Context: an optimization exercise on an open-source flow, tuned for small area and a short achievable clock period. The choices shown serve that exercise and are no tape-out recipe. At most, simulation tests tie the RTL to the original design; equivalence was not proved. Some runs may be left out. An edit can pass the tests and still lose a function that they never use. Only the layout flow was run in runs 2, 3, 12 and 13; the RTL was not checked for function there.

==> flow/design.v, too long to show whole: its modules and the start of the top module <==
// module mk_mac: 4329 lines
module mk_mac(CLK,
	      RST_N,
	      put_inp_A_a,
	      EN_put_inp_A,
	      RDY_put_inp_A,
	      put_inp_B_b,
	      EN_put_inp_B,
	      RDY_put_inp_B,
	      put_inp_C_c,
	      EN_put_inp_C,
	      RDY_put_inp_C,
	      put_inp_sel_sel,
	      EN_put_inp_sel,
	      RDY_put_inp_sel,
	      get_mac_op,
	      RDY_get_mac_op);
  // ...
==> flow/run.sh <==
#!/bin/bash
# synth_recipe.tcl (not shown) runs the flow's synth.tcl, then flattens the netlist and writes it again
# the make line also repeats each setting of config.mk as NAME=value (left out here)
make -C /OpenROAD-flow-scripts/flow DESIGN_CONFIG=/design/flow/config.mk WORK_HOME=/design/flow/orfs CLKGATE_MAP_FILE= SYNTH_SCRIPT=/design/flow/synth_recipe.tcl finish
==> flow/config.mk <==
export PLATFORM = sky130hd
export DESIGN_NAME = mk_mac
export DESIGN_NICKNAME = mk_mac
export VERILOG_FILES = /design/flow/design.v
export SDC_FILE = /design/flow/constraint.sdc
export NUM_CORES = 8
export LEC_CHECK = 0
export CAP_MARGIN = 20
export CORE_MARGIN = 2
export CORE_UTILIZATION = 40
export SLEW_MARGIN = 20
==> flow/constraint.sdc <==
create_clock -name core_clock -period 9.0 [get_ports {CLK}]
set_input_delay 1.8000 -clock core_clock [delete_from_list [all_inputs] [get_ports {CLK}]]
set_output_delay 1.8000 -clock core_clock [all_outputs]
set_load 0.01 [all_outputs]
Run 1, routed clock nets over the placement:
Scale: 1.5 px per um.
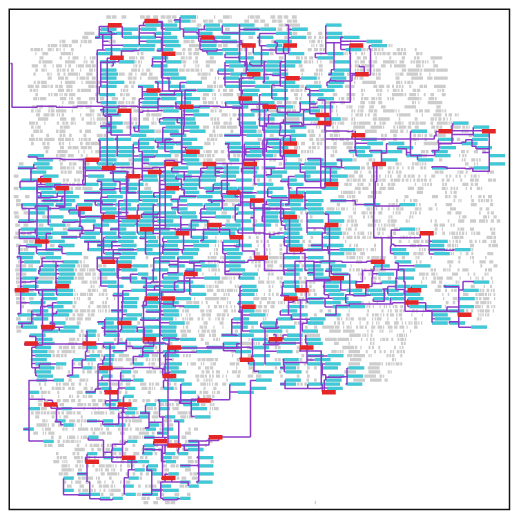
legend:
  red:
    item: clock-net drivers
    count: 90
  purple:
    item: clock wires
    length: 10300 um
  cyan:
    item: flip-flops
    count: 880
routed clock nets: 91
Setup Skew: 0.0257 ns
worst-skew pair later-pin latency: 0.65 ns

Run 1, placement view:
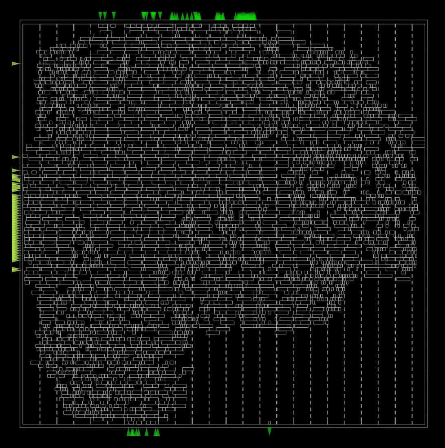
Core ar.: 107000 um2
FILL cells: 9664
Seq area share: 0.521
Post-Layout Cell Count: 4992
fin util: 0.454

Run 1, port wiring:
Scale: 2 px per um.
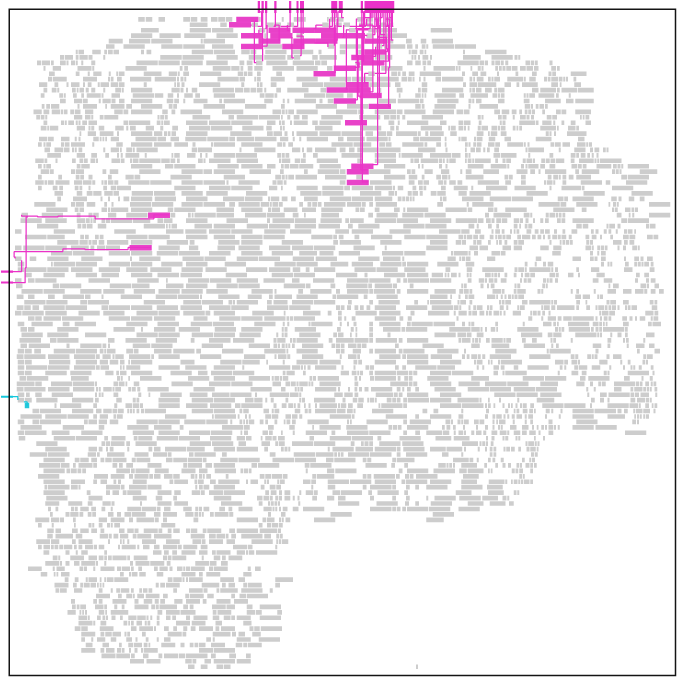
legend:
  cyan:
    port: `EN_put_inp_A`
    direction: input
    edge: left
    end_cells: 1
    buffers: 1
    wire: 8.40 um
  magenta:
    port: `get_mac_op`
    direction: output
    edge: 30 top, 2 left
    end_cells: 32
    buffers: 32
    wire: 1280 um
buffers added on ports: 102
Ports: 108

==> run notes, run 1 <==
CTS sink cnt - 880
Post-synth EDFFs - 769
Synth warnings - 1
wire per inst - 18.7 um
final worst slack - 2.89 ns
Synth Flop Type - edfxtp_1
outcome - timing/DRC/antenna clean
post-CTS setup buffers - 0
DR vias - 25855
DRT iter0 DRCs - 2102
root buf cell - clkbuf_16
top cell type's share of synthesized area - 0.535
CP Class - register to register
count of cell types in the netlist - 90
CP bufs+invs - 3
Hold Violations, Final - 0
vias in the first global route - 25549
CTS Buf Count - 90
Mapped Cells - 3419
Final Max Tran Viols - 0
flops & latches, synth - 880
Hold Path Stages - 0
Syn Area/Cell - 12.6 um2
most common cell after layout, fill and taps aside - edfxtp_1
crit-path cells - mux2i_1, nor2b_1, ha_1, and4_1, o2111ai_1, a2111oi_2, nand2_1, or3_1, xor2_1, a21oi_1, inv_1, ha_1, a21o_1, a21o_1, a21o_1, a41oi_1, nor2_1, o41ai_4, buf_4, inv_1, mux2_2
largest delay contributor family on the critical path - compound AO/OA/AOI/OAI gates
mapped cell area - 43100 um2
crit-path max FO - 81
Yosys top cell by area - edfxtp_1
data arrival time of the worst path - 6.50 ns
max_cap viols - 0
drt total wl - 93500 um
Crit-path slowest cell - a2111oi_2
==> run 1: area by class of cell <==
class                   count  area [um2]
multi-input cells        2232       16700
inverters                 177         664
clock buffers             107        2390
fillers                  9664       58400
well taps                1403        1760
flip-flops and latches    880       25300
clock inverters            58         563
repair buffers            135        1270
==> run 1: cell usage after synthesis, drive strengths merged (47+ instances only) <==
library cell and n:
nand2 217, xnor2 140, mux2i 75, inv 175, nand3 60, clkbuf 108, o21ai 158, nor2 193
dfxtp 111, ha 222, a21oi 171, nor2b 105, a21o 51, edfxtp 769, xor2 58, and2 203
nor3 47
==> run 1: metal layers <==
layer,global-route usage,vias up,wire (um)
met1,0.228,12323,42100
li1,-,12725,-
met2,0.279,645,44500
met5,0,-,38
met3,0.0238,156,4200
met4,0.0544,6,2650
==> run 1: per-stage QoR <==
stage	area [um2]	util
global route	48600	0.454
finish	48600	0.454
global placement	45700	0.427
CTS	48600	0.454
floorplan	43200	-
detailed placement	45700	0.427
==> run 1: cells by family (layout without fill, tap and decap cells) <==
family / after synthesis / after routing / synth area share
compound gates: 627 / 627 / 0.0946
xor+xnor: 198 / 198 / 0.0406
fa+ha+maj: 265 / 265 / 0.0843
buf+inv: 312 / 477 / 0.0286
flops: 880 / 880 / 0.587
mux: 136 / 136 / 0.0441
other cells: 1 / 6 / 0.0000869
simple gates: 1000 / 1000 / 0.121
## Run 2: files that changed since run 1, shown whole
==> flow/design.v <==
module mk_mac(CLK,
	      RST_N,
	      put_inp_A_a,
	      EN_put_inp_A,
	      RDY_put_inp_A,
	      put_inp_B_b,
	      EN_put_inp_B,
	      RDY_put_inp_B,
	      put_inp_C_c,
	      EN_put_inp_C,
	      RDY_put_inp_C,
	      put_inp_sel_sel,
	      EN_put_inp_sel,
	      RDY_put_inp_sel,
	      get_mac_op,
	      RDY_get_mac_op);
  input  CLK;
  input  RST_N;
  input  [15 : 0] put_inp_A_a;
  input  EN_put_inp_A;
  output RDY_put_inp_A;
  input  [15 : 0] put_inp_B_b;
  input  EN_put_inp_B;
  output RDY_put_inp_B;
  input  [31 : 0] put_inp_C_c;
  input  EN_put_inp_C;
  output RDY_put_inp_C;
  input  put_inp_sel_sel;
  input  EN_put_inp_sel;
  output RDY_put_inp_sel;
  output [31 : 0] get_mac_op;
  output RDY_get_mac_op;
  assign RDY_put_inp_A = 1'd1;
  assign RDY_put_inp_B = 1'd1;
  assign RDY_put_inp_C = 1'd1;
  assign RDY_put_inp_sel = 1'd1;
  assign RDY_get_mac_op = 1'd1;
  reg [15:0] rg_A, rg_B;
  reg [31:0] rg_C;
  reg        rg_sel;
  always @(posedge CLK) begin
    if (EN_put_inp_A)   rg_A   <= put_inp_A_a;
    if (EN_put_inp_B)   rg_B   <= put_inp_B_b;
    if (EN_put_inp_C)   rg_C   <= put_inp_C_c;
    if (EN_put_inp_sel) rg_sel <= put_inp_sel_sel;
  end
  reg [10:0] vld;    
  always @(posedge CLK) begin
    if (!RST_N) vld <= 11'd0;
    else        vld <= {vld[9:0], ~rg_sel};
  end
  wire [7:0] eA = rg_A[14:7];
  wire [7:0] eB = rg_B[14:7];
  wire zA = (eA == 8'd0), zB = (eB == 8'd0);
  wire iA = (eA == 8'd255), iB = (eB == 8'd255);
  wire cls_zi = (iA & zB) | (zA & iB);
  wire [1:0] cls_in = cls_zi ? 2'd0 : (zA | zB) ? 2'd1 : (iA | iB) ? 2'd2 : 2'd3;
  reg [1:0] lc;
  always @(posedge CLK)
    if (!rg_sel) lc <= cls_in;
  wire [7:0] e_sum = eA + eB - 8'd127;
  wire [7:0] e_clamp = (e_sum > 8'd1 && e_sum < 8'd254) ? e_sum : 8'd0;
  wire [7:0] exp_add = cls_zi ? 8'd255 : (zA | zB) ? 8'd0 : (iA | iB) ? 8'd255 : e_clamp;
  wire mi  = rg_sel;               
  wire mx7 = ~rg_sel | rg_A[7];
  wire my7 = ~rg_sel | rg_B[7];
  wire mt_1 = (rg_A[0] & rg_B[5]) ^ (rg_A[1] & rg_B[4]);
  wire mt_2 = (rg_A[0] & rg_B[5]) & (rg_A[1] & rg_B[4]);
  wire mt_3 = (rg_A[0] & rg_B[6]) ^ (rg_A[1] & rg_B[5]) ^ (rg_A[2] & rg_B[4]);
  wire mt_4 = ((rg_A[0] & rg_B[6]) & (rg_A[1] & rg_B[5])) | ((rg_A[0] & rg_B[6]) & (rg_A[2] & rg_B[4])) | ((rg_A[1] & rg_B[5]) & (rg_A[2] & rg_B[4]));
  wire mt_5 = (rg_A[3] & rg_B[3]) ^ (rg_A[4] & rg_B[2]);
  wire mt_6 = (rg_A[3] & rg_B[3]) & (rg_A[4] & rg_B[2]);
  wire mt_7 = (rg_A[1] & rg_B[6]) ^ (rg_A[2] & rg_B[5]) ^ (rg_A[3] & rg_B[4]);
  wire mt_8 = ((rg_A[1] & rg_B[6]) & (rg_A[2] & rg_B[5])) | ((rg_A[1] & rg_B[6]) & (rg_A[3] & rg_B[4])) | ((rg_A[2] & rg_B[5]) & (rg_A[3] & rg_B[4]));
  wire mt_9 = (rg_A[4] & rg_B[3]) ^ (rg_A[5] & rg_B[2]) ^ (rg_A[6] & rg_B[1]);
  wire mt_10 = ((rg_A[4] & rg_B[3]) & (rg_A[5] & rg_B[2])) | ((rg_A[4] & rg_B[3]) & (rg_A[6] & rg_B[1])) | ((rg_A[5] & rg_B[2]) & (rg_A[6] & rg_B[1]));
  wire mt_11 = ((mx7 & rg_B[0]) ^ mi) ^ ((my7 & rg_A[0]) ^ mi);
  wire mt_12 = ((mx7 & rg_B[0]) ^ mi) & ((my7 & rg_A[0]) ^ mi);
  wire mt_13 = (rg_A[2] & rg_B[6]) ^ (rg_A[3] & rg_B[5]) ^ (rg_A[4] & rg_B[4]);
  wire mt_14 = ((rg_A[2] & rg_B[6]) & (rg_A[3] & rg_B[5])) | ((rg_A[2] & rg_B[6]) & (rg_A[4] & rg_B[4])) | ((rg_A[3] & rg_B[5]) & (rg_A[4] & rg_B[4]));
  wire mt_15 = (rg_A[5] & rg_B[3]) ^ (rg_A[6] & rg_B[2]) ^ ((mx7 & rg_B[1]) ^ mi);
  wire mt_16 = ((rg_A[5] & rg_B[3]) & (rg_A[6] & rg_B[2])) | ((rg_A[5] & rg_B[3]) & ((mx7 & rg_B[1]) ^ mi)) | ((rg_A[6] & rg_B[2]) & ((mx7 & rg_B[1]) ^ mi));
  wire mt_17 = ((my7 & rg_A[1]) ^ mi) ^ mi ^ (mi & rg_C[8]);
  wire mt_18 = (((my7 & rg_A[1]) ^ mi) & mi) | (((my7 & rg_A[1]) ^ mi) & (mi & rg_C[8])) | (mi & (mi & rg_C[8]));
  wire mt_19 = (rg_A[3] & rg_B[6]) ^ (rg_A[4] & rg_B[5]) ^ (rg_A[5] & rg_B[4]);
  wire mt_20 = ((rg_A[3] & rg_B[6]) & (rg_A[4] & rg_B[5])) | ((rg_A[3] & rg_B[6]) & (rg_A[5] & rg_B[4])) | ((rg_A[4] & rg_B[5]) & (rg_A[5] & rg_B[4]));
  wire mt_21 = (rg_A[6] & rg_B[3]) ^ ((mx7 & rg_B[2]) ^ mi) ^ ((my7 & rg_A[2]) ^ mi);
  wire mt_22 = ((rg_A[6] & rg_B[3]) & ((mx7 & rg_B[2]) ^ mi)) | ((rg_A[6] & rg_B[3]) & ((my7 & rg_A[2]) ^ mi)) | (((mx7 & rg_B[2]) ^ mi) & ((my7 & rg_A[2]) ^ mi));
  wire mt_23 = (rg_A[4] & rg_B[6]) ^ (rg_A[5] & rg_B[5]) ^ (rg_A[6] & rg_B[4]);
  wire mt_24 = ((rg_A[4] & rg_B[6]) & (rg_A[5] & rg_B[5])) | ((rg_A[4] & rg_B[6]) & (rg_A[6] & rg_B[4])) | ((rg_A[5] & rg_B[5]) & (rg_A[6] & rg_B[4]));
  wire mt_25 = (rg_A[0] & rg_B[3]) ^ (rg_A[1] & rg_B[2]);
  wire mt_26 = (rg_A[0] & rg_B[3]) & (rg_A[1] & rg_B[2]);
  wire mt_27 = (rg_A[0] & rg_B[4]) ^ (rg_A[1] & rg_B[3]) ^ (rg_A[2] & rg_B[2]);
  wire mt_28 = ((rg_A[0] & rg_B[4]) & (rg_A[1] & rg_B[3])) | ((rg_A[0] & rg_B[4]) & (rg_A[2] & rg_B[2])) | ((rg_A[1] & rg_B[3]) & (rg_A[2] & rg_B[2]));
  wire mt_29 = (rg_A[3] & rg_B[1]) ^ (rg_A[4] & rg_B[0]);
  wire mt_30 = (rg_A[3] & rg_B[1]) & (rg_A[4] & rg_B[0]);
  wire mt_31 = mt_1 ^ (rg_A[2] & rg_B[3]) ^ (rg_A[3] & rg_B[2]);
  wire mt_32 = (mt_1 & (rg_A[2] & rg_B[3])) | (mt_1 & (rg_A[3] & rg_B[2])) | ((rg_A[2] & rg_B[3]) & (rg_A[3] & rg_B[2]));
  wire mt_33 = (rg_A[4] & rg_B[1]) ^ (rg_A[5] & rg_B[0]) ^ (mi & rg_C[5]);
  wire mt_34 = ((rg_A[4] & rg_B[1]) & (rg_A[5] & rg_B[0])) | ((rg_A[4] & rg_B[1]) & (mi & rg_C[5])) | ((rg_A[5] & rg_B[0]) & (mi & rg_C[5]));
  wire mt_35 = mt_2 ^ mt_3 ^ mt_5;
  wire mt_36 = (mt_2 & mt_3) | (mt_2 & mt_5) | (mt_3 & mt_5);
  wire mt_37 = (rg_A[5] & rg_B[1]) ^ (rg_A[6] & rg_B[0]) ^ (mi & rg_C[6]);
  wire mt_38 = ((rg_A[5] & rg_B[1]) & (rg_A[6] & rg_B[0])) | ((rg_A[5] & rg_B[1]) & (mi & rg_C[6])) | ((rg_A[6] & rg_B[0]) & (mi & rg_C[6]));
  wire mt_39 = mt_4 ^ mt_6 ^ mt_7;
  wire mt_40 = (mt_4 & mt_6) | (mt_4 & mt_7) | (mt_6 & mt_7);
  wire mt_41 = mt_9 ^ mt_11 ^ (mi & rg_C[7]);
  wire mt_42 = (mt_9 & mt_11) | (mt_9 & (mi & rg_C[7])) | (mt_11 & (mi & rg_C[7]));
  wire mt_43 = mt_8 ^ mt_10 ^ mt_12;
  wire mt_44 = (mt_8 & mt_10) | (mt_8 & mt_12) | (mt_10 & mt_12);
  wire mt_45 = mt_13 ^ mt_15 ^ mt_17;
  wire mt_46 = (mt_13 & mt_15) | (mt_13 & mt_17) | (mt_15 & mt_17);
  wire mt_47 = mt_14 ^ mt_16 ^ mt_18;
  wire mt_48 = (mt_14 & mt_16) | (mt_14 & mt_18) | (mt_16 & mt_18);
  wire mt_49 = mt_19 ^ mt_21 ^ (mi & rg_C[9]);
  wire mt_50 = (mt_19 & mt_21) | (mt_19 & (mi & rg_C[9])) | (mt_21 & (mi & rg_C[9]));
  wire mt_51 = mt_20 ^ mt_22 ^ mt_23;
  wire mt_52 = (mt_20 & mt_22) | (mt_20 & mt_23) | (mt_22 & mt_23);
  wire mt_53 = ((mx7 & rg_B[3]) ^ mi) ^ ((my7 & rg_A[3]) ^ mi) ^ (mi & rg_C[10]);
  wire mt_54 = (((mx7 & rg_B[3]) ^ mi) & ((my7 & rg_A[3]) ^ mi)) | (((mx7 & rg_B[3]) ^ mi) & (mi & rg_C[10])) | (((my7 & rg_A[3]) ^ mi) & (mi & rg_C[10]));
  wire mt_55 = mt_24 ^ (rg_A[5] & rg_B[6]) ^ (rg_A[6] & rg_B[5]);
  wire mt_56 = (mt_24 & (rg_A[5] & rg_B[6])) | (mt_24 & (rg_A[6] & rg_B[5])) | ((rg_A[5] & rg_B[6]) & (rg_A[6] & rg_B[5]));
  wire mt_57 = ((mx7 & rg_B[4]) ^ mi) ^ ((my7 & rg_A[4]) ^ mi) ^ (mi & rg_C[11]);
  wire mt_58 = (((mx7 & rg_B[4]) ^ mi) & ((my7 & rg_A[4]) ^ mi)) | (((mx7 & rg_B[4]) ^ mi) & (mi & rg_C[11])) | (((my7 & rg_A[4]) ^ mi) & (mi & rg_C[11]));
  wire mt_59 = (rg_A[6] & rg_B[6]) ^ ((mx7 & rg_B[5]) ^ mi) ^ ((my7 & rg_A[5]) ^ mi);
  wire mt_60 = ((rg_A[6] & rg_B[6]) & ((mx7 & rg_B[5]) ^ mi)) | ((rg_A[6] & rg_B[6]) & ((my7 & rg_A[5]) ^ mi)) | (((mx7 & rg_B[5]) ^ mi) & ((my7 & rg_A[5]) ^ mi));
  wire mt_61 = (rg_A[0] & rg_B[2]) ^ (rg_A[1] & rg_B[1]);
  wire mt_62 = (rg_A[0] & rg_B[2]) & (rg_A[1] & rg_B[1]);
  wire mt_63 = mt_25 ^ (rg_A[2] & rg_B[1]) ^ (rg_A[3] & rg_B[0]);
  wire mt_64 = (mt_25 & (rg_A[2] & rg_B[1])) | (mt_25 & (rg_A[3] & rg_B[0])) | ((rg_A[2] & rg_B[1]) & (rg_A[3] & rg_B[0]));
  wire mt_65 = mt_26 ^ mt_27 ^ mt_29;
  wire mt_66 = (mt_26 & mt_27) | (mt_26 & mt_29) | (mt_27 & mt_29);
  wire mt_67 = mt_28 ^ mt_30 ^ mt_31;
  wire mt_68 = (mt_28 & mt_30) | (mt_28 & mt_31) | (mt_30 & mt_31);
  wire mt_69 = mt_32 ^ mt_34 ^ mt_35;
  wire mt_70 = (mt_32 & mt_34) | (mt_32 & mt_35) | (mt_34 & mt_35);
  wire mt_71 = mt_36 ^ mt_38 ^ mt_39;
  wire mt_72 = (mt_36 & mt_38) | (mt_36 & mt_39) | (mt_38 & mt_39);
  wire mt_73 = mt_40 ^ mt_42 ^ mt_43;
  wire mt_74 = (mt_40 & mt_42) | (mt_40 & mt_43) | (mt_42 & mt_43);
  wire mt_75 = mt_44 ^ mt_46 ^ mt_47;
  wire mt_76 = (mt_44 & mt_46) | (mt_44 & mt_47) | (mt_46 & mt_47);
  wire mt_77 = mt_48 ^ mt_50 ^ mt_51;
  wire mt_78 = (mt_48 & mt_50) | (mt_48 & mt_51) | (mt_50 & mt_51);
  wire mt_79 = mt_52 ^ mt_54 ^ mt_55;
  wire mt_80 = (mt_52 & mt_54) | (mt_52 & mt_55) | (mt_54 & mt_55);
  wire mt_81 = mt_56 ^ mt_58 ^ mt_59;
  wire mt_82 = (mt_56 & mt_58) | (mt_56 & mt_59) | (mt_58 & mt_59);
  wire mt_83 = mt_60 ^ ((mx7 & rg_B[6]) ^ mi) ^ ((my7 & rg_A[6]) ^ mi);
  wire mt_84 = (mt_60 & ((mx7 & rg_B[6]) ^ mi)) | (mt_60 & ((my7 & rg_A[6]) ^ mi)) | (((mx7 & rg_B[6]) ^ mi) & ((my7 & rg_A[6]) ^ mi));
  wire mt_85 = (rg_A[0] & rg_B[1]) ^ (rg_A[1] & rg_B[0]);
  wire mt_86 = (rg_A[0] & rg_B[1]) & (rg_A[1] & rg_B[0]);
  wire mt_87 = mt_61 ^ (rg_A[2] & rg_B[0]) ^ (mi & rg_C[2]);
  wire mt_88 = (mt_61 & (rg_A[2] & rg_B[0])) | (mt_61 & (mi & rg_C[2])) | ((rg_A[2] & rg_B[0]) & (mi & rg_C[2]));
  wire mt_89 = mt_62 ^ mt_63 ^ (mi & rg_C[3]);
  wire mt_90 = (mt_62 & mt_63) | (mt_62 & (mi & rg_C[3])) | (mt_63 & (mi & rg_C[3]));
  wire mt_91 = mt_64 ^ mt_65 ^ (mi & rg_C[4]);
  wire mt_92 = (mt_64 & mt_65) | (mt_64 & (mi & rg_C[4])) | (mt_65 & (mi & rg_C[4]));
  wire mt_93 = mt_66 ^ mt_67 ^ mt_33;
  wire mt_94 = (mt_66 & mt_67) | (mt_66 & mt_33) | (mt_67 & mt_33);
  wire mt_95 = mt_68 ^ mt_69 ^ mt_37;
  wire mt_96 = (mt_68 & mt_69) | (mt_68 & mt_37) | (mt_69 & mt_37);
  wire mt_97 = mt_70 ^ mt_71 ^ mt_41;
  wire mt_98 = (mt_70 & mt_71) | (mt_70 & mt_41) | (mt_71 & mt_41);
  wire mt_99 = mt_72 ^ mt_73 ^ mt_45;
  wire mt_100 = (mt_72 & mt_73) | (mt_72 & mt_45) | (mt_73 & mt_45);
  wire mt_101 = mt_74 ^ mt_75 ^ mt_49;
  wire mt_102 = (mt_74 & mt_75) | (mt_74 & mt_49) | (mt_75 & mt_49);
  wire mt_103 = mt_76 ^ mt_77 ^ mt_53;
  wire mt_104 = (mt_76 & mt_77) | (mt_76 & mt_53) | (mt_77 & mt_53);
  wire mt_105 = mt_78 ^ mt_79 ^ mt_57;
  wire mt_106 = (mt_78 & mt_79) | (mt_78 & mt_57) | (mt_79 & mt_57);
  wire mt_107 = mt_80 ^ mt_81 ^ (mi & rg_C[12]);
  wire mt_108 = (mt_80 & mt_81) | (mt_80 & (mi & rg_C[12])) | (mt_81 & (mi & rg_C[12]));
  wire mt_109 = mt_82 ^ mt_83 ^ (mi & rg_C[13]);
  wire mt_110 = (mt_82 & mt_83) | (mt_82 & (mi & rg_C[13])) | (mt_83 & (mi & rg_C[13]));
  wire mt_111 = mt_84 ^ (mx7 & my7) ^ (mi & rg_C[14]);
  wire mt_112 = (mt_84 & (mx7 & my7)) | (mt_84 & (mi & rg_C[14])) | ((mx7 & my7) & (mi & rg_C[14]));
  wire mt_113 = mi ^ (mi & rg_C[15]);
  wire mt_114 = mi & (mi & rg_C[15]);
  wire [17:0] mt_r0 = {1'b0, mt_114, mt_112, mt_110, mt_108, mt_106, mt_104, mt_102, mt_100, mt_98, mt_96, mt_94, mt_92, mt_90, mt_88, mt_86, mt_85, (rg_A[0] & rg_B[0])};
  wire [17:0] mt_r1 = {1'b0, 1'b0, mt_113, mt_111, mt_109, mt_107, mt_105, mt_103, mt_101, mt_99, mt_97, mt_95, mt_93, mt_91, mt_89, mt_87, (mi & rg_C[1]), (mi & rg_C[0])};
  reg        t0_s;
  reg [7:0]  t0_e;
  reg [17:0] t0_r0, t0_r1;
  reg [31:0] t0_c;
  always @(posedge CLK) begin
    t0_s  <= rg_A[15] ^ rg_B[15];
    t0_e  <= exp_add;
    t0_r0 <= mt_r0;
    t0_r1 <= mt_r1;
    t0_c  <= rg_C;
  end
  wire [17:0] t0_sum = t0_r0 + t0_r1;
  reg        t1_s;
  reg [7:0]  t1_e;
  reg [15:0] t1_p;
  reg [31:0] t1_c;
  always @(posedge CLK) begin
    t1_s <= t0_s;
    t1_e <= t0_e;
    t1_p <= t0_sum[15:0];
    t1_c[15:0]  <= t0_c[15:0];
    t1_c[31:16] <= vld[0] ? t0_c[31:16] : t0_c[31:16] - 16'd1 + {14'd0, t0_sum[17:16]};
  end
  reg [31:0] i8_res;
  always @(posedge CLK)
    if (!vld[1]) i8_res <= {t1_c[31:16], t1_p};
  wire [7:0] m1 = t1_p[15] ? t1_p[15:8] : t1_p[14:7];
  wire g1 = t1_p[15] ? t1_p[8] : t1_p[7];
  wire r1 = t1_p[15] ? t1_p[7] : t1_p[6];
  wire st1 = t1_p[15] ? (t1_p[6:0] != 7'd0) : (t1_p[5:0] != 6'd0);
  wire [8:0] m9 = {1'b0, m1} + {8'd0, r1 & (g1 | st1)};
  wire [7:0] e1 = t1_e + {7'd0, t1_p[15]} + {7'd0, m9[8]};
  wire [6:0] f1 = (e1 == 8'd255) ? 7'd0 : m9[6:0];
  reg        t2_s;
  reg [7:0]  t2_e;
  reg [6:0]  t2_f;
  reg [31:0] t2_c;
  always @(posedge CLK) begin
    t2_s <= t1_s;
    t2_e <= e1;
    t2_f <= f1;
    t2_c <= t1_c;
  end
  wire [1:0] k3 = rg_sel ? lc : cls_in;
  reg        t3_s;
  reg [7:0]  t3_e;
  reg [6:0]  t3_f;
  reg [31:0] t3_c;
  always @(posedge CLK) begin
    t3_s <= t2_s;
    case (k3)
      2'd3: begin t3_e <= t2_e;   t3_f <= t2_f;    end
      2'd1: begin t3_e <= 8'd0;   t3_f <= 7'd0;    end
      2'd2: begin t3_e <= 8'd255; t3_f <= 7'd0;    end
      default: begin t3_e <= 8'd255; t3_f <= 7'h40; end
    endcase
    t3_c <= t2_c;
  end
  wire [7:0]  ce3 = t3_c[30:23];
  wire        swp3 = t3_e < ce3;
  wire [7:0]  dpc = t3_e - ce3;
  wire [7:0]  dcp = ce3 - t3_e;
  wire [7:0]  dif3 = swp3 ? dcp : dpc;
  wire        exc3 = (t3_e == 8'd255) | (ce3 == 8'd255);
  wire        both03 = (t3_e == 8'd0) & (ce3 == 8'd0);
  wire        ule3 = ~exc3 & (both03 | ((dpc == 8'd0) & (t3_f <= t3_c[22:16])));
  reg        t4_s, t4_swp, t4_zsh, t4_exc, t4_nan, t4_both0, t4_ule;
  reg [4:0]  t4_sh;
  reg [7:0]  t4_e;
  reg [6:0]  t4_f;
  reg [31:0] t4_c;
  always @(posedge CLK) begin
    t4_s     <= t3_s;
    t4_e     <= swp3 ? ce3 : t3_e;
    t4_f     <= t3_f;
    t4_c     <= t3_c;
    t4_swp   <= swp3;
    t4_sh    <= dif3[4:0];
    t4_zsh   <= exc3 | (dif3[7:5] != 3'd0);
    t4_exc   <= exc3;
    t4_nan   <= (t3_c[22:0] != 23'd0) | (t3_f != 7'd0);
    t4_both0 <= both03;
    t4_ule   <= ule3;
  end
  wire        asel = t4_swp | t4_ule;
  wire [22:0] mf4 = {t4_f, 16'd0};
  wire [22:0] cf4 = t4_c[22:0];
  wire [22:0] af4 = t4_both0 ? 23'd0 : (asel ? cf4 : mf4);
  wire [22:0] bf4 = t4_both0 ? 23'd0 : (asel ? mf4 : cf4);
  wire [26:0] bm4 = {1'b1, bf4, 3'b0};
  wire [26:0] shf4 = t4_zsh ? 27'd0 : (bm4 >> t4_sh);
  reg        t5_sub, t5_s, t5_exc, t5_nan;
  reg [7:0]  t5_e;
  reg [22:0] t5_a;
  reg [26:0] t5_b;
  always @(posedge CLK) begin
    t5_sub <= t4_s ^ t4_c[31];
    t5_s   <= asel ? t4_c[31] : t4_s;
    t5_exc <= t4_exc;
    t5_nan <= t4_nan;
    t5_e   <= t4_e;
    t5_a   <= af4;
    t5_b   <= shf4;
  end
  wire [27:0] a5 = {2'b01, t5_a, 3'b0};
  wire [27:0] b5 = {1'b0, t5_b} ^ {28{t5_sub}};
  reg        t6_s, t6_exc, t6_nan;
  reg [7:0]  t6_e;
  reg [27:0] t6_m;
  always @(posedge CLK) begin
    t6_s   <= t5_s;
    t6_exc <= t5_exc;
    t6_nan <= t5_nan;
    t6_e   <= t5_e;
    t6_m   <= a5 + b5 + {27'd0, t5_sub};
  end
  reg [4:0] lz;
  integer i;
  always @* begin
    lz = 5'd2;
    for (i = 0; i < 28; i = i + 1)
      if (t6_m[i]) lz = 5'd27 - i[4:0];
  end
  reg        t7_s, t7_exc, t7_nan;
  reg [7:0]  t7_e;
  reg [4:0]  t7_l;
  reg [27:0] t7_m;
  always @(posedge CLK) begin
    t7_s   <= t6_s;
    t7_exc <= t6_exc;
    t7_nan <= t6_nan;
    t7_e   <= t6_e;
    t7_l   <= lz;
    t7_m   <= t6_m;
  end
  wire [27:0] nm = t7_m << t7_l;
  reg        t8_s, t8_rnd;
  reg [7:0]  t8_e;
  reg [22:0] t8_f;
  always @(posedge CLK) begin
    t8_s   <= t7_s;
    t8_e   <= t7_exc ? 8'd255 : t7_e + 8'd1 - {3'd0, t7_l};
    t8_f   <= t7_exc ? (t7_nan ? 23'h400000 : 23'd0) : nm[26:4];
    t8_rnd <= ~t7_exc & nm[3] & (nm[4] | (nm[2:0] != 3'd0));
  end
  reg [31:0] t9, t10;
  always @(posedge CLK) begin
    t9  <= {t8_s, t8_e, t8_f + {22'd0, t8_rnd}};
    t10 <= t9;
  end
  reg [31:0] rg_out;
  always @(posedge CLK)
    rg_out <= rg_sel ? i8_res : (vld[10] ? t10 : 32'd0);
  assign get_mac_op = rg_out;
endmodule
==> flow/config.mk <==
export PLATFORM = sky130hd
export DESIGN_NAME = mk_mac
export DESIGN_NICKNAME = mk_mac
export VERILOG_FILES = /design/flow/design.v
export SDC_FILE = /design/flow/constraint.sdc
export NUM_CORES = 8
export LEC_CHECK = 0
export CAP_MARGIN = 20
export CORE_MARGIN = 2
export CORE_UTILIZATION = 40
export SETUP_SLACK_MARGIN = 5
export SLEW_MARGIN = 20
Run 2, metal 2:
Scale: 1.5 px per um. Cells faint in the background.
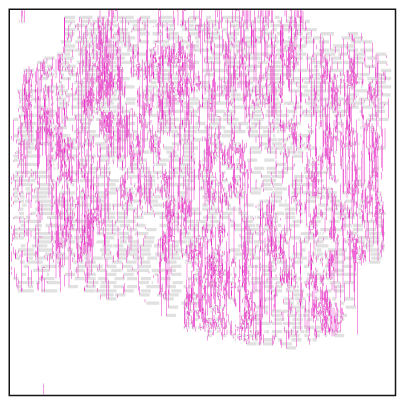
longest straight run: 78.2 um
nets with wire on the layer: 2255
share of all routed wire: 48%

Run 2, routed clock nets over the placement:
Scale: 2 px per um.
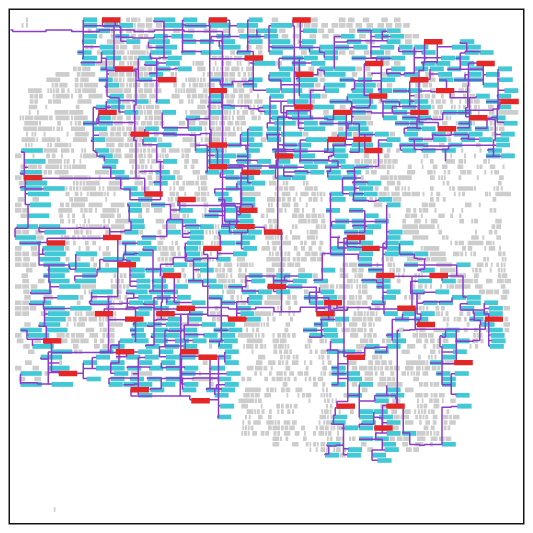
legend:
  purple:
    item: clock wires
    length: 7010 um
  cyan:
    item: flip-flops
    count: 661
  red:
    item: clock-net drivers
    count: 67
routed clock nets: 68
flops lie: spread over the die
Setup Skew: 0.0181 ns
worst-skew pair later-pin latency: 0.59 ns

==> run notes, run 2 <==
crit-path max FO - 3 (was 81)
DRT iter0 DRCs - 947 (was 2102)
Multi-input gate area - 10600 um2 (was 16700 um2)
data arrival time of the worst path - 4.52 ns (was 6.50 ns)
buffers added on ports - 102 (unchanged)
FILL cells - 5679 (was 9664)
most common cell after layout, fill and taps aside - dfxtp_1 (was edfxtp_1)
count of cell types in the netlist - 71 (was 90)
max_cap viols - 0 (unchanged)
DR vias - 16427 (was 25855)
Yosys top cell by area - dfxtp_1 (was edfxtp_1)
Sequential Area - 14200 um2 (was 25300 um2)
drt total wl - 57000 um (was 93500 um)
Syn Area/Cell - 11.2 um2 (was 12.6 um2)
Synth top cells by count - 564 x dfxtp_1, 173 x nand2_1, 144 x nor2_1, 139 x inv_1, 114 x ha_1 (was 769 x edfxtp_1, 222 x ha_1, 216 x nand2_1, 203 x and2_1, 193 x nor2_1)
CTS sink cnt - 661 (was 880)
outcome - timing/DRC/antenna clean (unchanged)
Hold Violations, Final - 0 (unchanged)
flops & latches, synth - 661 (was 880)
Hold Path Stages - 0 (unchanged)
root buf cell - clkbuf_16 (unchanged)
top cell type's share of synthesized area - 0.443 (was 0.535)
Post-Layout Cell Count - 3335 (was 4992)
crit-path cells - ha_4, inv_2, fa_2, nor2b_2, o21ai_2, a21boi_2, o211ai_1, a31oi_2, o21ai_1, nand2b_1, xnor2_2, ha_2, inv_2, ha_4, buf_4, a21o_1, a21oi_2, o21ai_2, a21o_1, and2_2, a211oi_2, xor2_1, o21ai_0 (was mux2i_1, nor2b_1, ha_1, and4_1, o2111ai_1, a2111oi_2, nand2_1, or3_1, xor2_1, a21oi_1, inv_1, ha_1, a21o_1, a21o_1, a21o_1, a41oi_1, nor2_1, o41ai_4, buf_4, inv_1, mux2_2)
Ports - 108 (unchanged)
run 2: cell count changes in the layout (fill, tap and decap cells not counted), sizes merged, moves of 34 or more:
cell,before,now
edfxtp,769,97
dfxtp,111,564
and2,203,75
ha,222,114
a21oi,171,88
nor2b,105,31
o21ai,158,90
xnor2,140,73
nor2,193,145
nand2,217,173
inv,179,145
run 2: kinds of logic (layout without fill, tap and decap cells):
logic type | count (synthesis) | after routing | synth area share
muxes | 87 | 87 | 0.0466
xor gates and xnor gates | 129 | 129 | 0.0443
other | 1 | 6 | 0.000147
adders and majority gates | 169 | 169 | 0.0991
DFF | 661 | 661 | 0.557
AOI/OAI and AO/OA | 375 | 375 | 0.0975
and+or+nand+nor | 631 | 631 | 0.121
buffers and inverters | 230 | 431 | 0.0349
run 2: through the flow:
stage | cell area [um2] | hold slack [ns] | setup WS (ns) | util
after floorplan | 25500 | 0.310 | 5.04 | -
after global placement | 27300 | 0.310 | 4.63 | 0.433
after detailed placement | 27300 | 0.312 | 4.47 | 0.433
after CTS | 30000 | 0.315 | 4.99 | 0.476
after global routing | 30300 | 0.322 | 4.69 | 0.480
final | 30300 | 0.313 | 4.90 | 0.480
run 2: per-layer routing:
metal  GRT usage  share of wire  up-vias
met5           0        0.00023        -
met4      0.0497          0.025        2
met3      0.0308          0.035       95
met2       0.283           0.48      311
met1       0.228           0.46     7883
li1            -              -     8136
run 2: area by class of cell:
type / count / share of cell area
Sequential cell: 661 / 0.469
Clock buffer: 100 / 0.0671
Tap cell: 846 / 0.0349
Inverter: 144 / 0.0178
Clock inverter: 22 / 0.00871
Multi-Input combinational cell: 1396 / 0.351
Antenna cell: 1 / 0.0000826
Timing Repair Buffer: 165 / 0.0513
run 2: repair_timing:
item                       CTS  global route
pin swaps                    9            33
setup endpoints to repair    8            10
gates cloned                 0             0
resized for setup           19            59
setup buffers               43            10
run 2: worst max-delay path: cells and delay by family (launching register included):
| family | cells | cell delay [ns] |
|---|---|---|
| adder cells (fa/ha/maj) | 4 | 0.84 |
| flip-flops | 1 | 0.34 |
| XOR/XNOR | 2 | 0.29 |
| buffers and inverters | 3 | 0.20 |
| AO/OA/AOI/OAI | 11 | 1.77 |
| AND/OR/NAND/NOR | 3 | 0.51 |
==> run 3, diff against run 2 <==
--- a/flow/config.mk
+++ b/flow/config.mk
@@ -10,3 +10,2 @@
 export CORE_UTILIZATION = 40
-export SETUP_SLACK_MARGIN = 5
 export SLEW_MARGIN = 20
Run 3, routed clock nets over the placement:
Scale: 2 px per um.
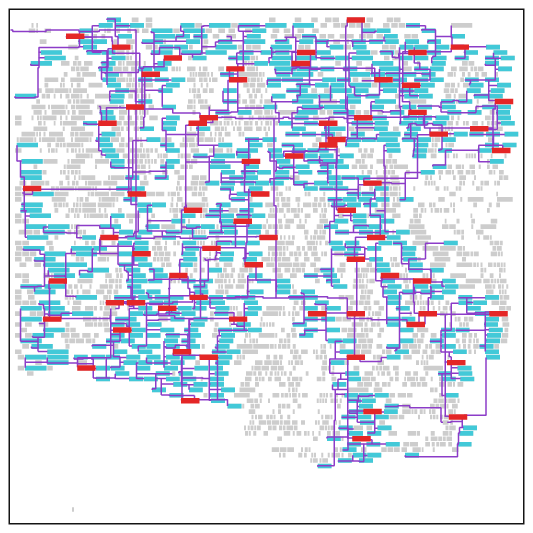
legend:
  red:
    item: clock-net drivers
    count: 67
  cyan:
    item: flip-flops
    count: 661
  purple:
    item: clock wires
    length: 7200 um
flops lie: spread over the die
Setup Skew: 0.0253 ns

==> run notes, run 3 <==
Hold Violations, Final - 0 (unchanged)
CTS Buf Count - 67 (unchanged)
count of cell types in the netlist - 71 (unchanged)
DRT iter0 DRCs - 928 (was 947)
post-cts sizing count - 0 (was 19)
vias in the first global route - 16258 (was 16430)
fin util - 0.471 (was 0.480)
Synth top cells by count - 564 x dfxtp_1, 173 x nand2_1, 144 x nor2_1, 139 x inv_1, 114 x ha_1 (unchanged)
Ports - 108 (unchanged)
worst-skew pair later-pin latency - 0.59 ns (about the same)
crit-path cells - ha_1, inv_1, fa_1, nor2b_1, o21ai_0, a21boi_0, o211ai_1, a31oi_1, o21ai_0, nand2b_1, xnor2_1, ha_1, inv_1, ha_1, inv_1, fa_1, nor2b_1, o21ai_0, a21boi_0, o21a_1, a21o_1, nor2_1, a311oi_1, xnor2_1 (was ha_4, inv_2, fa_2, nor2b_2, o21ai_2, a21boi_2, o211ai_1, a31oi_2, o21ai_1, nand2b_1, xnor2_2, ha_2, inv_2, ha_4, buf_4, a21o_1, a21oi_2, o21ai_2, a21o_1, and2_2, a211oi_2, xor2_1, o21ai_0)
CTS sink cnt - 661 (unchanged)
outcome - timing/DRC/antenna clean (unchanged)
FILL cells - 5769 (was 5679)
most common cell in the netlist - dfxtp_1 (unchanged)
flops & latches, synth - 661 (unchanged)
Worst path depth - 24 (was 23)
mapped cell area - 25500 um2 (unchanged)
drt total wl - 55800 um (was 57000 um)
data arrival time of the worst path - 5.25 ns (was 4.52 ns)
DIE WIDTH - 257 um (unchanged)
post-CTS setup buffers - 0 (was 43)
top cell type's share of synthesized area - 0.443 (unchanged)
Yosys top cell by area - dfxtp_1 (unchanged)
Syn Area/Cell - 11.2 um2 (unchanged)
CP Class - register to register (unchanged)
CP bufs+invs - 3 (unchanged)
crit-path max FO - 5 (was 3)
buffers added on ports - 102 (unchanged)
largest delay contributor family on the critical path - compound AO/OA/AOI/OAI gates (unchanged)
root buf cell - clkbuf_16 (unchanged)
Sequential Area - 14200 um2 (about the same)
max_cap viols - 0 (unchanged)
Nets - 2623 (was 2675)
Synth Flop Type - dfxtp_1 (unchanged)
Synth warnings - 1 (unchanged)
final worst hold slack - 0.310 ns (was 0.313 ns)
Post-synth EDFFs - 97 (unchanged)
Mapped Cells - 2283 (unchanged)
Final Max Tran Viols - 0 (unchanged)
DP HPWL - 42000 um (was 41700 um)
Hold Path Stages - 0 (unchanged)
Run 3, selected gate families:
Scale: 1.5 px per um.
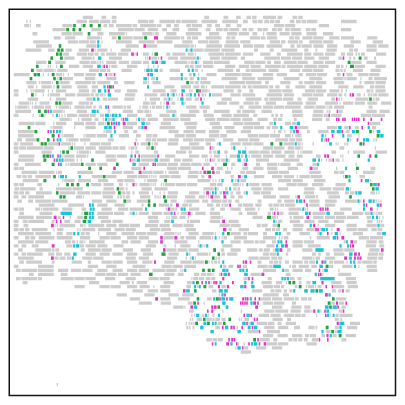
legend:
  cyan:
    family: aoi and oai cells
    cells: 283
    most_used: o21ai_0
  green:
    family: and/or cells
    cells: 138
    most_used: and2_1
    where: spread over the die
  magenta:
    family: nor cells
    cells: 236
    most_used: nor2_1
most common cell after layout, fill and taps aside: dfxtp_1
Post-Layout Cell Count: 3283
fraction of area in multi-input gates: 0.352

run 3: changes by cell type in the layout (fill, tap and decap cells not counted), sizes merged:
cell and delta:
buf -52, bufinv +2, clkbuf -4, clkinv +4, clkinvlp -1, inv -1
run 3: worst register-to-register path: cells and delay by family, from the launching register on:
| family | cells | cell delay, ns |
|---|---|---|
| compound gates | 10 | 2.30 |
| fa+ha+maj | 5 | 1.29 |
| simple gates | 4 | 0.37 |
| flops | 1 | 0.32 |
| xor+xnor | 2 | 0.22 |
| buf+inv | 3 | 0.16 |
run 3: kinds of logic after synthesis:
family | share of synthesized area
and+or+nand+nor | 0.121
AOI/OAI and AO/OA | 0.0975
adders and majority gates | 0.0991
DFF | 0.557
xor gates and xnor gates | 0.0443
muxes | 0.0466
buffers and inverters | 0.0349
other | 0.000147
run 3: layout make-up:
class	instances	area share
diodes	1	0.0000842
clock buffers	96	0.0684
clock inverters	26	0.0113
inverters	144	0.0182
multi-input cells	1396	0.352
flip-flops and latches	661	0.478
well taps	846	0.0356
repair buffers	113	0.0371
run 3: through the flow:
stage | cell area, um2 | worst slack (ns)
finish | 29700 | 4.26
global route | 29700 | 3.80
CTS | 29700 | 4.27
detailed placement | 27300 | 4.31
global placement | 27300 | 4.45
floorplan | 25500 | 4.93
run 3: per-layer routing:
layer	track usage	vias to the layer above	share of wire
met5	0	-	0.00023
met4	0.0530	2	0.024
met3	0.0306	89	0.041
met2	0.284	337	0.48
met1	0.223	7580	0.46
li1	-	8046	-
==> run 4: a larger rewrite; changed files in full <==
==> flow/design.v <==
module mk_mac(CLK,
	      RST_N,
	      put_inp_A_a,
	      EN_put_inp_A,
	      RDY_put_inp_A,
	      put_inp_B_b,
	      EN_put_inp_B,
	      RDY_put_inp_B,
	      put_inp_C_c,
	      EN_put_inp_C,
	      RDY_put_inp_C,
	      put_inp_sel_sel,
	      EN_put_inp_sel,
	      RDY_put_inp_sel,
	      get_mac_op,
	      RDY_get_mac_op);
  input  CLK;
  input  RST_N;
  input  [15 : 0] put_inp_A_a;
  input  EN_put_inp_A;
  output RDY_put_inp_A;
  input  [15 : 0] put_inp_B_b;
  input  EN_put_inp_B;
  output RDY_put_inp_B;
  input  [31 : 0] put_inp_C_c;
  input  EN_put_inp_C;
  output RDY_put_inp_C;
  input  put_inp_sel_sel;
  input  EN_put_inp_sel;
  output RDY_put_inp_sel;
  output [31 : 0] get_mac_op;
  output RDY_get_mac_op;
  assign RDY_put_inp_A = 1'd1;
  assign RDY_put_inp_B = 1'd1;
  assign RDY_put_inp_C = 1'd1;
  assign RDY_put_inp_sel = 1'd1;
  assign RDY_get_mac_op = 1'd1;
  reg [15:0] rg_A, rg_B;
  reg [31:0] rg_C;
  reg        rg_sel;
  always @(posedge CLK) begin
    if (EN_put_inp_A)   rg_A   <= put_inp_A_a;
    if (EN_put_inp_B)   rg_B   <= put_inp_B_b;
    if (EN_put_inp_C)   rg_C   <= put_inp_C_c;
    if (EN_put_inp_sel) rg_sel <= put_inp_sel_sel;
  end
  reg [10:0] vld;    
  always @(posedge CLK) begin
    if (!RST_N) vld <= 11'd0;
    else        vld <= {vld[9:0], ~rg_sel};
  end
  wire [7:0] eA = rg_A[14:7];
  wire [7:0] eB = rg_B[14:7];
  wire zA = (eA == 8'd0), zB = (eB == 8'd0);
  wire iA = (eA == 8'd255), iB = (eB == 8'd255);
  wire cls_zi = (iA & zB) | (zA & iB);
  wire [1:0] cls_in = cls_zi ? 2'd0 : (zA | zB) ? 2'd1 : (iA | iB) ? 2'd2 : 2'd3;
  reg [1:0] lc;
  always @(posedge CLK)
    if (!rg_sel) lc <= cls_in;
  wire [7:0] e_sum = eA + eB - 8'd127;
  wire [7:0] e_clamp = (e_sum > 8'd1 && e_sum < 8'd254) ? e_sum : 8'd0;
  wire [7:0] exp_add = cls_zi ? 8'd255 : (zA | zB) ? 8'd0 : (iA | iB) ? 8'd255 : e_clamp;
  wire [15:0] prod = {1'b1, rg_A[6:0]} * {1'b1, rg_B[6:0]};
  reg        t0_s;
  reg [7:0]  t0_e;
  reg [15:0] t0_p;
  reg [31:0] t0_c;
  always @(posedge CLK) begin
    t0_s <= rg_A[15] ^ rg_B[15];
    t0_e <= exp_add;
    t0_p <= prod;
    t0_c <= rg_C;
  end
  wire [7:0] m1 = t0_p[15] ? t0_p[15:8] : t0_p[14:7];
  wire g1 = t0_p[15] ? t0_p[8] : t0_p[7];
  wire r1 = t0_p[15] ? t0_p[7] : t0_p[6];
  wire st1 = t0_p[15] ? (t0_p[6:0] != 7'd0) : (t0_p[5:0] != 6'd0);
  wire [8:0] m9 = {1'b0, m1} + {8'd0, r1 & (g1 | st1)};
  wire [7:0] e1 = t0_e + {7'd0, t0_p[15]} + {7'd0, m9[8]};
  wire [6:0] f1 = (e1 == 8'd255) ? 7'd0 : m9[6:0];
  reg        t1_s;
  reg [7:0]  t1_e;
  reg [6:0]  t1_f;
  reg [31:0] t1_c;
  always @(posedge CLK) begin
    t1_s <= t0_s;
    t1_e <= e1;
    t1_f <= f1;
    t1_c <= t0_c;
  end
  reg        t2_s;
  reg [7:0]  t2_e;
  reg [6:0]  t2_f;
  reg [31:0] t2_c;
  always @(posedge CLK) begin
    t2_s <= t1_s;
    t2_e <= t1_e;
    t2_f <= t1_f;
    t2_c <= t1_c;
  end
  wire [1:0] k3 = rg_sel ? lc : cls_in;
  reg        t3_s;
  reg [7:0]  t3_e;
  reg [6:0]  t3_f;
  reg [31:0] t3_c;
  always @(posedge CLK) begin
    t3_s <= t2_s;
    case (k3)
      2'd3: begin t3_e <= t2_e;   t3_f <= t2_f;    end
      2'd1: begin t3_e <= 8'd0;   t3_f <= 7'd0;    end
      2'd2: begin t3_e <= 8'd255; t3_f <= 7'd0;    end
      default: begin t3_e <= 8'd255; t3_f <= 7'h40; end
    endcase
    t3_c <= t2_c;
  end
  wire [22:0] mf = {t3_f, 16'd0};
  wire [7:0]  ce = t3_c[30:23];
  wire        swp = t3_e < ce;
  wire        bs  = swp ? t3_c[31] : t3_s;
  wire        ss  = swp ? t3_s : t3_c[31];
  wire [7:0]  be  = swp ? ce : t3_e;
  wire [7:0]  se  = swp ? t3_e : ce;
  wire [22:0] bf  = swp ? t3_c[22:0] : mf;
  wire [22:0] sf  = swp ? mf : t3_c[22:0];
  wire        exc = (be == 8'd255);
  wire        nan = (t3_c[22:0] != 23'd0) | (t3_f != 7'd0);
  wire        both0 = (be == 8'd0);
  wire [7:0]  dif = be - se;
  wire [26:0] smant = {1'b1, both0 ? 23'd0 : sf, 3'b0};
  wire [26:0] shf = exc ? 27'd0 : (smant >> dif);
  reg        t4_bs, t4_ss, t4_exc, t4_nan;
  reg [7:0]  t4_e;
  reg [22:0] t4_bf;
  reg [26:0] t4_sm;
  always @(posedge CLK) begin
    t4_bs  <= bs;
    t4_ss  <= ss;
    t4_exc <= exc;
    t4_nan <= nan;
    t4_e   <= be;
    t4_bf  <= both0 ? 23'd0 : bf;
    t4_sm  <= shf;
  end
  wire [26:0] bm = {1'b1, t4_bf, 3'b0};
  wire        ule = bm <= t4_sm;
  wire [27:0] a5 = {1'b0, ule ? t4_sm : bm};
  wire [27:0] b5 = {1'b0, ule ? bm : t4_sm};
  wire [27:0] sum = (t4_bs ^ t4_ss) ? a5 - b5 : a5 + b5;
  reg        t5_s, t5_exc, t5_nan;
  reg [7:0]  t5_e;
  reg [27:0] t5_m;
  always @(posedge CLK) begin
    t5_s   <= ule ? t4_ss : t4_bs;
    t5_exc <= t4_exc;
    t5_nan <= t4_nan;
    t5_e   <= t4_e;
    t5_m   <= sum;
  end
  reg [4:0] lz;
  integer i;
  always @* begin
    lz = 5'd0;
    for (i = 0; i < 26; i = i + 1)
      if (t5_m[i]) lz = 5'd25 - i[4:0];
  end
  wire [4:0]  lsc = lz + 5'd1;
  wire [25:0] lm = t5_m[25:0] << lsc;
  reg [22:0] n_f;
  reg [7:0]  n_e;
  reg        n_g, n_r, n_st;
  always @* begin
    if (t5_m[27]) begin
      n_f = t5_m[26:4]; n_e = t5_e + 8'd1;
      n_g = t5_m[4]; n_r = t5_m[3]; n_st = |t5_m[2:0];
    end else if (t5_m[26]) begin
      n_f = t5_m[25:3]; n_e = t5_e;
      n_g = t5_m[3]; n_r = t5_m[2]; n_st = |t5_m[1:0];
    end else begin
      n_f = lm[25:3]; n_e = t5_e - {3'd0, lsc};
      n_g = lm[3]; n_r = lm[2]; n_st = |lm[1:0];
    end
  end
  reg        t6_s, t6_rnd;
  reg [7:0]  t6_e;
  reg [22:0] t6_f;
  always @(posedge CLK) begin
    t6_s   <= t5_s;
    t6_e   <= t5_exc ? 8'd255 : n_e;
    t6_f   <= t5_exc ? (t5_nan ? 23'h400000 : 23'd0) : n_f;
    t6_rnd <= ~t5_exc & n_r & (n_g | n_st);
  end
  reg [31:0] t7, t8, t9, t10;
  always @(posedge CLK) begin
    t7  <= {t6_s, t6_e, t6_f + {22'd0, t6_rnd}};
    t8  <= t7;
    t9  <= t8;
    t10 <= t9;
  end
  reg [31:0] i8_r, i8_d1, i8_d2;
  wire signed [7:0]  i8_a = rg_A[7:0];
  wire signed [7:0]  i8_b = rg_B[7:0];
  wire signed [15:0] i8_p = i8_a * i8_b;
  always @(posedge CLK) begin
    if (rg_sel) i8_r <= {{16{i8_p[15]}}, i8_p} + rg_C;
    i8_d1 <= i8_r;
    i8_d2 <= i8_d1;
  end
  reg [31:0] rg_out;
  always @(posedge CLK)
    rg_out <= rg_sel ? i8_d2 : (vld[10] ? t10 : 32'd0);
  assign get_mac_op = rg_out;
endmodule
Run 4, placement view:
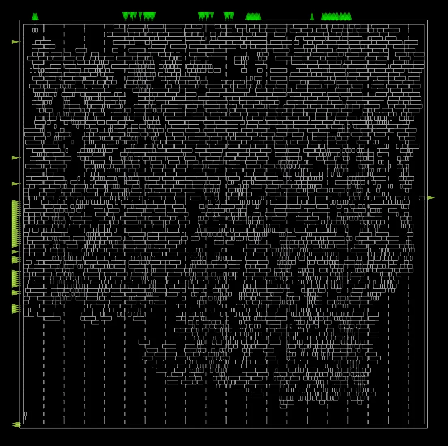
FILL cells: 6901
fin util: 0.462

Run 4, routed clock nets over the placement:
Scale: 1.5 px per um.
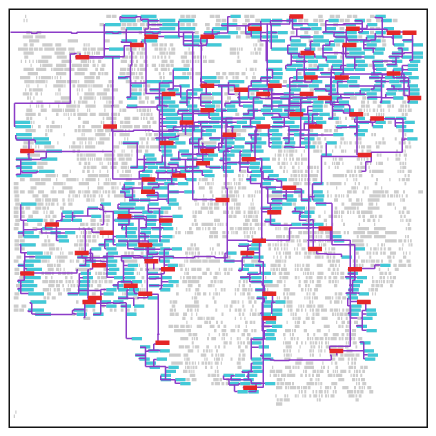
legend:
  cyan:
    item: flip-flops
    count: 669
  purple:
    item: clock wires
    length: 7430 um
  red:
    item: clock-net drivers
    count: 68
routed clock nets: 69

==> run notes, run 4 <==
outcome - timing/DRC/antenna clean (unchanged)
most common cell in the netlist - dfxtp_1 (unchanged)
top cell type's share of synthesized area - 0.382 (was 0.443)
DRT iter0 DRCs - 1698 (was 928)
flops & latches, synth - 669 (was 661)
DP HPWL - 57100 um (was 42000 um)
drt total wl - 74900 um (was 55800 um)
most common cell after layout, fill and taps aside - dfxtp_1 (unchanged)
post-cts sizing count - 0 (unchanged)
CTS Buf Count - 68 (was 67)
data arrival time of the worst path - 8.82 ns (was 5.25 ns)
Setup Skew - 0.0315 ns (was 0.0253 ns)
largest net degree at the start of global routing - 73 (was 74)
Mapped Cells - 2887 (was 2283)
DIE WIDTH - 278 um (was 257 um)
CP Class - register to register (unchanged)
count of cell types in the netlist - 94 (was 71)
setup TNS - 0 ns (unchanged)
crit-path max FO - 17 (was 5)
worst-skew pair later-pin latency - 0.63 ns (was 0.59 ns)
R2R setup slack - 0.56 ns (was 4.26 ns)
Synth warnings - 1 (unchanged)
Hold Path Stages - 0 (unchanged)
Yosys top cell by area - dfxtp_1 (unchanged)
Synth Flop Type - dfxtp_1 (unchanged)
buffers added on ports - 102 (unchanged)
CTS sink cnt - 669 (was 661)
Post-synth EDFFs - 97 (unchanged)
max_cap viols - 0 (unchanged)
Ports - 108 (unchanged)
Final Max Tran Viols - 0 (unchanged)
Crit-path slowest cell - xnor2_2 (was a21boi_0)
Hold Violations, Final - 0 (unchanged)
DRC errors left - 0 (unchanged)
Nets - 3312 (was 2623)
vias in the first global route - 21124 (was 16258)
sequential share of the synthesized area - 0.480 (was 0.557)
Final Cycle Share - 0.937 (was 0.526)
DR vias - 20980 (was 16054)
Syn Area/Cell - 10.4 um2 (was 11.2 um2)
# diodes - 0 (was 1)
mapped cell area - 29900 um2 (was 25500 um2)
root buf cell - clkbuf_16 (unchanged)
Synth top cells by count - 572 x dfxtp_1, 263 x nand2_1, 203 x inv_1, 176 x a21oi_1, 172 x ha_1 (was 564 x dfxtp_1, 173 x nand2_1, 144 x nor2_1, 139 x inv_1, 114 x ha_1)
post-CTS setup buffers - 0 (unchanged)
run 4: cell families after synthesis:
group           synth area share
compound gates             0.125
xor+xnor                  0.0490
fa+ha+maj                  0.133
buf+inv                   0.0410
flops                      0.480
mux                       0.0444
other cells             0.000125
simple gates               0.128
run 4: stage by stage:
stage               hold slack, ns  area [um2]  worst slack [ns]  std cells
floorplan                    0.310       30000              1.60       2892
global placement             0.311       31900             0.992       3877
detailed placement           0.312       31900             0.687       3877
CTS                          0.312       34400             0.697       4002
global route                 0.319       34400             0.148       4002
finish                       0.309       34400             0.563       4002
run 4: metal layers:
layer / GRT usage / wire, um / up-vias
met5: 0 / 0 / -
met4: 0.0768 / 2800 / 0
met3: 0.0278 / 2970 / 159
li1: - / - / 10234
met2: 0.337 / 36700 / 529
met1: 0.242 / 32500 / 10058
run 4: final cells by class:
| type | count | area, um2 |
|---|---|---|
| Fill cell | 6901 | 40000 |
| Multi-Input combinational cell | 1909 | 14400 |
| Sequential cell | 669 | 14400 |
| Clock buffer | 89 | 1860 |
| Tap cell | 969 | 1210 |
| Timing Repair Buffer | 122 | 1170 |
| Inverter | 208 | 781 |
| Clock inverter | 36 | 562 |
run 4: worst max-delay path: cells and delay by family, from the launching register on:
family          cells  cell delay (ns)
buf+inv             2             0.09
fa+ha+maj           6             2.72
flops               1             0.60
compound gates     13             3.27
simple gates        5             0.64
xor+xnor            2             0.87
Run 4, port wiring:
Scale: 2 px per um.
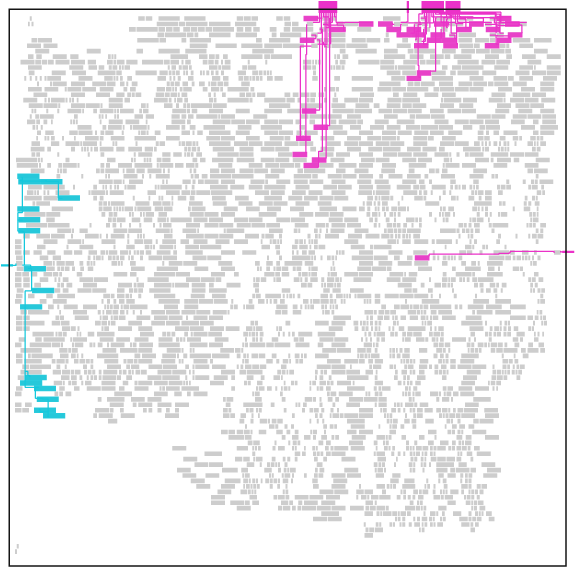

==> run 5: too many edits to list; what changed since run 4 <==
flow/design.v: 213 -> 957 lines; modules unchanged: 0
  mk_mac: edited, 213 -> 957 lines
--- a/flow/config.mk
+++ b/flow/config.mk
@@ -6,6 +6,8 @@
 export NUM_CORES = 8
 export LEC_CHECK = 0
+export ABC_AREA = 1
 export CAP_MARGIN = 20
 export CORE_MARGIN = 2
 export CORE_UTILIZATION = 40
+export SETUP_SLACK_MARGIN = 5
 export SLEW_MARGIN = 20
Run 5, port wiring:
Scale: 3 px per um.
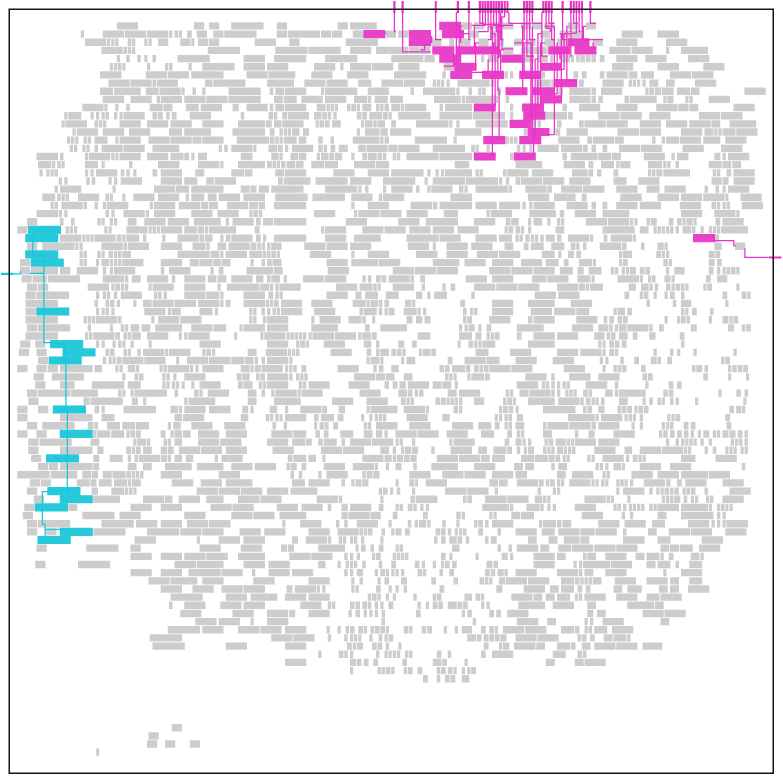
legend:
  magenta:
    port: `get_mac_op`
    direction: output
    edge: 31 top, 1 right
    end_cells: 32
    buffers: 32
    wire: 894 um
  cyan:
    port: `EN_put_inp_A`
    direction: input
    edge: left
    end_cells: 16
    buffers: 1
    wire: 163 um

Run 5, routed clock nets over the placement:
Scale: 2 px per um.
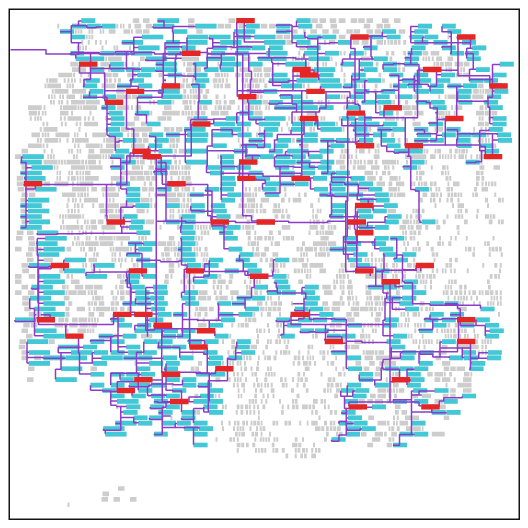
legend:
  red:
    item: clock-net drivers
    count: 61
  cyan:
    item: flip-flops
    count: 661
  purple:
    item: clock wires
    length: 6750 um
routed clock nets: 62
Setup Skew: 0.0449 ns
worst-skew pair later-pin latency: 0.64 ns

==> run notes, run 5 <==
CP Class - register to register (unchanged)
DP HPWL - 41700 um (was 57100 um)
Hold Path Stages - 0 (unchanged)
Synth warnings - 1 (unchanged)
Synth Flop Type - dfxtp_1 (unchanged)
DRC errors left - 0 (unchanged)
FILL cells - 5756 (was 6901)
vias in the first global route - 16537 (was 21124)
Synth top cells by count - 564 x dfxtp_1, 487 x nand2_1, 336 x inv_1, 177 x nor2_1, 155 x o21ai_0 (was 572 x dfxtp_1, 263 x nand2_1, 203 x inv_1, 176 x a21oi_1, 172 x ha_1)
root buf cell - clkbuf_16 (unchanged)
# diodes - 0 (unchanged)
top cell type's share of synthesized area - 0.451 (was 0.382)
CTS Buf Count - 61 (was 68)
CTS sink cnt - 661 (was 669)
outcome - timing/DRC/antenna clean (unchanged)
buffers added on ports - 102 (unchanged)
crit-path max FO - 3 (was 17)
Worst path depth - 24 (was 28)
wire per inst - 15.3 um (was 18.7 um)
largest delay contributor family on the critical path - compound AO/OA/AOI/OAI gates (unchanged)
Final Max Tran Viols - 0 (unchanged)
Core ar. - 61800 um2 (was 74300 um2)
Nets - 2905 (was 3312)
mapped cell area - 25000 um2 (was 29900 um2)
largest net degree at the start of global routing - 63 (was 73)
count of cell types in the netlist - 58 (was 94)
Yosys top cell by area - dfxtp_1 (unchanged)
crit-path cells - ha_1, inv_1, fa_1, inv_1, nand3_1, nand2_1, nand3_1, nand2_1, a21oi_2, o21bai_1, a31oi_1, o21bai_1, a21oi_2, nor2_1, nand3_1, nand2_1, a21o_1, ha_4, nor2_4, o21ai_0, nor2_1, o21ai_1, a21oi_1, xor2_1
Syn Area/Cell - 9.73 um2 (was 10.4 um2)
DR vias - 16577 (was 20980)
GRT busiest layer - met2 (unchanged)
R2R setup slack - 5.15 ns (was 0.56 ns)
run 5: cell types whose count changed after synthesis, sizes merged, moves of 40 or more:
cell   before  now
inv       207  341
and2       59    5
a21oi     178   75
nand2     265  493
mux2i      57   11
ha        172  111
xor2       51   99
and3       40    0
xnor2     115   17
run 5: repair_timing:
item	in CTS	in global routing
hold buffers	0	0
pin swaps	2	4
gates resized for setup	6	5
setup buffers	2	7
endpoints found under the setup margin	11	13
run 5: cells by family (layout without fill, tap and decap cells):
group,Yosys count,after routing,share of synthesized area
buffers and inverters,438,575,0.0665
muxes,11,11,0.00440
other,1,5,0.000150
adders and majority gates,171,171,0.103
DFF,661,661,0.567
xor gates and xnor gates,116,116,0.0406
AOI/OAI and AO/OA,331,331,0.0760
and+or+nand+nor,845,845,0.142
run 5: area by class of cell:
cell class | instances | area, um2 | share of cell area
sequential | 661 | 14200 | 0.490
clock inverter | 26 | 299 | 0.0103
tap | 837 | 1050 | 0.0362
timing repair buffer | 117 | 1140 | 0.0392
multi-input combinational | 1479 | 9220 | 0.318
clock buffer | 89 | 1760 | 0.0609
inverter | 343 | 1290 | 0.0445
run 5: per-stage QoR:
step                instance area (um2)  cells  setup WS (ns)  utilization  hold WS [ns]
CTS                               28900   3545           5.01        0.467         0.283
global route                      29000   3552           4.83        0.468         0.292
global placement                  26800   3427           4.58        0.433         0.312
floorplan                         25100   2578           5.48            -         0.310
finish                            29000   3552           5.15        0.468         0.287
detailed placement                26800   3428           4.35        0.433         0.312
run 5: per-layer routing:
| metal | wire (um) | vias to the layer above |
|---|---|---|
| li1 | - | 8385 |
| met1 | 24300 | 7775 |
| met2 | 26100 | 330 |
| met3 | 2300 | 87 |
| met4 | 1630 | 0 |
| met5 | 0 | - |
==> run 6, diff against run 5 <==
==> flow/flow/run.sh (new file) <==
#!/bin/bash
# Standard layout, logged.
bash standard.sh > standard.log 2>&1
==> flow/standard.sh (new file) <==
#!/bin/bash
# synth_recipe.tcl (not shown) runs the flow's synth.tcl, then flattens the netlist and writes it again
# the make line also repeats each setting of config.mk as NAME=value (left out here)
make -C /OpenROAD-flow-scripts/flow DESIGN_CONFIG=/design/flow/config.mk WORK_HOME=/design/flow/orfs CLKGATE_MAP_FILE= SYNTH_SCRIPT=/design/flow/synth_recipe.tcl "${@:-finish}"
removed: flow/run.sh
Run 6, selected gate families:
Scale: 1.5 px per um.
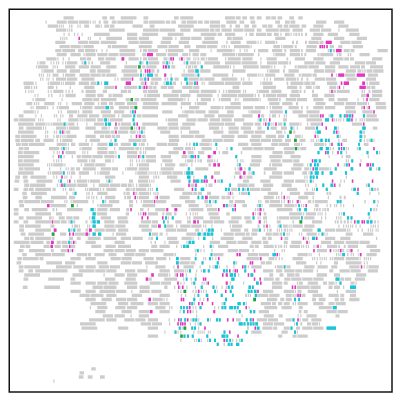
legend:
  magenta:
    family: nor cells
    cells: 228
    most_used: nor2_1
  green:
    family: and/or cells
    cells: 14
    most_used: or2_2
  cyan:
    family: aoi and oai cells
    cells: 316
    most_used: o21ai_0
fraction of area in multi-input gates: 0.318
Post-Layout Cell Count: 3552

Run 6, placement view:
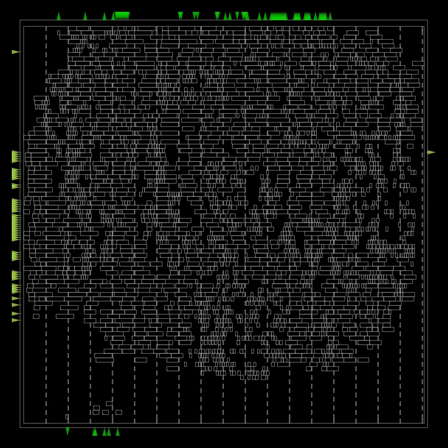
Seq cells: 661
fin util: 0.468

==> run notes, run 6 <==
CTS Buf Count - 61 (unchanged)
crit-path max FO - 3 (unchanged)
most common cell after layout, fill and taps aside - dfxtp_1 (unchanged)
crit-path cells - ha_1, inv_1, fa_1, inv_1, nand3_1, nand2_1, nand3_1, nand2_1, a21oi_2, o21bai_1, a31oi_1, o21bai_1, a21oi_2, nor2_1, nand3_1, nand2_1, a21o_1, ha_4, nor2_4, o21ai_0, nor2_1, o21ai_1, a21oi_1, xor2_1 (unchanged)
Post-synth EDFFs - 97 (unchanged)
sequential share of the synthesized area - 0.567 (unchanged)
Synth warnings - 1 (unchanged)
final worst slack - 5.15 ns (unchanged)
Nets - 2905 (unchanged)
Hold Path Stages - 0 (unchanged)
Core ar. - 61800 um2 (unchanged)
Ports - 108 (unchanged)
DP Worst Slack - 4.35 ns (unchanged)
root buf cell - clkbuf_16 (unchanged)
vias per cell - 4.67 (unchanged)
DR vias - 16577 (unchanged)
DIE WIDTH - 254 um (unchanged)
vias in the first global route - 16537 (unchanged)
Rows - 91 (unchanged)
placed cell area - 26800 um2 (unchanged)
outcome - timing/DRC/antenna clean (unchanged)
Final Max Tran Viols - 0 (unchanged)
most common cell in the netlist - dfxtp_1 (unchanged)
mapped cell area - 25000 um2 (unchanged)
R2R setup slack - 5.15 ns (about the same)
Multi-input gate area - 9220 um2 (unchanged)
flops & latches, synth - 661 (unchanged)
final instance area - 29000 um2 (unchanged)
DRT iter0 DRCs - 1130 (unchanged)
DP HPWL - 41700 um (unchanged)
# diodes - 0 (unchanged)
Setup Skew - 0.0449 ns (unchanged)
setup TNS - 0 ns (unchanged)
Crit-path slowest cell - fa_1 (unchanged)
largest net degree at the start of global routing - 63 (unchanged)
CP Class - register to register (unchanged)
max_cap viols - 0 (unchanged)
count of cell types in the netlist - 58 (unchanged)
CTS sink cnt - 661 (unchanged)
Mapped Cells - 2574 (unchanged)
data arrival time of the worst path - 4.38 ns (about the same)
Synth Flop Type - dfxtp_1 (unchanged)
minimum clock period - 3.85 ns (unchanged)
top cell type's share of synthesized area - 0.451 (unchanged)
wire per inst - 15.3 um (unchanged)
Yosys top cell by area - dfxtp_1 (unchanged)
Final Cycle Share - 0.427 (unchanged)
Sequential Area - 14200 um2 (unchanged)
Synth top cells by count - 564 x dfxtp_1, 487 x nand2_1, 336 x inv_1, 177 x nor2_1, 155 x o21ai_0 (unchanged)
buffers added on ports - 102 (unchanged)
FILL cells - 5756 (unchanged)
## run 6: routing by layer
| layer | GRT usage | wire, um | share of wire | vias up |
|---|---|---|---|---|
| met5 | 0 | 0 | 0 | - |
| met4 | 0.0595 | 1630 | 0.030 | 0 |
| met3 | 0.0234 | 2300 | 0.042 | 87 |
| met2 | 0.287 | 26100 | 0.48 | 330 |
| met1 | 0.217 | 24300 | 0.45 | 7775 |
| li1 | - | - | - | 8385 |
## run 6: stage by stage
step / cells / hold slack [ns]
floorplan: 2578 / 0.310
global placement: 3427 / 0.312
detailed placement: 3428 / 0.312
CTS: 3545 / 0.283
global route: 3552 / 0.292
finish: 3552 / 0.287
## run 6: logic make-up after synthesis
family,synth area share
mux,0.00440
compound gates,0.0760
other cells,0.000150
flops,0.567
buf+inv,0.0665
xor+xnor,0.0406
fa+ha+maj,0.103
simple gates,0.142
## run 6: repair_timing
action,4_1_cts,5_1_grt
pin swaps,2,4
endpoints found under the setup margin,11,13
resized for setup,6,5
buffers inserted,2,7
hold buffers,0,0
## run 6: critical path: cells and delay by family, from the launching register on
family	cells	cell delay, ns
buf+inv	2	0.14
compound gates	9	1.44
flops	1	0.32
xor+xnor	1	0.18
fa+ha+maj	3	0.70
simple gates	9	0.98
## run 6: final cells by class
cell class                      instances  share of cell area
Sequential cell                       661               0.490
Multi-Input combinational cell       1479               0.318
Clock buffer                           89              0.0609
Inverter                              343              0.0445
Timing Repair Buffer                  117              0.0392
Tap cell                              837              0.0362
Clock inverter                         26              0.0103
==> run 7, diff against run 6 <==
==> flow/run.sh (new file) <==
#!/bin/bash
# synth_recipe.tcl (not shown) runs the flow's synth.tcl, then flattens the netlist and writes it again
# the make line also repeats each setting of config.mk as NAME=value (left out here)
make -C /OpenROAD-flow-scripts/flow DESIGN_CONFIG=/design/flow/config.mk WORK_HOME=/design/flow/orfs CLKGATE_MAP_FILE= SYNTH_SCRIPT=/design/flow/synth_recipe.tcl finish
--- a/flow/config.mk
+++ b/flow/config.mk
@@ -10,3 +10,4 @@
 export CORE_MARGIN = 2
-export CORE_UTILIZATION = 40
+export CORE_UTILIZATION = 65
+export PLACE_DENSITY = 0.75
 export SETUP_SLACK_MARGIN = 5
removed: flow/flow/run.sh
removed: flow/standard.sh
Run 7, port wiring:
Scale: 3 px per um.
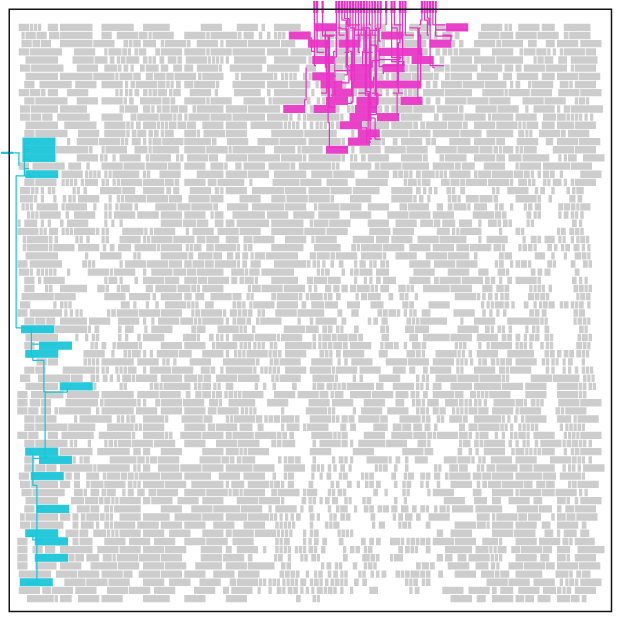
legend:
  magenta:
    port: `get_mac_op`
    direction: output
    edge: top
    end_cells: 32
    buffers: 32
    wire: 1020 um
  cyan:
    port: `EN_put_inp_A`
    direction: input
    edge: left
    end_cells: 16
    buffers: 1
    wire: 210 um

==> run notes, run 7 <==
top cell type's share of synthesized area - 0.451 (unchanged)
final worst hold slack - 0.300 ns (was 0.287 ns)
vias per cell - 5.23 (was 4.67)
DP HPWL - 39900 um (was 41700 um)
Hold Violations, Final - 0 (unchanged)
layout cells sized above 1 - 0.0654 (was 0.0567)
worst-skew pair later-pin latency - 0.60 ns (was 0.64 ns)
data arrival time of the worst path - 4.29 ns (was 4.38 ns)
flops & latches, synth - 661 (unchanged)
vias in the first global route - 16934 (was 16537)
Syn Area/Cell - 9.73 um2 (unchanged)
Synth warnings - 1 (unchanged)
mapped cell area - 25000 um2 (unchanged)
wire per inst - 16.7 um (was 15.3 um)
RSZ-0062 raised after global routing - true (unchanged)
R2R setup slack - 5.23 ns (was 5.15 ns)
buffers added on ports - 102 (unchanged)
minimum clock period - 3.77 ns (was 3.85 ns)
Mapped Cells - 2574 (unchanged)
count of cell types in the netlist - 58 (unchanged)
max_cap viols - 0 (unchanged)
setup TNS - 0 ns (unchanged)
max_slew headroom - 0.316 (was 0.344)
CP Class - register to register (unchanged)
Final Cycle Share - 0.419 (was 0.427)
CTS Buf Count - 66 (was 61)
outcome - timing/DRC/antenna clean (unchanged)
Post-synth EDFFs - 97 (unchanged)
most common cell in the netlist - dfxtp_1 (unchanged)
Max Clk Rate - 265 MHz (was 260 MHz)
sequential share of the synthesized area - 0.567 (unchanged)
Ports - 108 (unchanged)
Synth Flop Type - dfxtp_1 (unchanged)
Worst-Margin Slew - 1.02 ns (was 0.983 ns)
Yosys top cell by area - dfxtp_1 (unchanged)
Setup Skew - 0.0268 ns (was 0.0449 ns)
Hold Path Stages - 0 (unchanged)
crit-path max FO - 3 (unchanged)
root buf cell - clkbuf_16 (unchanged)
Nets - 2910 (was 2905)
Rows - 71 (was 91)
CTS sink cnt - 661 (unchanged)
DIE WIDTH - 200 um (was 254 um)
DRT iter0 DRCs - 1229 (was 1130)
Antenna Violating Nets Remaining - 0 (unchanged)
FILL cells - 2612 (was 5756)
commonest non-fill, non-tap cells in the layout - 564 x dfxtp_1, 486 x nand2_1, 335 x inv_1 (was 564 x dfxtp_1, 487 x nand2_1, 335 x inv_1)
Synth top cells by count - 564 x dfxtp_1, 487 x nand2_1, 336 x inv_1, 177 x nor2_1, 155 x o21ai_0 (unchanged)
First-pass DRT Iterations - 5 (unchanged)
most common cell after layout, fill and taps aside - dfxtp_1 (unchanged)
# diodes - 0 (unchanged)
largest net degree at the start of global routing - 63 (unchanged)
GP Congestion - 0.900 (was 0.868)
DRC errors left - 0 (unchanged)
Core ar. - 37800 um2 (was 61800 um2)
ys async rst share - 0 (unchanged)
Final Max Tran Viols - 0 (unchanged)
Starting Density - 0.662 (was 0.405)
Run 7, metal 2:
Scale: 2 px per um. Cells faint in the background.
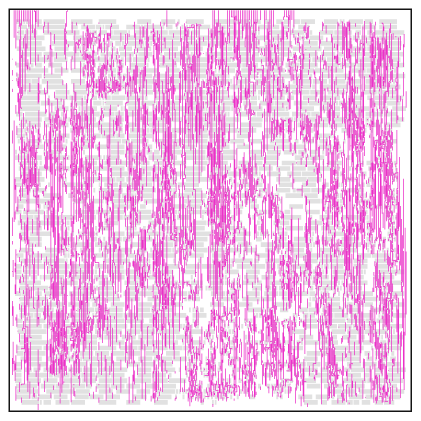
share of all routed wire: 50%
longest straight run: 80.6 um
DR vias: 16903
met2 usage: 0.476
drt total wl: 54000 um

-- run 7: cell counts after synthesis --
Identical to the previous run, type by type.
-- run 7: critical path: stages (launching register included) --
cell,delay (ns)
dfxtp_1,0.32
ha_1,0.13
inv_1,0.05
fa_1,0.35
inv_1,0.09
nand3_1,0.08
nand2_2,0.10
nand3_1,0.07
nand2_1,0.11
a21oi_2,0.08
o21bai_2,0.18
a31oi_2,0.13
o21bai_2,0.20
a21oi_2,0.09
nor2_1,0.13
nand3_1,0.09
nand2_1,0.11
a21o_1,0.21
ha_4,0.23
nor2_4,0.08
o21ai_0,0.16
nor2_1,0.20
o21ai_1,0.13
a21oi_1,0.21
xor2_1,0.17
-- run 7: logic make-up (layout without fill, tap and decap cells) --
logic type | after synthesis | count (layout) | share of synthesized area
and+or+nand+nor | 845 | 845 | 0.142
adders and majority gates | 171 | 171 | 0.103
muxes | 11 | 11 | 0.00440
buffers and inverters | 438 | 581 | 0.0665
DFF | 661 | 661 | 0.567
xor gates and xnor gates | 116 | 116 | 0.0406
AOI/OAI and AO/OA | 331 | 331 | 0.0760
other | 1 | 5 | 0.000150
-- run 7: cell type report --
class                      instances  area (um2)  share of cell area
clock buffer                      87        1900              0.0662
clock inverter                    34         355              0.0123
inverter                         343        1290              0.0450
multi-input combinational       1479        9240               0.321
sequential                       661       14200               0.494
tap                              511         639              0.0222
timing repair buffer             117        1130              0.0394
-- run 7: per-layer routing --
| layer | routed length (um) | GRT usage | share of wire |
|---|---|---|---|
| met1 | 22500 | 0.329 | 0.42 |
| met2 | 26800 | 0.476 | 0.50 |
| met3 | 2690 | 0.0457 | 0.050 |
| met4 | 1980 | 0.117 | 0.037 |
| met5 | 0 | 0 | 0 |
-- run 7: metrics by stage --
step	cells	setup WS (ns)	instance area, um2	util
5_1_grt	3232	4.93	28800	0.760
3_3_place_gp	3101	4.65	26400	0.697
2_1_floorplan	2578	5.48	25100	-
3_5_place_dp	3101	4.41	26400	0.697
6_report	3232	5.23	28800	0.760
4_1_cts	3224	5.02	28700	0.757
-- run 7: timing repair --
| action | in CTS | in global routing |
|---|---|---|
| setup buffers | 2 | 8 |
| gates cloned | 0 | 0 |
| endpoints found under the setup margin | 11 | 16 |
| pin swaps | 2 | 9 |
| resized for setup | 6 | 12 |
| hold buffers | 0 | 0 |
--- run 8: outline of the changes from run 7 ---
flow/design.v: 957 -> 1047 lines; modules unchanged: 0
  mk_mac: edited, 957 -> 1047 lines
==> run notes, run 8 <==
setup TNS - 0 ns (unchanged)
Antenna Violating Nets Remaining - 0 (unchanged)
largest net degree at the start of global routing - 67 (was 63)
Rows - 72 (was 71)
DRT iter0 DRCs - 1593 (was 1229)
vias per cell - 5.48 (was 5.23)
DP HPWL - 45200 um (was 39900 um)
Mapped Cells - 2767 (was 2574)
sequential share of the synthesized area - 0.540 (was 0.567)
outcome - timing/DRC/antenna clean (unchanged)
Nets - 3085 (was 2910)
mapped cell area - 25800 um2 (was 25000 um2)
First-pass DRT Iterations - 7 (was 5)
max_cap viols - 0 (unchanged)
Final Cycle Share - 0.416 (was 0.419)
CTS sink cnt - 647 (was 661)
ys async rst share - 0 (unchanged)
Yosys top cell by area - dfxtp_1 (unchanged)
RSZ-0062 raised after global routing - false (was true)
largest family of logic cells by synthesized area - simple AND/OR/NAND/NOR gates (unchanged)
data arrival time of the worst path - 4.24 ns (was 4.29 ns)
wire per inst - 18.0 um (was 16.7 um)
max_slew headroom - 0.425 (was 0.316)
GP Congestion - 0.955 (was 0.900)
root buf cell - clkbuf_16 (unchanged)
top cell type's share of synthesized area - 0.427 (was 0.451)
worst-skew pair later-pin latency - 0.64 ns (was 0.60 ns)
Adder-Cell Fraction of Synth Area - 0.0987 (was 0.103)
DRC errors left - 0 (unchanged)
DIE WIDTH - 203 um (was 200 um)
Synth Area in Compound Gates - 0.0579 (was 0.0760)
minimum clock period - 3.75 ns (was 3.77 ns)
DR vias - 18708 (was 16903)
fin util - 0.750 (was 0.760)
flops & latches, synth - 647 (was 661)
CTS Buf Count - 59 (was 66)
## run 8: cell types whose count changed in the layout (fill, tap and decap cells not counted), sizes merged, moves of 24 or more
cell	before	now
nand3	93	302
inv	349	320
nand2	493	623
o22ai	29	5
nor2	181	142
o21ai	158	113
## run 8: cell type report
type,count,area (um2)
clock buffers,80,1730
repair buffers,112,1100
fillers,2719,9740
multi-input cells,1712,10200
well taps,518,648
flip-flops and latches,647,13900
clock inverters,31,378
inverters,314,1180
## run 8: repair_timing
item / 4_1_cts / 5_1_grt
buffers inserted: 0 / 0
resized for setup: 1 / 3
hold buffers: 0 / 0
setup endpoints to repair: 4 / 5
## run 8: kinds of logic after synthesis
kind of cell	count (synthesis)
AO/OA/AOI/OAI	259
XOR/XNOR	98
adder cells (fa/ha/maj)	168
buffers and inverters	412
flip-flops	647
multiplexers	7
other	1
AND/OR/NAND/NOR	1175
## run 8: metrics by stage
step                      cells  setup WS (ns)  cell area, um2  hold slack [ns]
final                      3414           5.25           29200            0.310
after global routing       3414           5.02           29200            0.326
after CTS                  3414           5.00           29200            0.318
after detailed placement   3303           4.94           27100            0.312
after global placement     3302           5.01           27000            0.310
after floorplan            2771           5.93           25800            0.310
## run 8: per-layer routing
| metal | vias to the layer above | global-route usage | share of wire |
|---|---|---|---|
| li1 | 9114 | - | - |
| met1 | 8763 | 0.401 | 0.43 |
| met2 | 697 | 0.488 | 0.46 |
| met3 | 134 | 0.0620 | 0.072 |
| met4 | 0 | 0.119 | 0.038 |
| met5 | - | 0 | 0 |
## run 8: worst max-delay path, delay by kind of cell, from the launching register on
kind / cells / cell delay, ns
xor+xnor: 1 / 0.17
buf+inv: 7 / 1.18
flops: 1 / 0.37
simple gates: 2 / 0.19
fa+ha+maj: 4 / 1.71
Run 8, selected gate families:
Scale: 2 px per um.
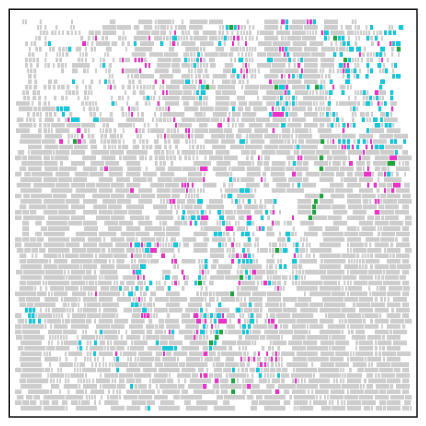
legend:
  magenta:
    family: nor cells
    cells: 185
    most_used: nor2_1
  green:
    family: and/or cells
    cells: 26
    most_used: or2_2
  cyan:
    family: aoi and oai cells
    cells: 249
    most_used: o21ai_0
    where: spread over the die
most common cell after layout, fill and taps aside: nand2_1
fraction of area in multi-input gates: 0.350

Run 8, metal 2:
Scale: 2 px per um. Cells faint in the background.
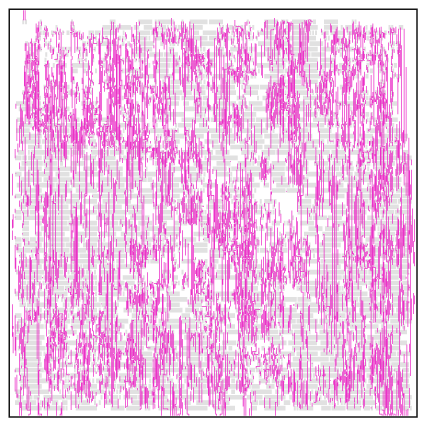
nets with wire on the layer: 2581
wire length on this layer: 28.4 mm

==> run 9, diff against run 8 <==
==> flow/flow/run.sh (new file) <==
#!/bin/bash
# Standard synthesis, then the standard layout steps with faster port
# buffers and a tighter timing-repair target.
set -e
bash standard.sh synth > synth.log 2>&1
bash standard.sh "BUFFER_PORTS_ARGS=-buffer_cell sky130_fd_sc_hd__buf_2" SETUP_SLACK_MARGIN=6 finish > layout.log 2>&1
==> flow/standard.sh (new file) <==
#!/bin/bash
# synth_recipe.tcl (not shown) runs the flow's synth.tcl, then flattens the netlist and writes it again
# the make line also repeats each setting of config.mk as NAME=value (left out here)
make -C /OpenROAD-flow-scripts/flow DESIGN_CONFIG=/design/flow/config.mk WORK_HOME=/design/flow/orfs CLKGATE_MAP_FILE= SYNTH_SCRIPT=/design/flow/synth_recipe.tcl "${@:-finish}"
removed: flow/run.sh
Run 9, placement view:
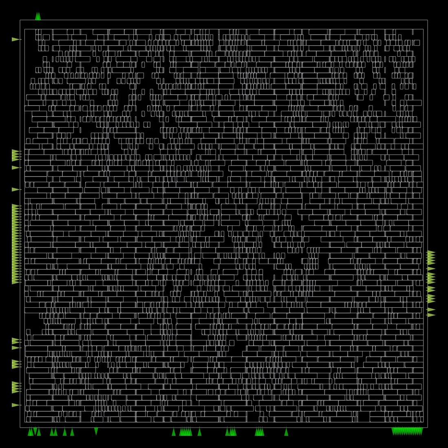
Rows: 72
Tap Count: 518
fin util: 0.743

Run 9, port wiring:
Scale: 3 px per um.
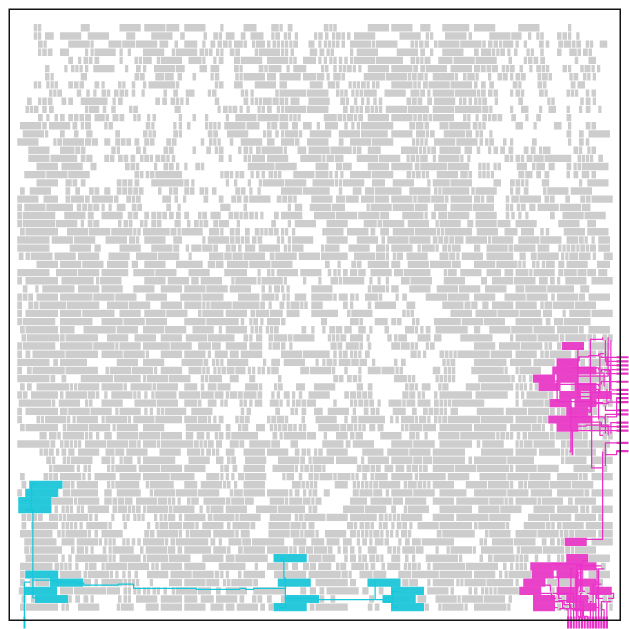
legend:
  magenta:
    port: `get_mac_op`
    direction: output
    edge: 17 right, 15 bottom
    end_cells: 32
    buffers: 32
    wire: 717 um
  cyan:
    port: `EN_put_inp_A`
    direction: input
    edge: bottom
    end_cells: 16
    buffers: 1
    wire: 226 um

==> run notes, run 9 <==
DP HPWL - 44300 um (was 45200 um)
Starting Density - 0.662 (unchanged)
drt total wl - 61200 um (was 61400 um)
Syn Area/Cell - 9.32 um2 (unchanged)
DIE WIDTH - 203 um (unchanged)
DR vias - 18853 (was 18708)
worst-skew pair later-pin latency - 0.65 ns (was 0.64 ns)
Max Clk Rate - 326 MHz (was 267 MHz)
layout cells sized above 1 - 0.112 (was 0.0642)
sequential share of the synthesized area - 0.540 (unchanged)
max_slew headroom - 0.337 (was 0.425)
vias per cell - 5.49 (was 5.48)
largest delay contributor family on the critical path - adder cells (unchanged)
commonest non-fill, non-tap cells in the layout - 612 x nand2_1, 547 x dfxtp_1, 293 x inv_1 (was 613 x nand2_1, 548 x dfxtp_1, 299 x inv_1)
Post-synth EDFFs - 97 (unchanged)
wire per inst - 17.8 um (was 18.0 um)
Core ar. - 38900 um2 (unchanged)
mapped cell area - 25800 um2 (unchanged)
Multi-input gate area - 10300 um2 (was 10200 um2)
Nets - 3106 (was 3085)
max_cap viols - 0 (unchanged)
Antenna Violating Nets Remaining - 0 (unchanged)
FILL cells - 2741 (was 2719)
Setup Skew - 0.0292 ns (was 0.0339 ns)
Ports - 108 (unchanged)
Mapped Cells - 2767 (unchanged)
data arrival time of the worst path - 3.57 ns (was 4.24 ns)
DRC errors left - 0 (unchanged)
vias in the first global route - 18248 (was 18188)
outcome - timing/DRC/antenna clean (unchanged)
DRT iter0 DRCs - 1596 (was 1593)
most common cell in the netlist - nand2_1 (unchanged)
buffers added on ports - 102 (unchanged)
largest net degree at the start of global routing - 37 (was 67)
crit-path max FO - 7 (was 66)
crit-path cells - buf_12, inv_16, nor2_4, inv_2, nand2_2, xor2_1, inv_1, fa_2, inv_2, fa_2, inv_2, fa_1, inv_2, fa_1 (was clkbuf_8, inv_6, nor2_1, inv_1, nand2_1, xor2_1, inv_1, fa_1, inv_1, fa_1, inv_1, fa_1, inv_1, fa_1)
Final Cycle Share - 0.341 (was 0.416)
cts hold-fix bufs - 0 (unchanged)
setup TNS - 0 ns (unchanged)
## run 9: cell counts after synthesis
No cell type changed its count.
## run 9: timing repair
action / CTS / global route
setup buffers: 5 / 12
resized for setup: 13 / 16
cloned: 4 / 0
endpoints found under the setup margin: 23 / 31
pin swaps: 0 / 8
## run 9: final cells by class
type / count / area share
multi-input cells: 1712 / 0.354
repair inverters: 2 / 0.000606
well taps: 518 / 0.0224
clock buffers: 82 / 0.0593
inverters: 314 / 0.0414
repair buffers: 130 / 0.0271
flip-flops and latches: 647 / 0.481
clock inverters: 31 / 0.0134
## run 9: metrics by stage
step	util	instance area, um2	instances	hold slack [ns]
6_report	0.743	28900	3436	0.311
5_1_grt	0.743	28900	3436	0.322
4_1_cts	0.740	28800	3424	0.317
3_5_place_dp	0.682	26500	3302	0.312
3_3_place_gp	0.682	26500	3302	0.310
2_1_floorplan	-	25800	2771	0.310
## run 9: cells by family (layout without fill, tap and decap cells)
group                    after synthesis  count (layout)  synth area share
AND/OR/NAND/NOR                     1175            1175             0.202
flip-flops                           647             647             0.540
buffers and inverters                412             559            0.0644
AO/OA/AOI/OAI                        259             259            0.0579
adder cells (fa/ha/maj)              168             168            0.0987
XOR/XNOR                              98              98            0.0336
multiplexers                           7               7           0.00272
other                                  1               5          0.000145
## run 9: metal layers
| layer | vias to the layer above | part of all wire | GRT usage | wire length [um] |
|---|---|---|---|---|
| met3 | 115 | 0.063 | 0.0443 | 3840 |
| met5 | - | 0.00013 | 0 | 8 |
| li1 | 9159 | - | - | - |
| met4 | 2 | 0.031 | 0.109 | 1920 |
| met2 | 696 | 0.47 | 0.491 | 28600 |
| met1 | 8881 | 0.44 | 0.404 | 26800 |
==> run 10, diff against run 9 <==
--- a/flow/config.mk
+++ b/flow/config.mk
@@ -11,4 +11,5 @@
 export CORE_UTILIZATION = 65
+export CTS_CLUSTER_DIAMETER = 100
+export CTS_CLUSTER_SIZE = 30
 export PLACE_DENSITY = 0.75
-export SETUP_SLACK_MARGIN = 5
 export SLEW_MARGIN = 20
Run 10, port wiring:
Scale: 3 px per um.
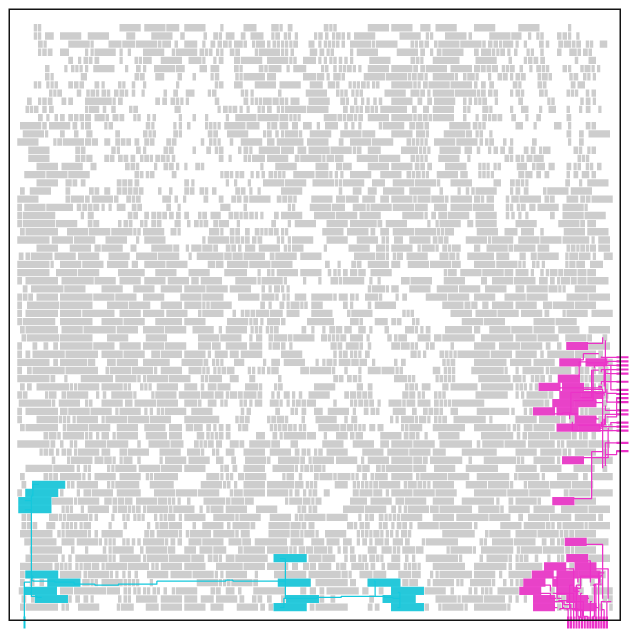
legend:
  magenta:
    port: `get_mac_op`
    direction: output
    edge: 17 right, 15 bottom
    end_cells: 32
    buffers: 32
    wire: 614 um
  cyan:
    port: `EN_put_inp_A`
    direction: input
    edge: bottom
    end_cells: 16
    buffers: 1
    wire: 223 um

Run 10, selected gate families:
Scale: 2 px per um.
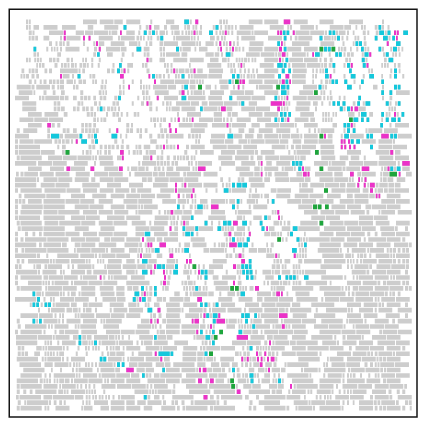
legend:
  magenta:
    family: nor cells
    cells: 185
    most_used: nor2_1
  green:
    family: and/or cells
    cells: 26
    most_used: or2_2
  cyan:
    family: aoi and oai cells
    cells: 249
    most_used: o21ai_0
    where: spread over the die
fraction of area in multi-input gates: 0.373
Post-Layout Cell Count: 3361

==> run notes, run 10 <==
crit-path cells - buf_12, inv_16, nor2_4, inv_2, nand2_2, xor2_1, inv_1, fa_2, inv_2, fa_2, inv_2, fa_1, inv_1, fa_1 (was buf_12, inv_16, nor2_4, inv_2, nand2_2, xor2_1, inv_1, fa_2, inv_2, fa_2, inv_2, fa_1, inv_2, fa_1)
GP Congestion - 0.935 (unchanged)
final worst slack - 5.96 ns (was 5.93 ns)
Area growth syn-to-layout - 6.79% (was 12.2%)
max_cap viols - 0 (unchanged)
CP Class - register to register (unchanged)
wire per inst - 17.5 um (was 17.8 um)
top cell type's share of synthesized area - 0.427 (unchanged)
DRT iter0 DRCs - 1462 (was 1596)
vias in the first global route - 17502 (was 18248)
CP peak stage delay - 0.54 ns (about the same)
max_slew headroom - 0.349 (was 0.337)
root buf cell - clkbuf_16 (unchanged)
FILL cells - 2970 (was 2741)
sequential share of the synthesized area - 0.540 (unchanged)
DRC errors left - 0 (unchanged)
Rows - 72 (unchanged)
data arrival time of the worst path - 3.51 ns (was 3.57 ns)
buffers added on ports - 102 (unchanged)
R2R setup slack - 5.96 ns (was 5.93 ns)
most common cell in the netlist - nand2_1 (unchanged)
Synth Flop Type - dfxtp_1 (unchanged)
DR vias - 18434 (was 18853)
drt total wl - 58800 um (was 61200 um)
Syn Area/Cell - 9.32 um2 (unchanged)
Nets - 3071 (was 3106)
setup TNS - 0 ns (unchanged)
Antenna Violating Nets Remaining - 0 (unchanged)
Hold Violations, Final - 0 (unchanged)
DIE WIDTH - 203 um (unchanged)
crit-path max FO - 7 (unchanged)
minimum clock period - 3.04 ns (was 3.07 ns)
largest net degree at the start of global routing - 37 (unchanged)
vias per cell - 5.48 (was 5.49)
worst-skew pair later-pin latency - 0.58 ns (was 0.65 ns)
First-pass DRT Iterations - 7 (was 6)
Setup Skew - 0.0131 ns (was 0.0292 ns)
Worst-Margin Slew - 0.972 ns (was 0.990 ns)
layout cells sized above 1 - 0.0886 (was 0.112)
ys async rst share - 0 (unchanged)
Yosys top cell by area - dfxtp_1 (unchanged)
Synth warnings - 1 (unchanged)
CTS sink cnt - 647 (unchanged)
commonest non-fill, non-tap cells in the layout - 612 x nand2_1, 547 x dfxtp_1, 294 x inv_1 (was 612 x nand2_1, 547 x dfxtp_1, 293 x inv_1)
mapped cell area - 25800 um2 (unchanged)
# diodes - 0 (unchanged)
most common cell after layout, fill and taps aside - nand2_1 (unchanged)
Synth top cells by count - 613 x nand2_1, 550 x dfxtp_1, 300 x inv_1, 292 x nand3_1, 131 x nor2_1 (unchanged)
CTS Buf Count - 25 (was 60)
DP HPWL - 44300 um (unchanged)
outcome - timing/DRC/antenna clean (unchanged)
Max Clk Rate - 329 MHz (was 326 MHz)
Final Max Tran Viols - 0 (unchanged)
Core ar. - 38900 um2 (unchanged)
flops & latches, synth - 647 (unchanged)
Post-synth EDFFs - 97 (unchanged)
count of cell types in the netlist - 61 (unchanged)
cts hold-fix bufs - 0 (unchanged)
[run 10: logic make-up after synthesis]
kind of cell             Yosys count  share of synthesized area
other                              1                   0.000145
AO/OA/AOI/OAI                    259                     0.0579
multiplexers                       7                    0.00272
adder cells (fa/ha/maj)          168                     0.0987
XOR/XNOR                          98                     0.0336
AND/OR/NAND/NOR                 1175                      0.202
flip-flops                       647                      0.540
buffers and inverters            412                     0.0644
[run 10: critical path: cells and delay by family (launching register included)]
kind          cells  cell delay (ns)
buf+inv           7             0.56
simple gates      2             0.08
xor+xnor          1             0.15
flops             1             0.44
fa+ha+maj         4             1.70
[run 10: metrics by stage]
| step | instances | instance area (um2) | util | hold slack [ns] |
|---|---|---|---|---|
| CTS | 3349 | 27400 | 0.704 | 0.327 |
| detailed placement | 3302 | 26500 | 0.682 | 0.312 |
| floorplan | 2771 | 25800 | - | 0.310 |
| global route | 3361 | 27500 | 0.707 | 0.338 |
| finish | 3361 | 27500 | 0.707 | 0.328 |
| global placement | 3302 | 26500 | 0.682 | 0.310 |
[run 10: layer usage]
metal | part of all wire | routed length [um] | track usage | vias up
li1 | - | - | - | 9038
met1 | 0.45 | 26200 | 0.405 | 8709
met2 | 0.46 | 27200 | 0.467 | 595
met3 | 0.064 | 3770 | 0.0337 | 90
met4 | 0.027 | 1590 | 0.0740 | 2
met5 | 0.00022 | 13 | 0 | -
[run 10: final cells by class]
type	instances	area [um2]	area share
Sequential cell	647	13900	0.506
Multi-Input combinational cell	1712	10300	0.373
Inverter	314	1200	0.0435
Timing Repair Buffer	130	783	0.0285
Clock buffer	34	659	0.0240
Tap cell	518	648	0.0235
Clock inverter	4	27.5	0.00100
Timing Repair inverter	2	17.5	0.000636
[run 10: repair_timing]
item	in CTS	in global routing
setup endpoints to repair	24	24
pin swaps	0	8
buffers inserted	5	12
gates cloned	4	0
hold endpoints to repair	0	0
resized for setup	14	16
==> run 11, diff against run 10 <==
==> flow/flow/run.sh (replaced) <==
#!/bin/bash
# Standard synthesis, then the standard layout steps with faster port
# buffers and a tighter timing-repair target.
set -e
bash standard.sh synth > synth.log 2>&1
bash standard.sh "BUFFER_PORTS_ARGS=-buffer_cell sky130_fd_sc_hd__buf_2" SETUP_SLACK_MARGIN=6.3 finish > layout.log 2>&1
==> run notes, run 11 <==
outcome - timing/DRC/antenna clean (unchanged)
Setup Skew - 0.0181 ns (was 0.0131 ns)
max_cap viols - 0 (unchanged)
minimum clock period - 2.99 ns (was 3.04 ns)
drt total wl - 59500 um (was 58800 um)
crit-path cells - buf_12, inv_16, nor2_2, inv_2, buf_4, buf_6, buf_4, nand2_1, xor2_1, inv_1, fa_2, fa_2, inv_2, fa_2 (was buf_12, inv_16, nor2_4, inv_2, nand2_2, xor2_1, inv_1, fa_2, inv_2, fa_2, inv_2, fa_1, inv_1, fa_1)
commonest non-fill, non-tap cells in the layout - 604 x nand2_1, 530 x dfxtp_1, 287 x nand3_1 (was 612 x nand2_1, 547 x dfxtp_1, 294 x inv_1)
Sequential Area - 13900 um2 (about the same)
Antenna Violating Nets Remaining - 0 (unchanged)
Nets - 3100 (was 3071)
sequential share of the synthesized area - 0.540 (unchanged)
vias in the first global route - 17580 (was 17502)
setup TNS - 0 ns (unchanged)
Area growth syn-to-layout - 8.98% (was 6.79%)
max_slew headroom - 0.241 (was 0.349)
largest net degree at the start of global routing - 37 (unchanged)
flops & latches, synth - 647 (unchanged)
RSZ-0062 raised after global routing - true (unchanged)
vias per cell - 5.47 (was 5.48)
R2R setup slack - 6.01 ns (was 5.96 ns)
Mapped Cells - 2767 (unchanged)
DIE WIDTH - 203 um (unchanged)
Synth warnings - 1 (unchanged)
Core ar. - 38900 um2 (unchanged)
ys async rst share - 0 (unchanged)
count of cell types in the netlist - 61 (unchanged)
Rows - 72 (unchanged)
DR vias - 18555 (was 18434)
CP Class - register to register (unchanged)
Worst-Margin Slew - 1.14 ns (was 0.972 ns)
## run 11: cell counts after synthesis
No cell type changed its count.
## run 11: timing repair
| item | CTS | global route |
|---|---|---|
| pin swaps | 7 | 33 |
| setup buffers | 22 | 24 |
| gates cloned | 4 | 0 |
| setup endpoints to repair | 75 | 85 |
| gates resized for setup | 51 | 84 |
## run 11: layout make-up
| type | count | area share |
|---|---|---|
| flip-flops and latches | 647 | 0.497 |
| repair buffers | 159 | 0.0401 |
| inverters | 314 | 0.0428 |
| repair inverters | 2 | 0.000624 |
| multi-input cells | 1712 | 0.372 |
| clock buffers | 36 | 0.0241 |
| clock inverters | 2 | 0.000713 |
| well taps | 518 | 0.0231 |
## run 11: cell families (layout without fill, tap and decap cells)
group / Yosys count / in the layout / synth area share
compound gates: 259 / 259 / 0.0579
simple gates: 1175 / 1175 / 0.202
fa+ha+maj: 168 / 168 / 0.0987
flops: 647 / 647 / 0.540
other cells: 1 / 5 / 0.000145
xor+xnor: 98 / 98 / 0.0336
mux: 7 / 7 / 0.00272
buf+inv: 412 / 513 / 0.0644
## run 11: worst register-to-register path, delay by kind of cell, from the launching register on
family	cells	cell delay [ns]
XOR/XNOR	1	0.17
adder cells (fa/ha/maj)	3	1.49
buffers and inverters	8	0.74
flip-flops	1	0.45
AND/OR/NAND/NOR	2	0.09
## run 11: stage by stage
step	utilization	cells	cell area [um2]	hold WS, ns
2_1_floorplan	-	2771	25800	0.310
3_3_place_gp	0.682	3302	26500	0.310
3_5_place_dp	0.682	3302	26500	0.312
4_1_cts	0.711	3366	27700	0.333
5_1_grt	0.722	3390	28100	0.339
6_report	0.722	3390	28100	0.329
## run 11: layer usage
layer	up-vias	global-route usage	part of all wire
li1	9103	-	-
met1	8696	0.406	0.44
met2	637	0.463	0.46
met3	117	0.0356	0.067
met4	2	0.0954	0.036
met5	-	0	0.00022
Run 11, selected gate families:
Scale: 2 px per um.
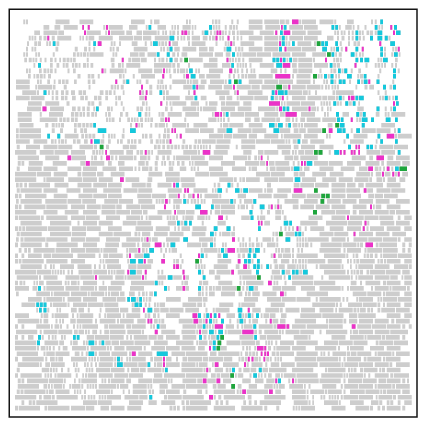
legend:
  green:
    family: and/or cells
    cells: 26
    most_used: or2_2
  cyan:
    family: aoi and oai cells
    cells: 249
    most_used: o21ai_0
    where: spread over the die
  magenta:
    family: nor cells
    cells: 185
    most_used: nor2_1
fraction of area in multi-input gates: 0.372
Post-Layout Cell Count: 3390

Run 11, port wiring:
Scale: 3 px per um.
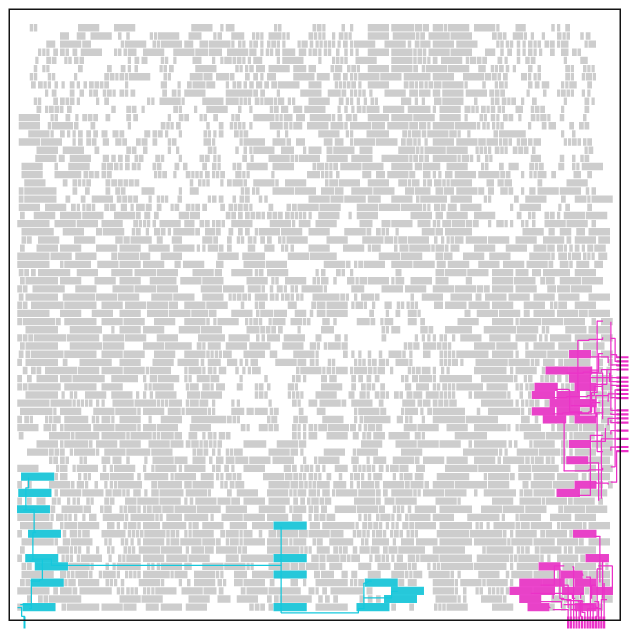
legend:
  cyan:
    port: `EN_put_inp_A`
    direction: input
    edge: bottom
    end_cells: 16
    buffers: 1
    wire: 233 um
  magenta:
    port: `get_mac_op`
    direction: output
    edge: 18 right, 14 bottom
    end_cells: 32
    buffers: 32
    wire: 751 um

## Run 12: large edit since run 11, in outline
flow/design.v: 1047 -> 1056 lines; modules unchanged: 0
  mk_mac: edited, 1047 -> 1056 lines
==> flow/flow/run.sh (replaced) <==
#!/bin/bash
# Standard synthesis, then the standard layout steps with faster port
# buffers and a tighter timing-repair target.
set -e
bash standard.sh synth > synth.log 2>&1
bash standard.sh "BUFFER_PORTS_ARGS=-buffer_cell sky130_fd_sc_hd__buf_2" SETUP_SLACK_MARGIN=6 finish > layout.log 2>&1
Run 12, placement view:
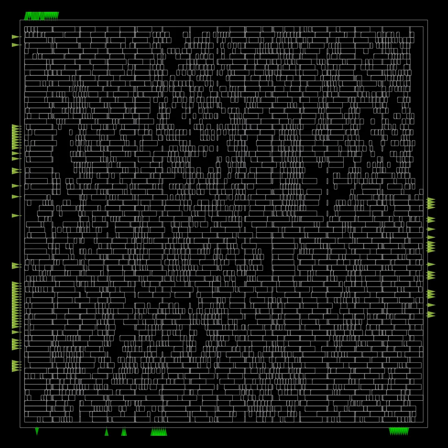
Post-Layout Cell Count: 3431
Tap Count: 525
Rows: 73

Run 12, selected gate families:
Scale: 2 px per um.
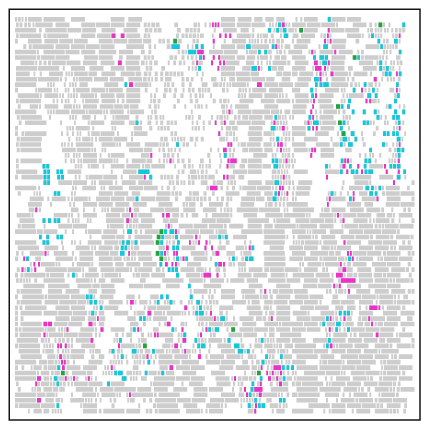
legend:
  green:
    family: and/or cells
    cells: 16
    most_used: or2_2
  magenta:
    family: nor cells
    cells: 218
    most_used: nor2_1
    where: spread over the die
  cyan:
    family: aoi and oai cells
    cells: 257
    most_used: o21ai_0
    where: spread over the die

==> run notes, run 12 <==
# diodes - 0 (unchanged)
crit-path max FO - 1 (was 4)
R2R setup slack - 6.18 ns (was 6.01 ns)
Nets - 3134 (was 3100)
DP HPWL - 44100 um (was 44000 um)
flops & latches, synth - 652 (was 647)
layout cells sized above 1 - 0.0716 (was 0.124)
DP Worst Slack - 5.94 ns (was 5.08 ns)
largest delay contributor family on the critical path - flip-flops (was adder cells)
Multi-input gate area - 10400 um2 (was 10500 um2)
vias in the first global route - 17517 (was 17580)
Synth warnings - 1 (unchanged)
Worst-Margin Slew - 1.15 ns (was 1.14 ns)
most common cell after layout, fill and taps aside - nand2_1 (unchanged)
Final Cycle Share - 0.324 (was 0.332)
Hold Violations, Final - 0 (unchanged)
Area growth syn-to-layout - 5.46% (was 8.98%)
Antenna Violating Nets Remaining - 0 (unchanged)
FILL cells - 3078 (was 2944)
drt total wl - 57400 um (was 59500 um)
buffers added on ports - 102 (unchanged)
Max Clk Rate - 343 MHz (was 335 MHz)
Core ar. - 39700 um2 (was 38900 um2)
CTS sink cnt - 652 (was 647)
Yosys top cell by area - dfxtp_1 (unchanged)
Final Max Tran Viols - 0 (unchanged)
Mapped Cells - 2855 (was 2767)
DR vias - 18509 (was 18555)
setup TNS - 0 ns (unchanged)
First-pass DRT Iterations - 6 (was 5)
largest family of logic cells by synthesized area - simple AND/OR/NAND/NOR gates (unchanged)
final worst hold slack - 0.324 ns (was 0.329 ns)
CP bufs+invs - 1 (was 8)
Adder-Cell Fraction of Synth Area - 0.0980 (was 0.0987)
Simple-Gate Fraction of Synth Area - 0.207 (was 0.202)
top cell type's share of synthesized area - 0.425 (was 0.427)
crit-path cells - buf_2 (was buf_12, inv_16, nor2_2, inv_2, buf_4, buf_6, buf_4, nand2_1, xor2_1, inv_1, fa_2, fa_2, inv_2, fa_2)
wire per inst - 16.7 um (was 17.6 um)
commonest non-fill, non-tap cells in the layout - 640 x nand2_1, 552 x dfxtp_1, 329 x inv_1 (was 604 x nand2_1, 530 x dfxtp_1, 287 x nand3_1)
max_slew headroom - 0.236 (was 0.241)
sequential share of the synthesized area - 0.536 (was 0.540)
minimum clock period - 2.92 ns (was 2.99 ns)
outcome - timing/DRC/antenna clean (unchanged)
RSZ-0062 raised after global routing - false (was true)
worst-skew pair later-pin latency - 0.60 ns (was 0.59 ns)
CP peak stage delay - 0.37 ns (was 0.54 ns)
DRC errors left - 0 (unchanged)
Starting Density - 0.658 (was 0.662)
mapped cell area - 26200 um2 (was 25800 um2)
Worst path depth - 1 (was 14)
root buf cell - clkbuf_16 (unchanged)
Setup Skew - 0.0233 ns (was 0.0181 ns)
Synth Area in XOR/XNOR - 0.0308 (was 0.0336)
Synth Flop Type - dfxtp_1 (unchanged)
-- run 12: cell types whose count changed in the layout (fill, tap and decap cells not counted), moves of 17 or more --
| cell | previous run | this run |
|---|---|---|
| fa_2 | 18 | 0 |
| buf_4 | 48 | 7 |
| o21ai_0 | 83 | 123 |
| nand2_1 | 604 | 640 |
| inv_1 | 281 | 329 |
| nor2_1 | 128 | 166 |
| dfxtp_2 | 20 | 3 |
| buf_6 | 20 | 1 |
| o21ai_1 | 26 | 8 |
| fa_1 | 41 | 60 |
| dfxtp_1 | 530 | 552 |
| inv_2 | 28 | 7 |
-- run 12: cell families (layout without fill, tap and decap cells) --
kind of cell,after synthesis,after routing
and+or+nand+nor,1228,1228
DFF,652,652
buffers and inverters,442,489
AOI/OAI and AO/OA,268,268
adders and majority gates,169,169
xor gates and xnor gates,91,91
muxes,4,4
other,1,5
-- run 12: cell type report --
| cell class | count | share of cell area |
|---|---|---|
| flip-flops and latches | 652 | 0.508 |
| clock inverters | 2 | 0.00104 |
| multi-input cells | 1765 | 0.375 |
| repair buffers | 110 | 0.0208 |
| repair inverters | 1 | 0.000181 |
| inverters | 339 | 0.0464 |
| clock buffers | 37 | 0.0244 |
| well taps | 525 | 0.0238 |
-- run 12: timing repair --
action | 4_1_cts | 5_1_grt
hold buffers | 0 | 0
resized for setup | 2 | 6
endpoints found under the setup margin | 10 | 19
buffers inserted | 0 | 2
cloned | 0 | 1
pin swaps | 0 | 0
-- run 12: metal layers --
layer / track usage / vias to the layer above / wire length (um)
met3: 0.0267 / 84 / 2990
met1: 0.364 / 8606 / 25100
li1: - / 9239 / -
met5: 0 / - / 0
met4: 0.0673 / 0 / 1600
met2: 0.478 / 580 / 27700
-- run 12: through the flow --
step	util	instances	area (um2)
3_3_place_gp	0.676	3389	26800
5_1_grt	0.694	3431	27600
6_report	0.694	3431	27600
3_5_place_dp	0.676	3389	26800
4_1_cts	0.693	3428	27600
2_1_floorplan	-	2859	26200
## Run 13: large edit since run 12, in outline
flow/design.v: 1056 -> 962 lines; modules unchanged: 0
  mk_mac: edited, 1056 -> 962 lines
Run 13, placement view:
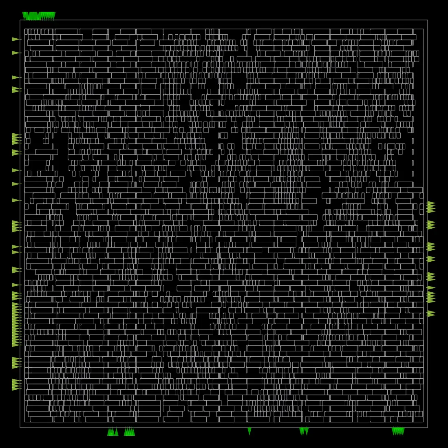
Seq area share: 0.507
Core ar.: 38900 um2
Post-Layout Cell Count: 3453

==> run notes, run 13 <==
outcome - timing/DRC/antenna clean (unchanged)
Rows - 72 (was 73)
drt total wl - 56000 um (was 57400 um)
GRT busiest layer - met2 (unchanged)
Final Cycle Share - 0.322 (was 0.324)
GP Congestion - 0.974 (was 0.917)
largest net degree at the start of global routing - 40 (was 49)
top cell type's share of synthesized area - 0.428 (was 0.425)
count of cell types in the netlist - 59 (was 63)
met2 usage - 0.487 (was 0.478)
ys async rst share - 0 (unchanged)
Antenna Violating Nets Remaining - 0 (unchanged)
largest delay contributor family on the critical path - adder cells (was flip-flops)
Setup Skew - 0.0450 ns (was 0.0233 ns)
Mapped Cells - 2857 (was 2855)
DR vias - 18534 (was 18509)
Starting Density - 0.662 (was 0.658)
DP HPWL - 43500 um (was 44100 um)
FILL cells - 3020 (was 3078)
crit-path cells - buf_4, nand2_1, inv_1, fa_2, fa_1, inv_1, fa_1, inv_1, fa_1 (was buf_2)
DIE WIDTH - 203 um (was 205 um)
Syn Area/Cell - 9.01 um2 (was 9.16 um2)
final worst hold slack - 0.317 ns (was 0.324 ns)
data arrival time of the worst path - 3.43 ns (was 1.12 ns)
RSZ-0062 raised after global routing - false (unchanged)
Run 13, routed clock nets over the placement:
Scale: 2 px per um.
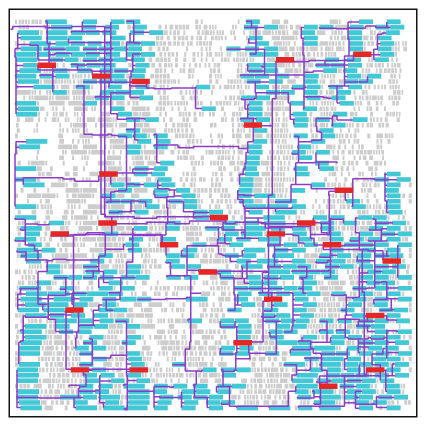
legend:
  cyan:
    item: flip-flops
    count: 647
  red:
    item: clock-net drivers
    count: 25
  purple:
    item: clock wires
    length: 5510 um
flops lie: spread over the die

==> run 13: changes by cell type in the layout (fill, tap and decap cells not counted), sizes merged, moves of 8 or more <==
| cell | before | now |
|---|---|---|
| xor2 | 78 | 68 |
| nor3 | 24 | 34 |
| nand2 | 647 | 690 |
| nand3 | 297 | 286 |
| buf | 110 | 131 |
| o21ai | 133 | 113 |
| ha | 109 | 96 |
| a21oi | 79 | 87 |
==> run 13: per-layer routing <==
layer  up-vias  wire length, um
li1       9254                -
met1      8641            24600
met2       546            27500
met3        93             2670
met4         0             1310
met5         -                0
==> run 13: what timing repair did <==
item,in CTS,in global routing
setup endpoints to repair,14,28
pin swaps,0,4
gates resized for setup,2,15
setup buffers,7,17
==> run 13: kinds of logic (layout without fill, tap and decap cells) <==
family / Yosys count / count (layout) / share of synthesized area
XOR/XNOR: 84 / 84 / 0.0289
adder cells (fa/ha/maj): 156 / 156 / 0.0933
multiplexers: 6 / 6 / 0.00233
AND/OR/NAND/NOR: 1273 / 1273 / 0.214
other: 1 / 5 / 0.000146
flip-flops: 647 / 647 / 0.540
buffers and inverters: 443 / 517 / 0.0677
AO/OA/AOI/OAI: 247 / 247 / 0.0533
==> run 13: per-stage QoR <==
stage               cell area (um2)   util
global placement              26500  0.682
CTS                           27300  0.702
floorplan                     25800      -
finish                        27500  0.706
global route                  27500  0.706
detailed placement            26500  0.682
==> run 13: layout make-up <==
| type | count | area share |
|---|---|---|
| multi-input combinational | 1771 | 0.369 |
| clock buffer | 37 | 0.0256 |
| timing repair buffer | 131 | 0.0265 |
| tap | 518 | 0.0236 |
| inverter | 347 | 0.0476 |
| clock inverter | 2 | 0.00105 |
| sequential | 647 | 0.507 |

==> gallery <==
Selected gate families.
Plate I
Scale: 1.5 px per um.
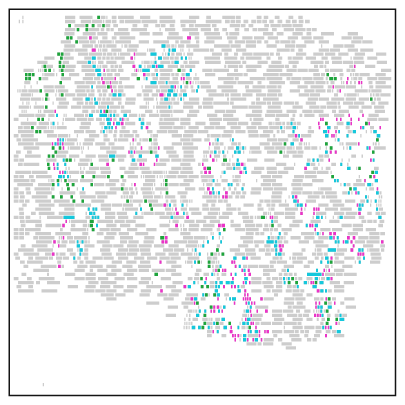
Plate II
Scale: 2 px per um.
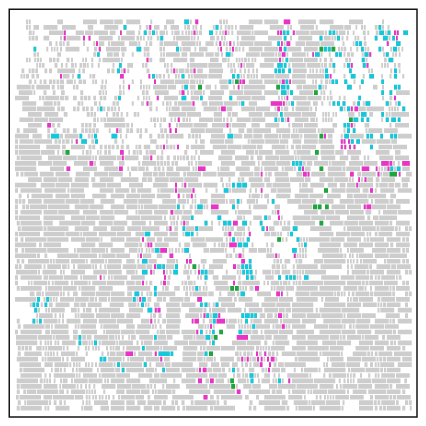
Plate III
Scale: 2 px per um.
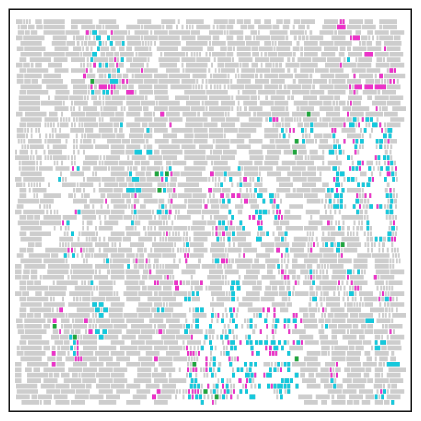
Plate IV
Scale: 1.5 px per um.
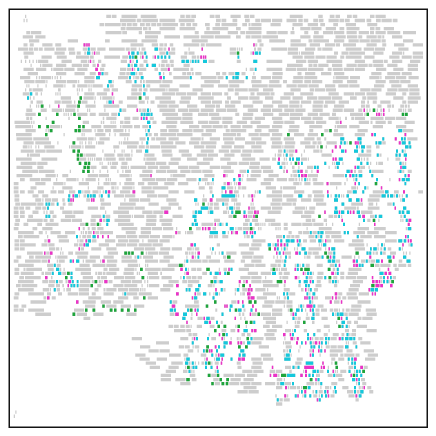
Plate V
Scale: 2 px per um.
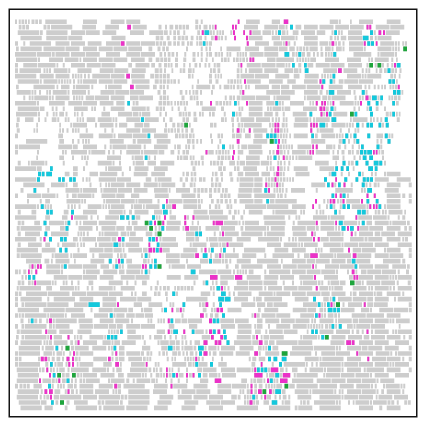
- run 7 = Plate III
- run 13 = Plate V
- run 9 = Plate II
- run 2 = Plate I
- run 4 = Plate IV

==> static timing again, ports no longer ideal <==
How much do the figures lean on ideal ports? The routed layouts below were timed once more, with nothing changed but the port constraints. Step 1, drivers: a clkbuf_16 drives CLK and a buf_2 each remaining input, both assumed. Step 2 times the ports against the registers' clock, not the clock port: input delays grow and output delays shrink by t, the midpoint of the rising clock arrivals with the driver on. Three values: ideal, step 1, step 2; two values: the first two.
run | t, ns | setup slack, ns | worst hold slack (ns) | worst data-port slew with drivers (ns)
run 1 | 0.708 | 2.886 / 2.886 / 2.886 | 0.415 / 0.415 / 0.415 | 0.07
run 2 | 0.641 | 4.896 / 4.896 / 4.896 | 0.313 / 0.313 / 0.313 | 0.07
run 3 | 0.640 | 4.263 / 4.263 / 4.263 | 0.310 / 0.310 / 0.310 | 0.06
run 4 | 0.672 | 0.563 / 0.563 / 0.563 | 0.309 / 0.309 / 0.309 | 0.05
run 5 | 0.673 | 5.154 / 5.154 / 5.154 | 0.287 / 0.287 / 0.287 | 0.05
run 6 | 0.673 | 5.154 / 5.154 / 5.154 | 0.287 / 0.287 / 0.287 | 0.05
run 7 | 0.639 | 5.232 / 5.232 / 5.232 | 0.300 / 0.300 / 0.300 | 0.04
run 8 | 0.681 | 5.252 / 5.252 / 5.252 | 0.310 / 0.310 / 0.310 | 0.05
run 9 | 0.691 | 5.932 / 5.932 / 5.932 | 0.311 / 0.311 / 0.311 | 0.04
run 10 | 0.631 | 5.962 / 5.962 / 5.962 | 0.328 / 0.328 / 0.328 | 0.04
run 11 | 0.635 | 6.011 / 6.011 / 6.011 | 0.329 / 0.329 / 0.329 | 0.03
run 12 | 0.649 | 6.082 / 6.023 / 6.141 | 0.324 / 0.324 / 0.324 | 0.05
run 13 | 0.639 | 6.105 / 6.069 / 6.105 | 0.317 / 0.317 / 0.317 | 0.06
After both steps every run listed still meets setup and hold.
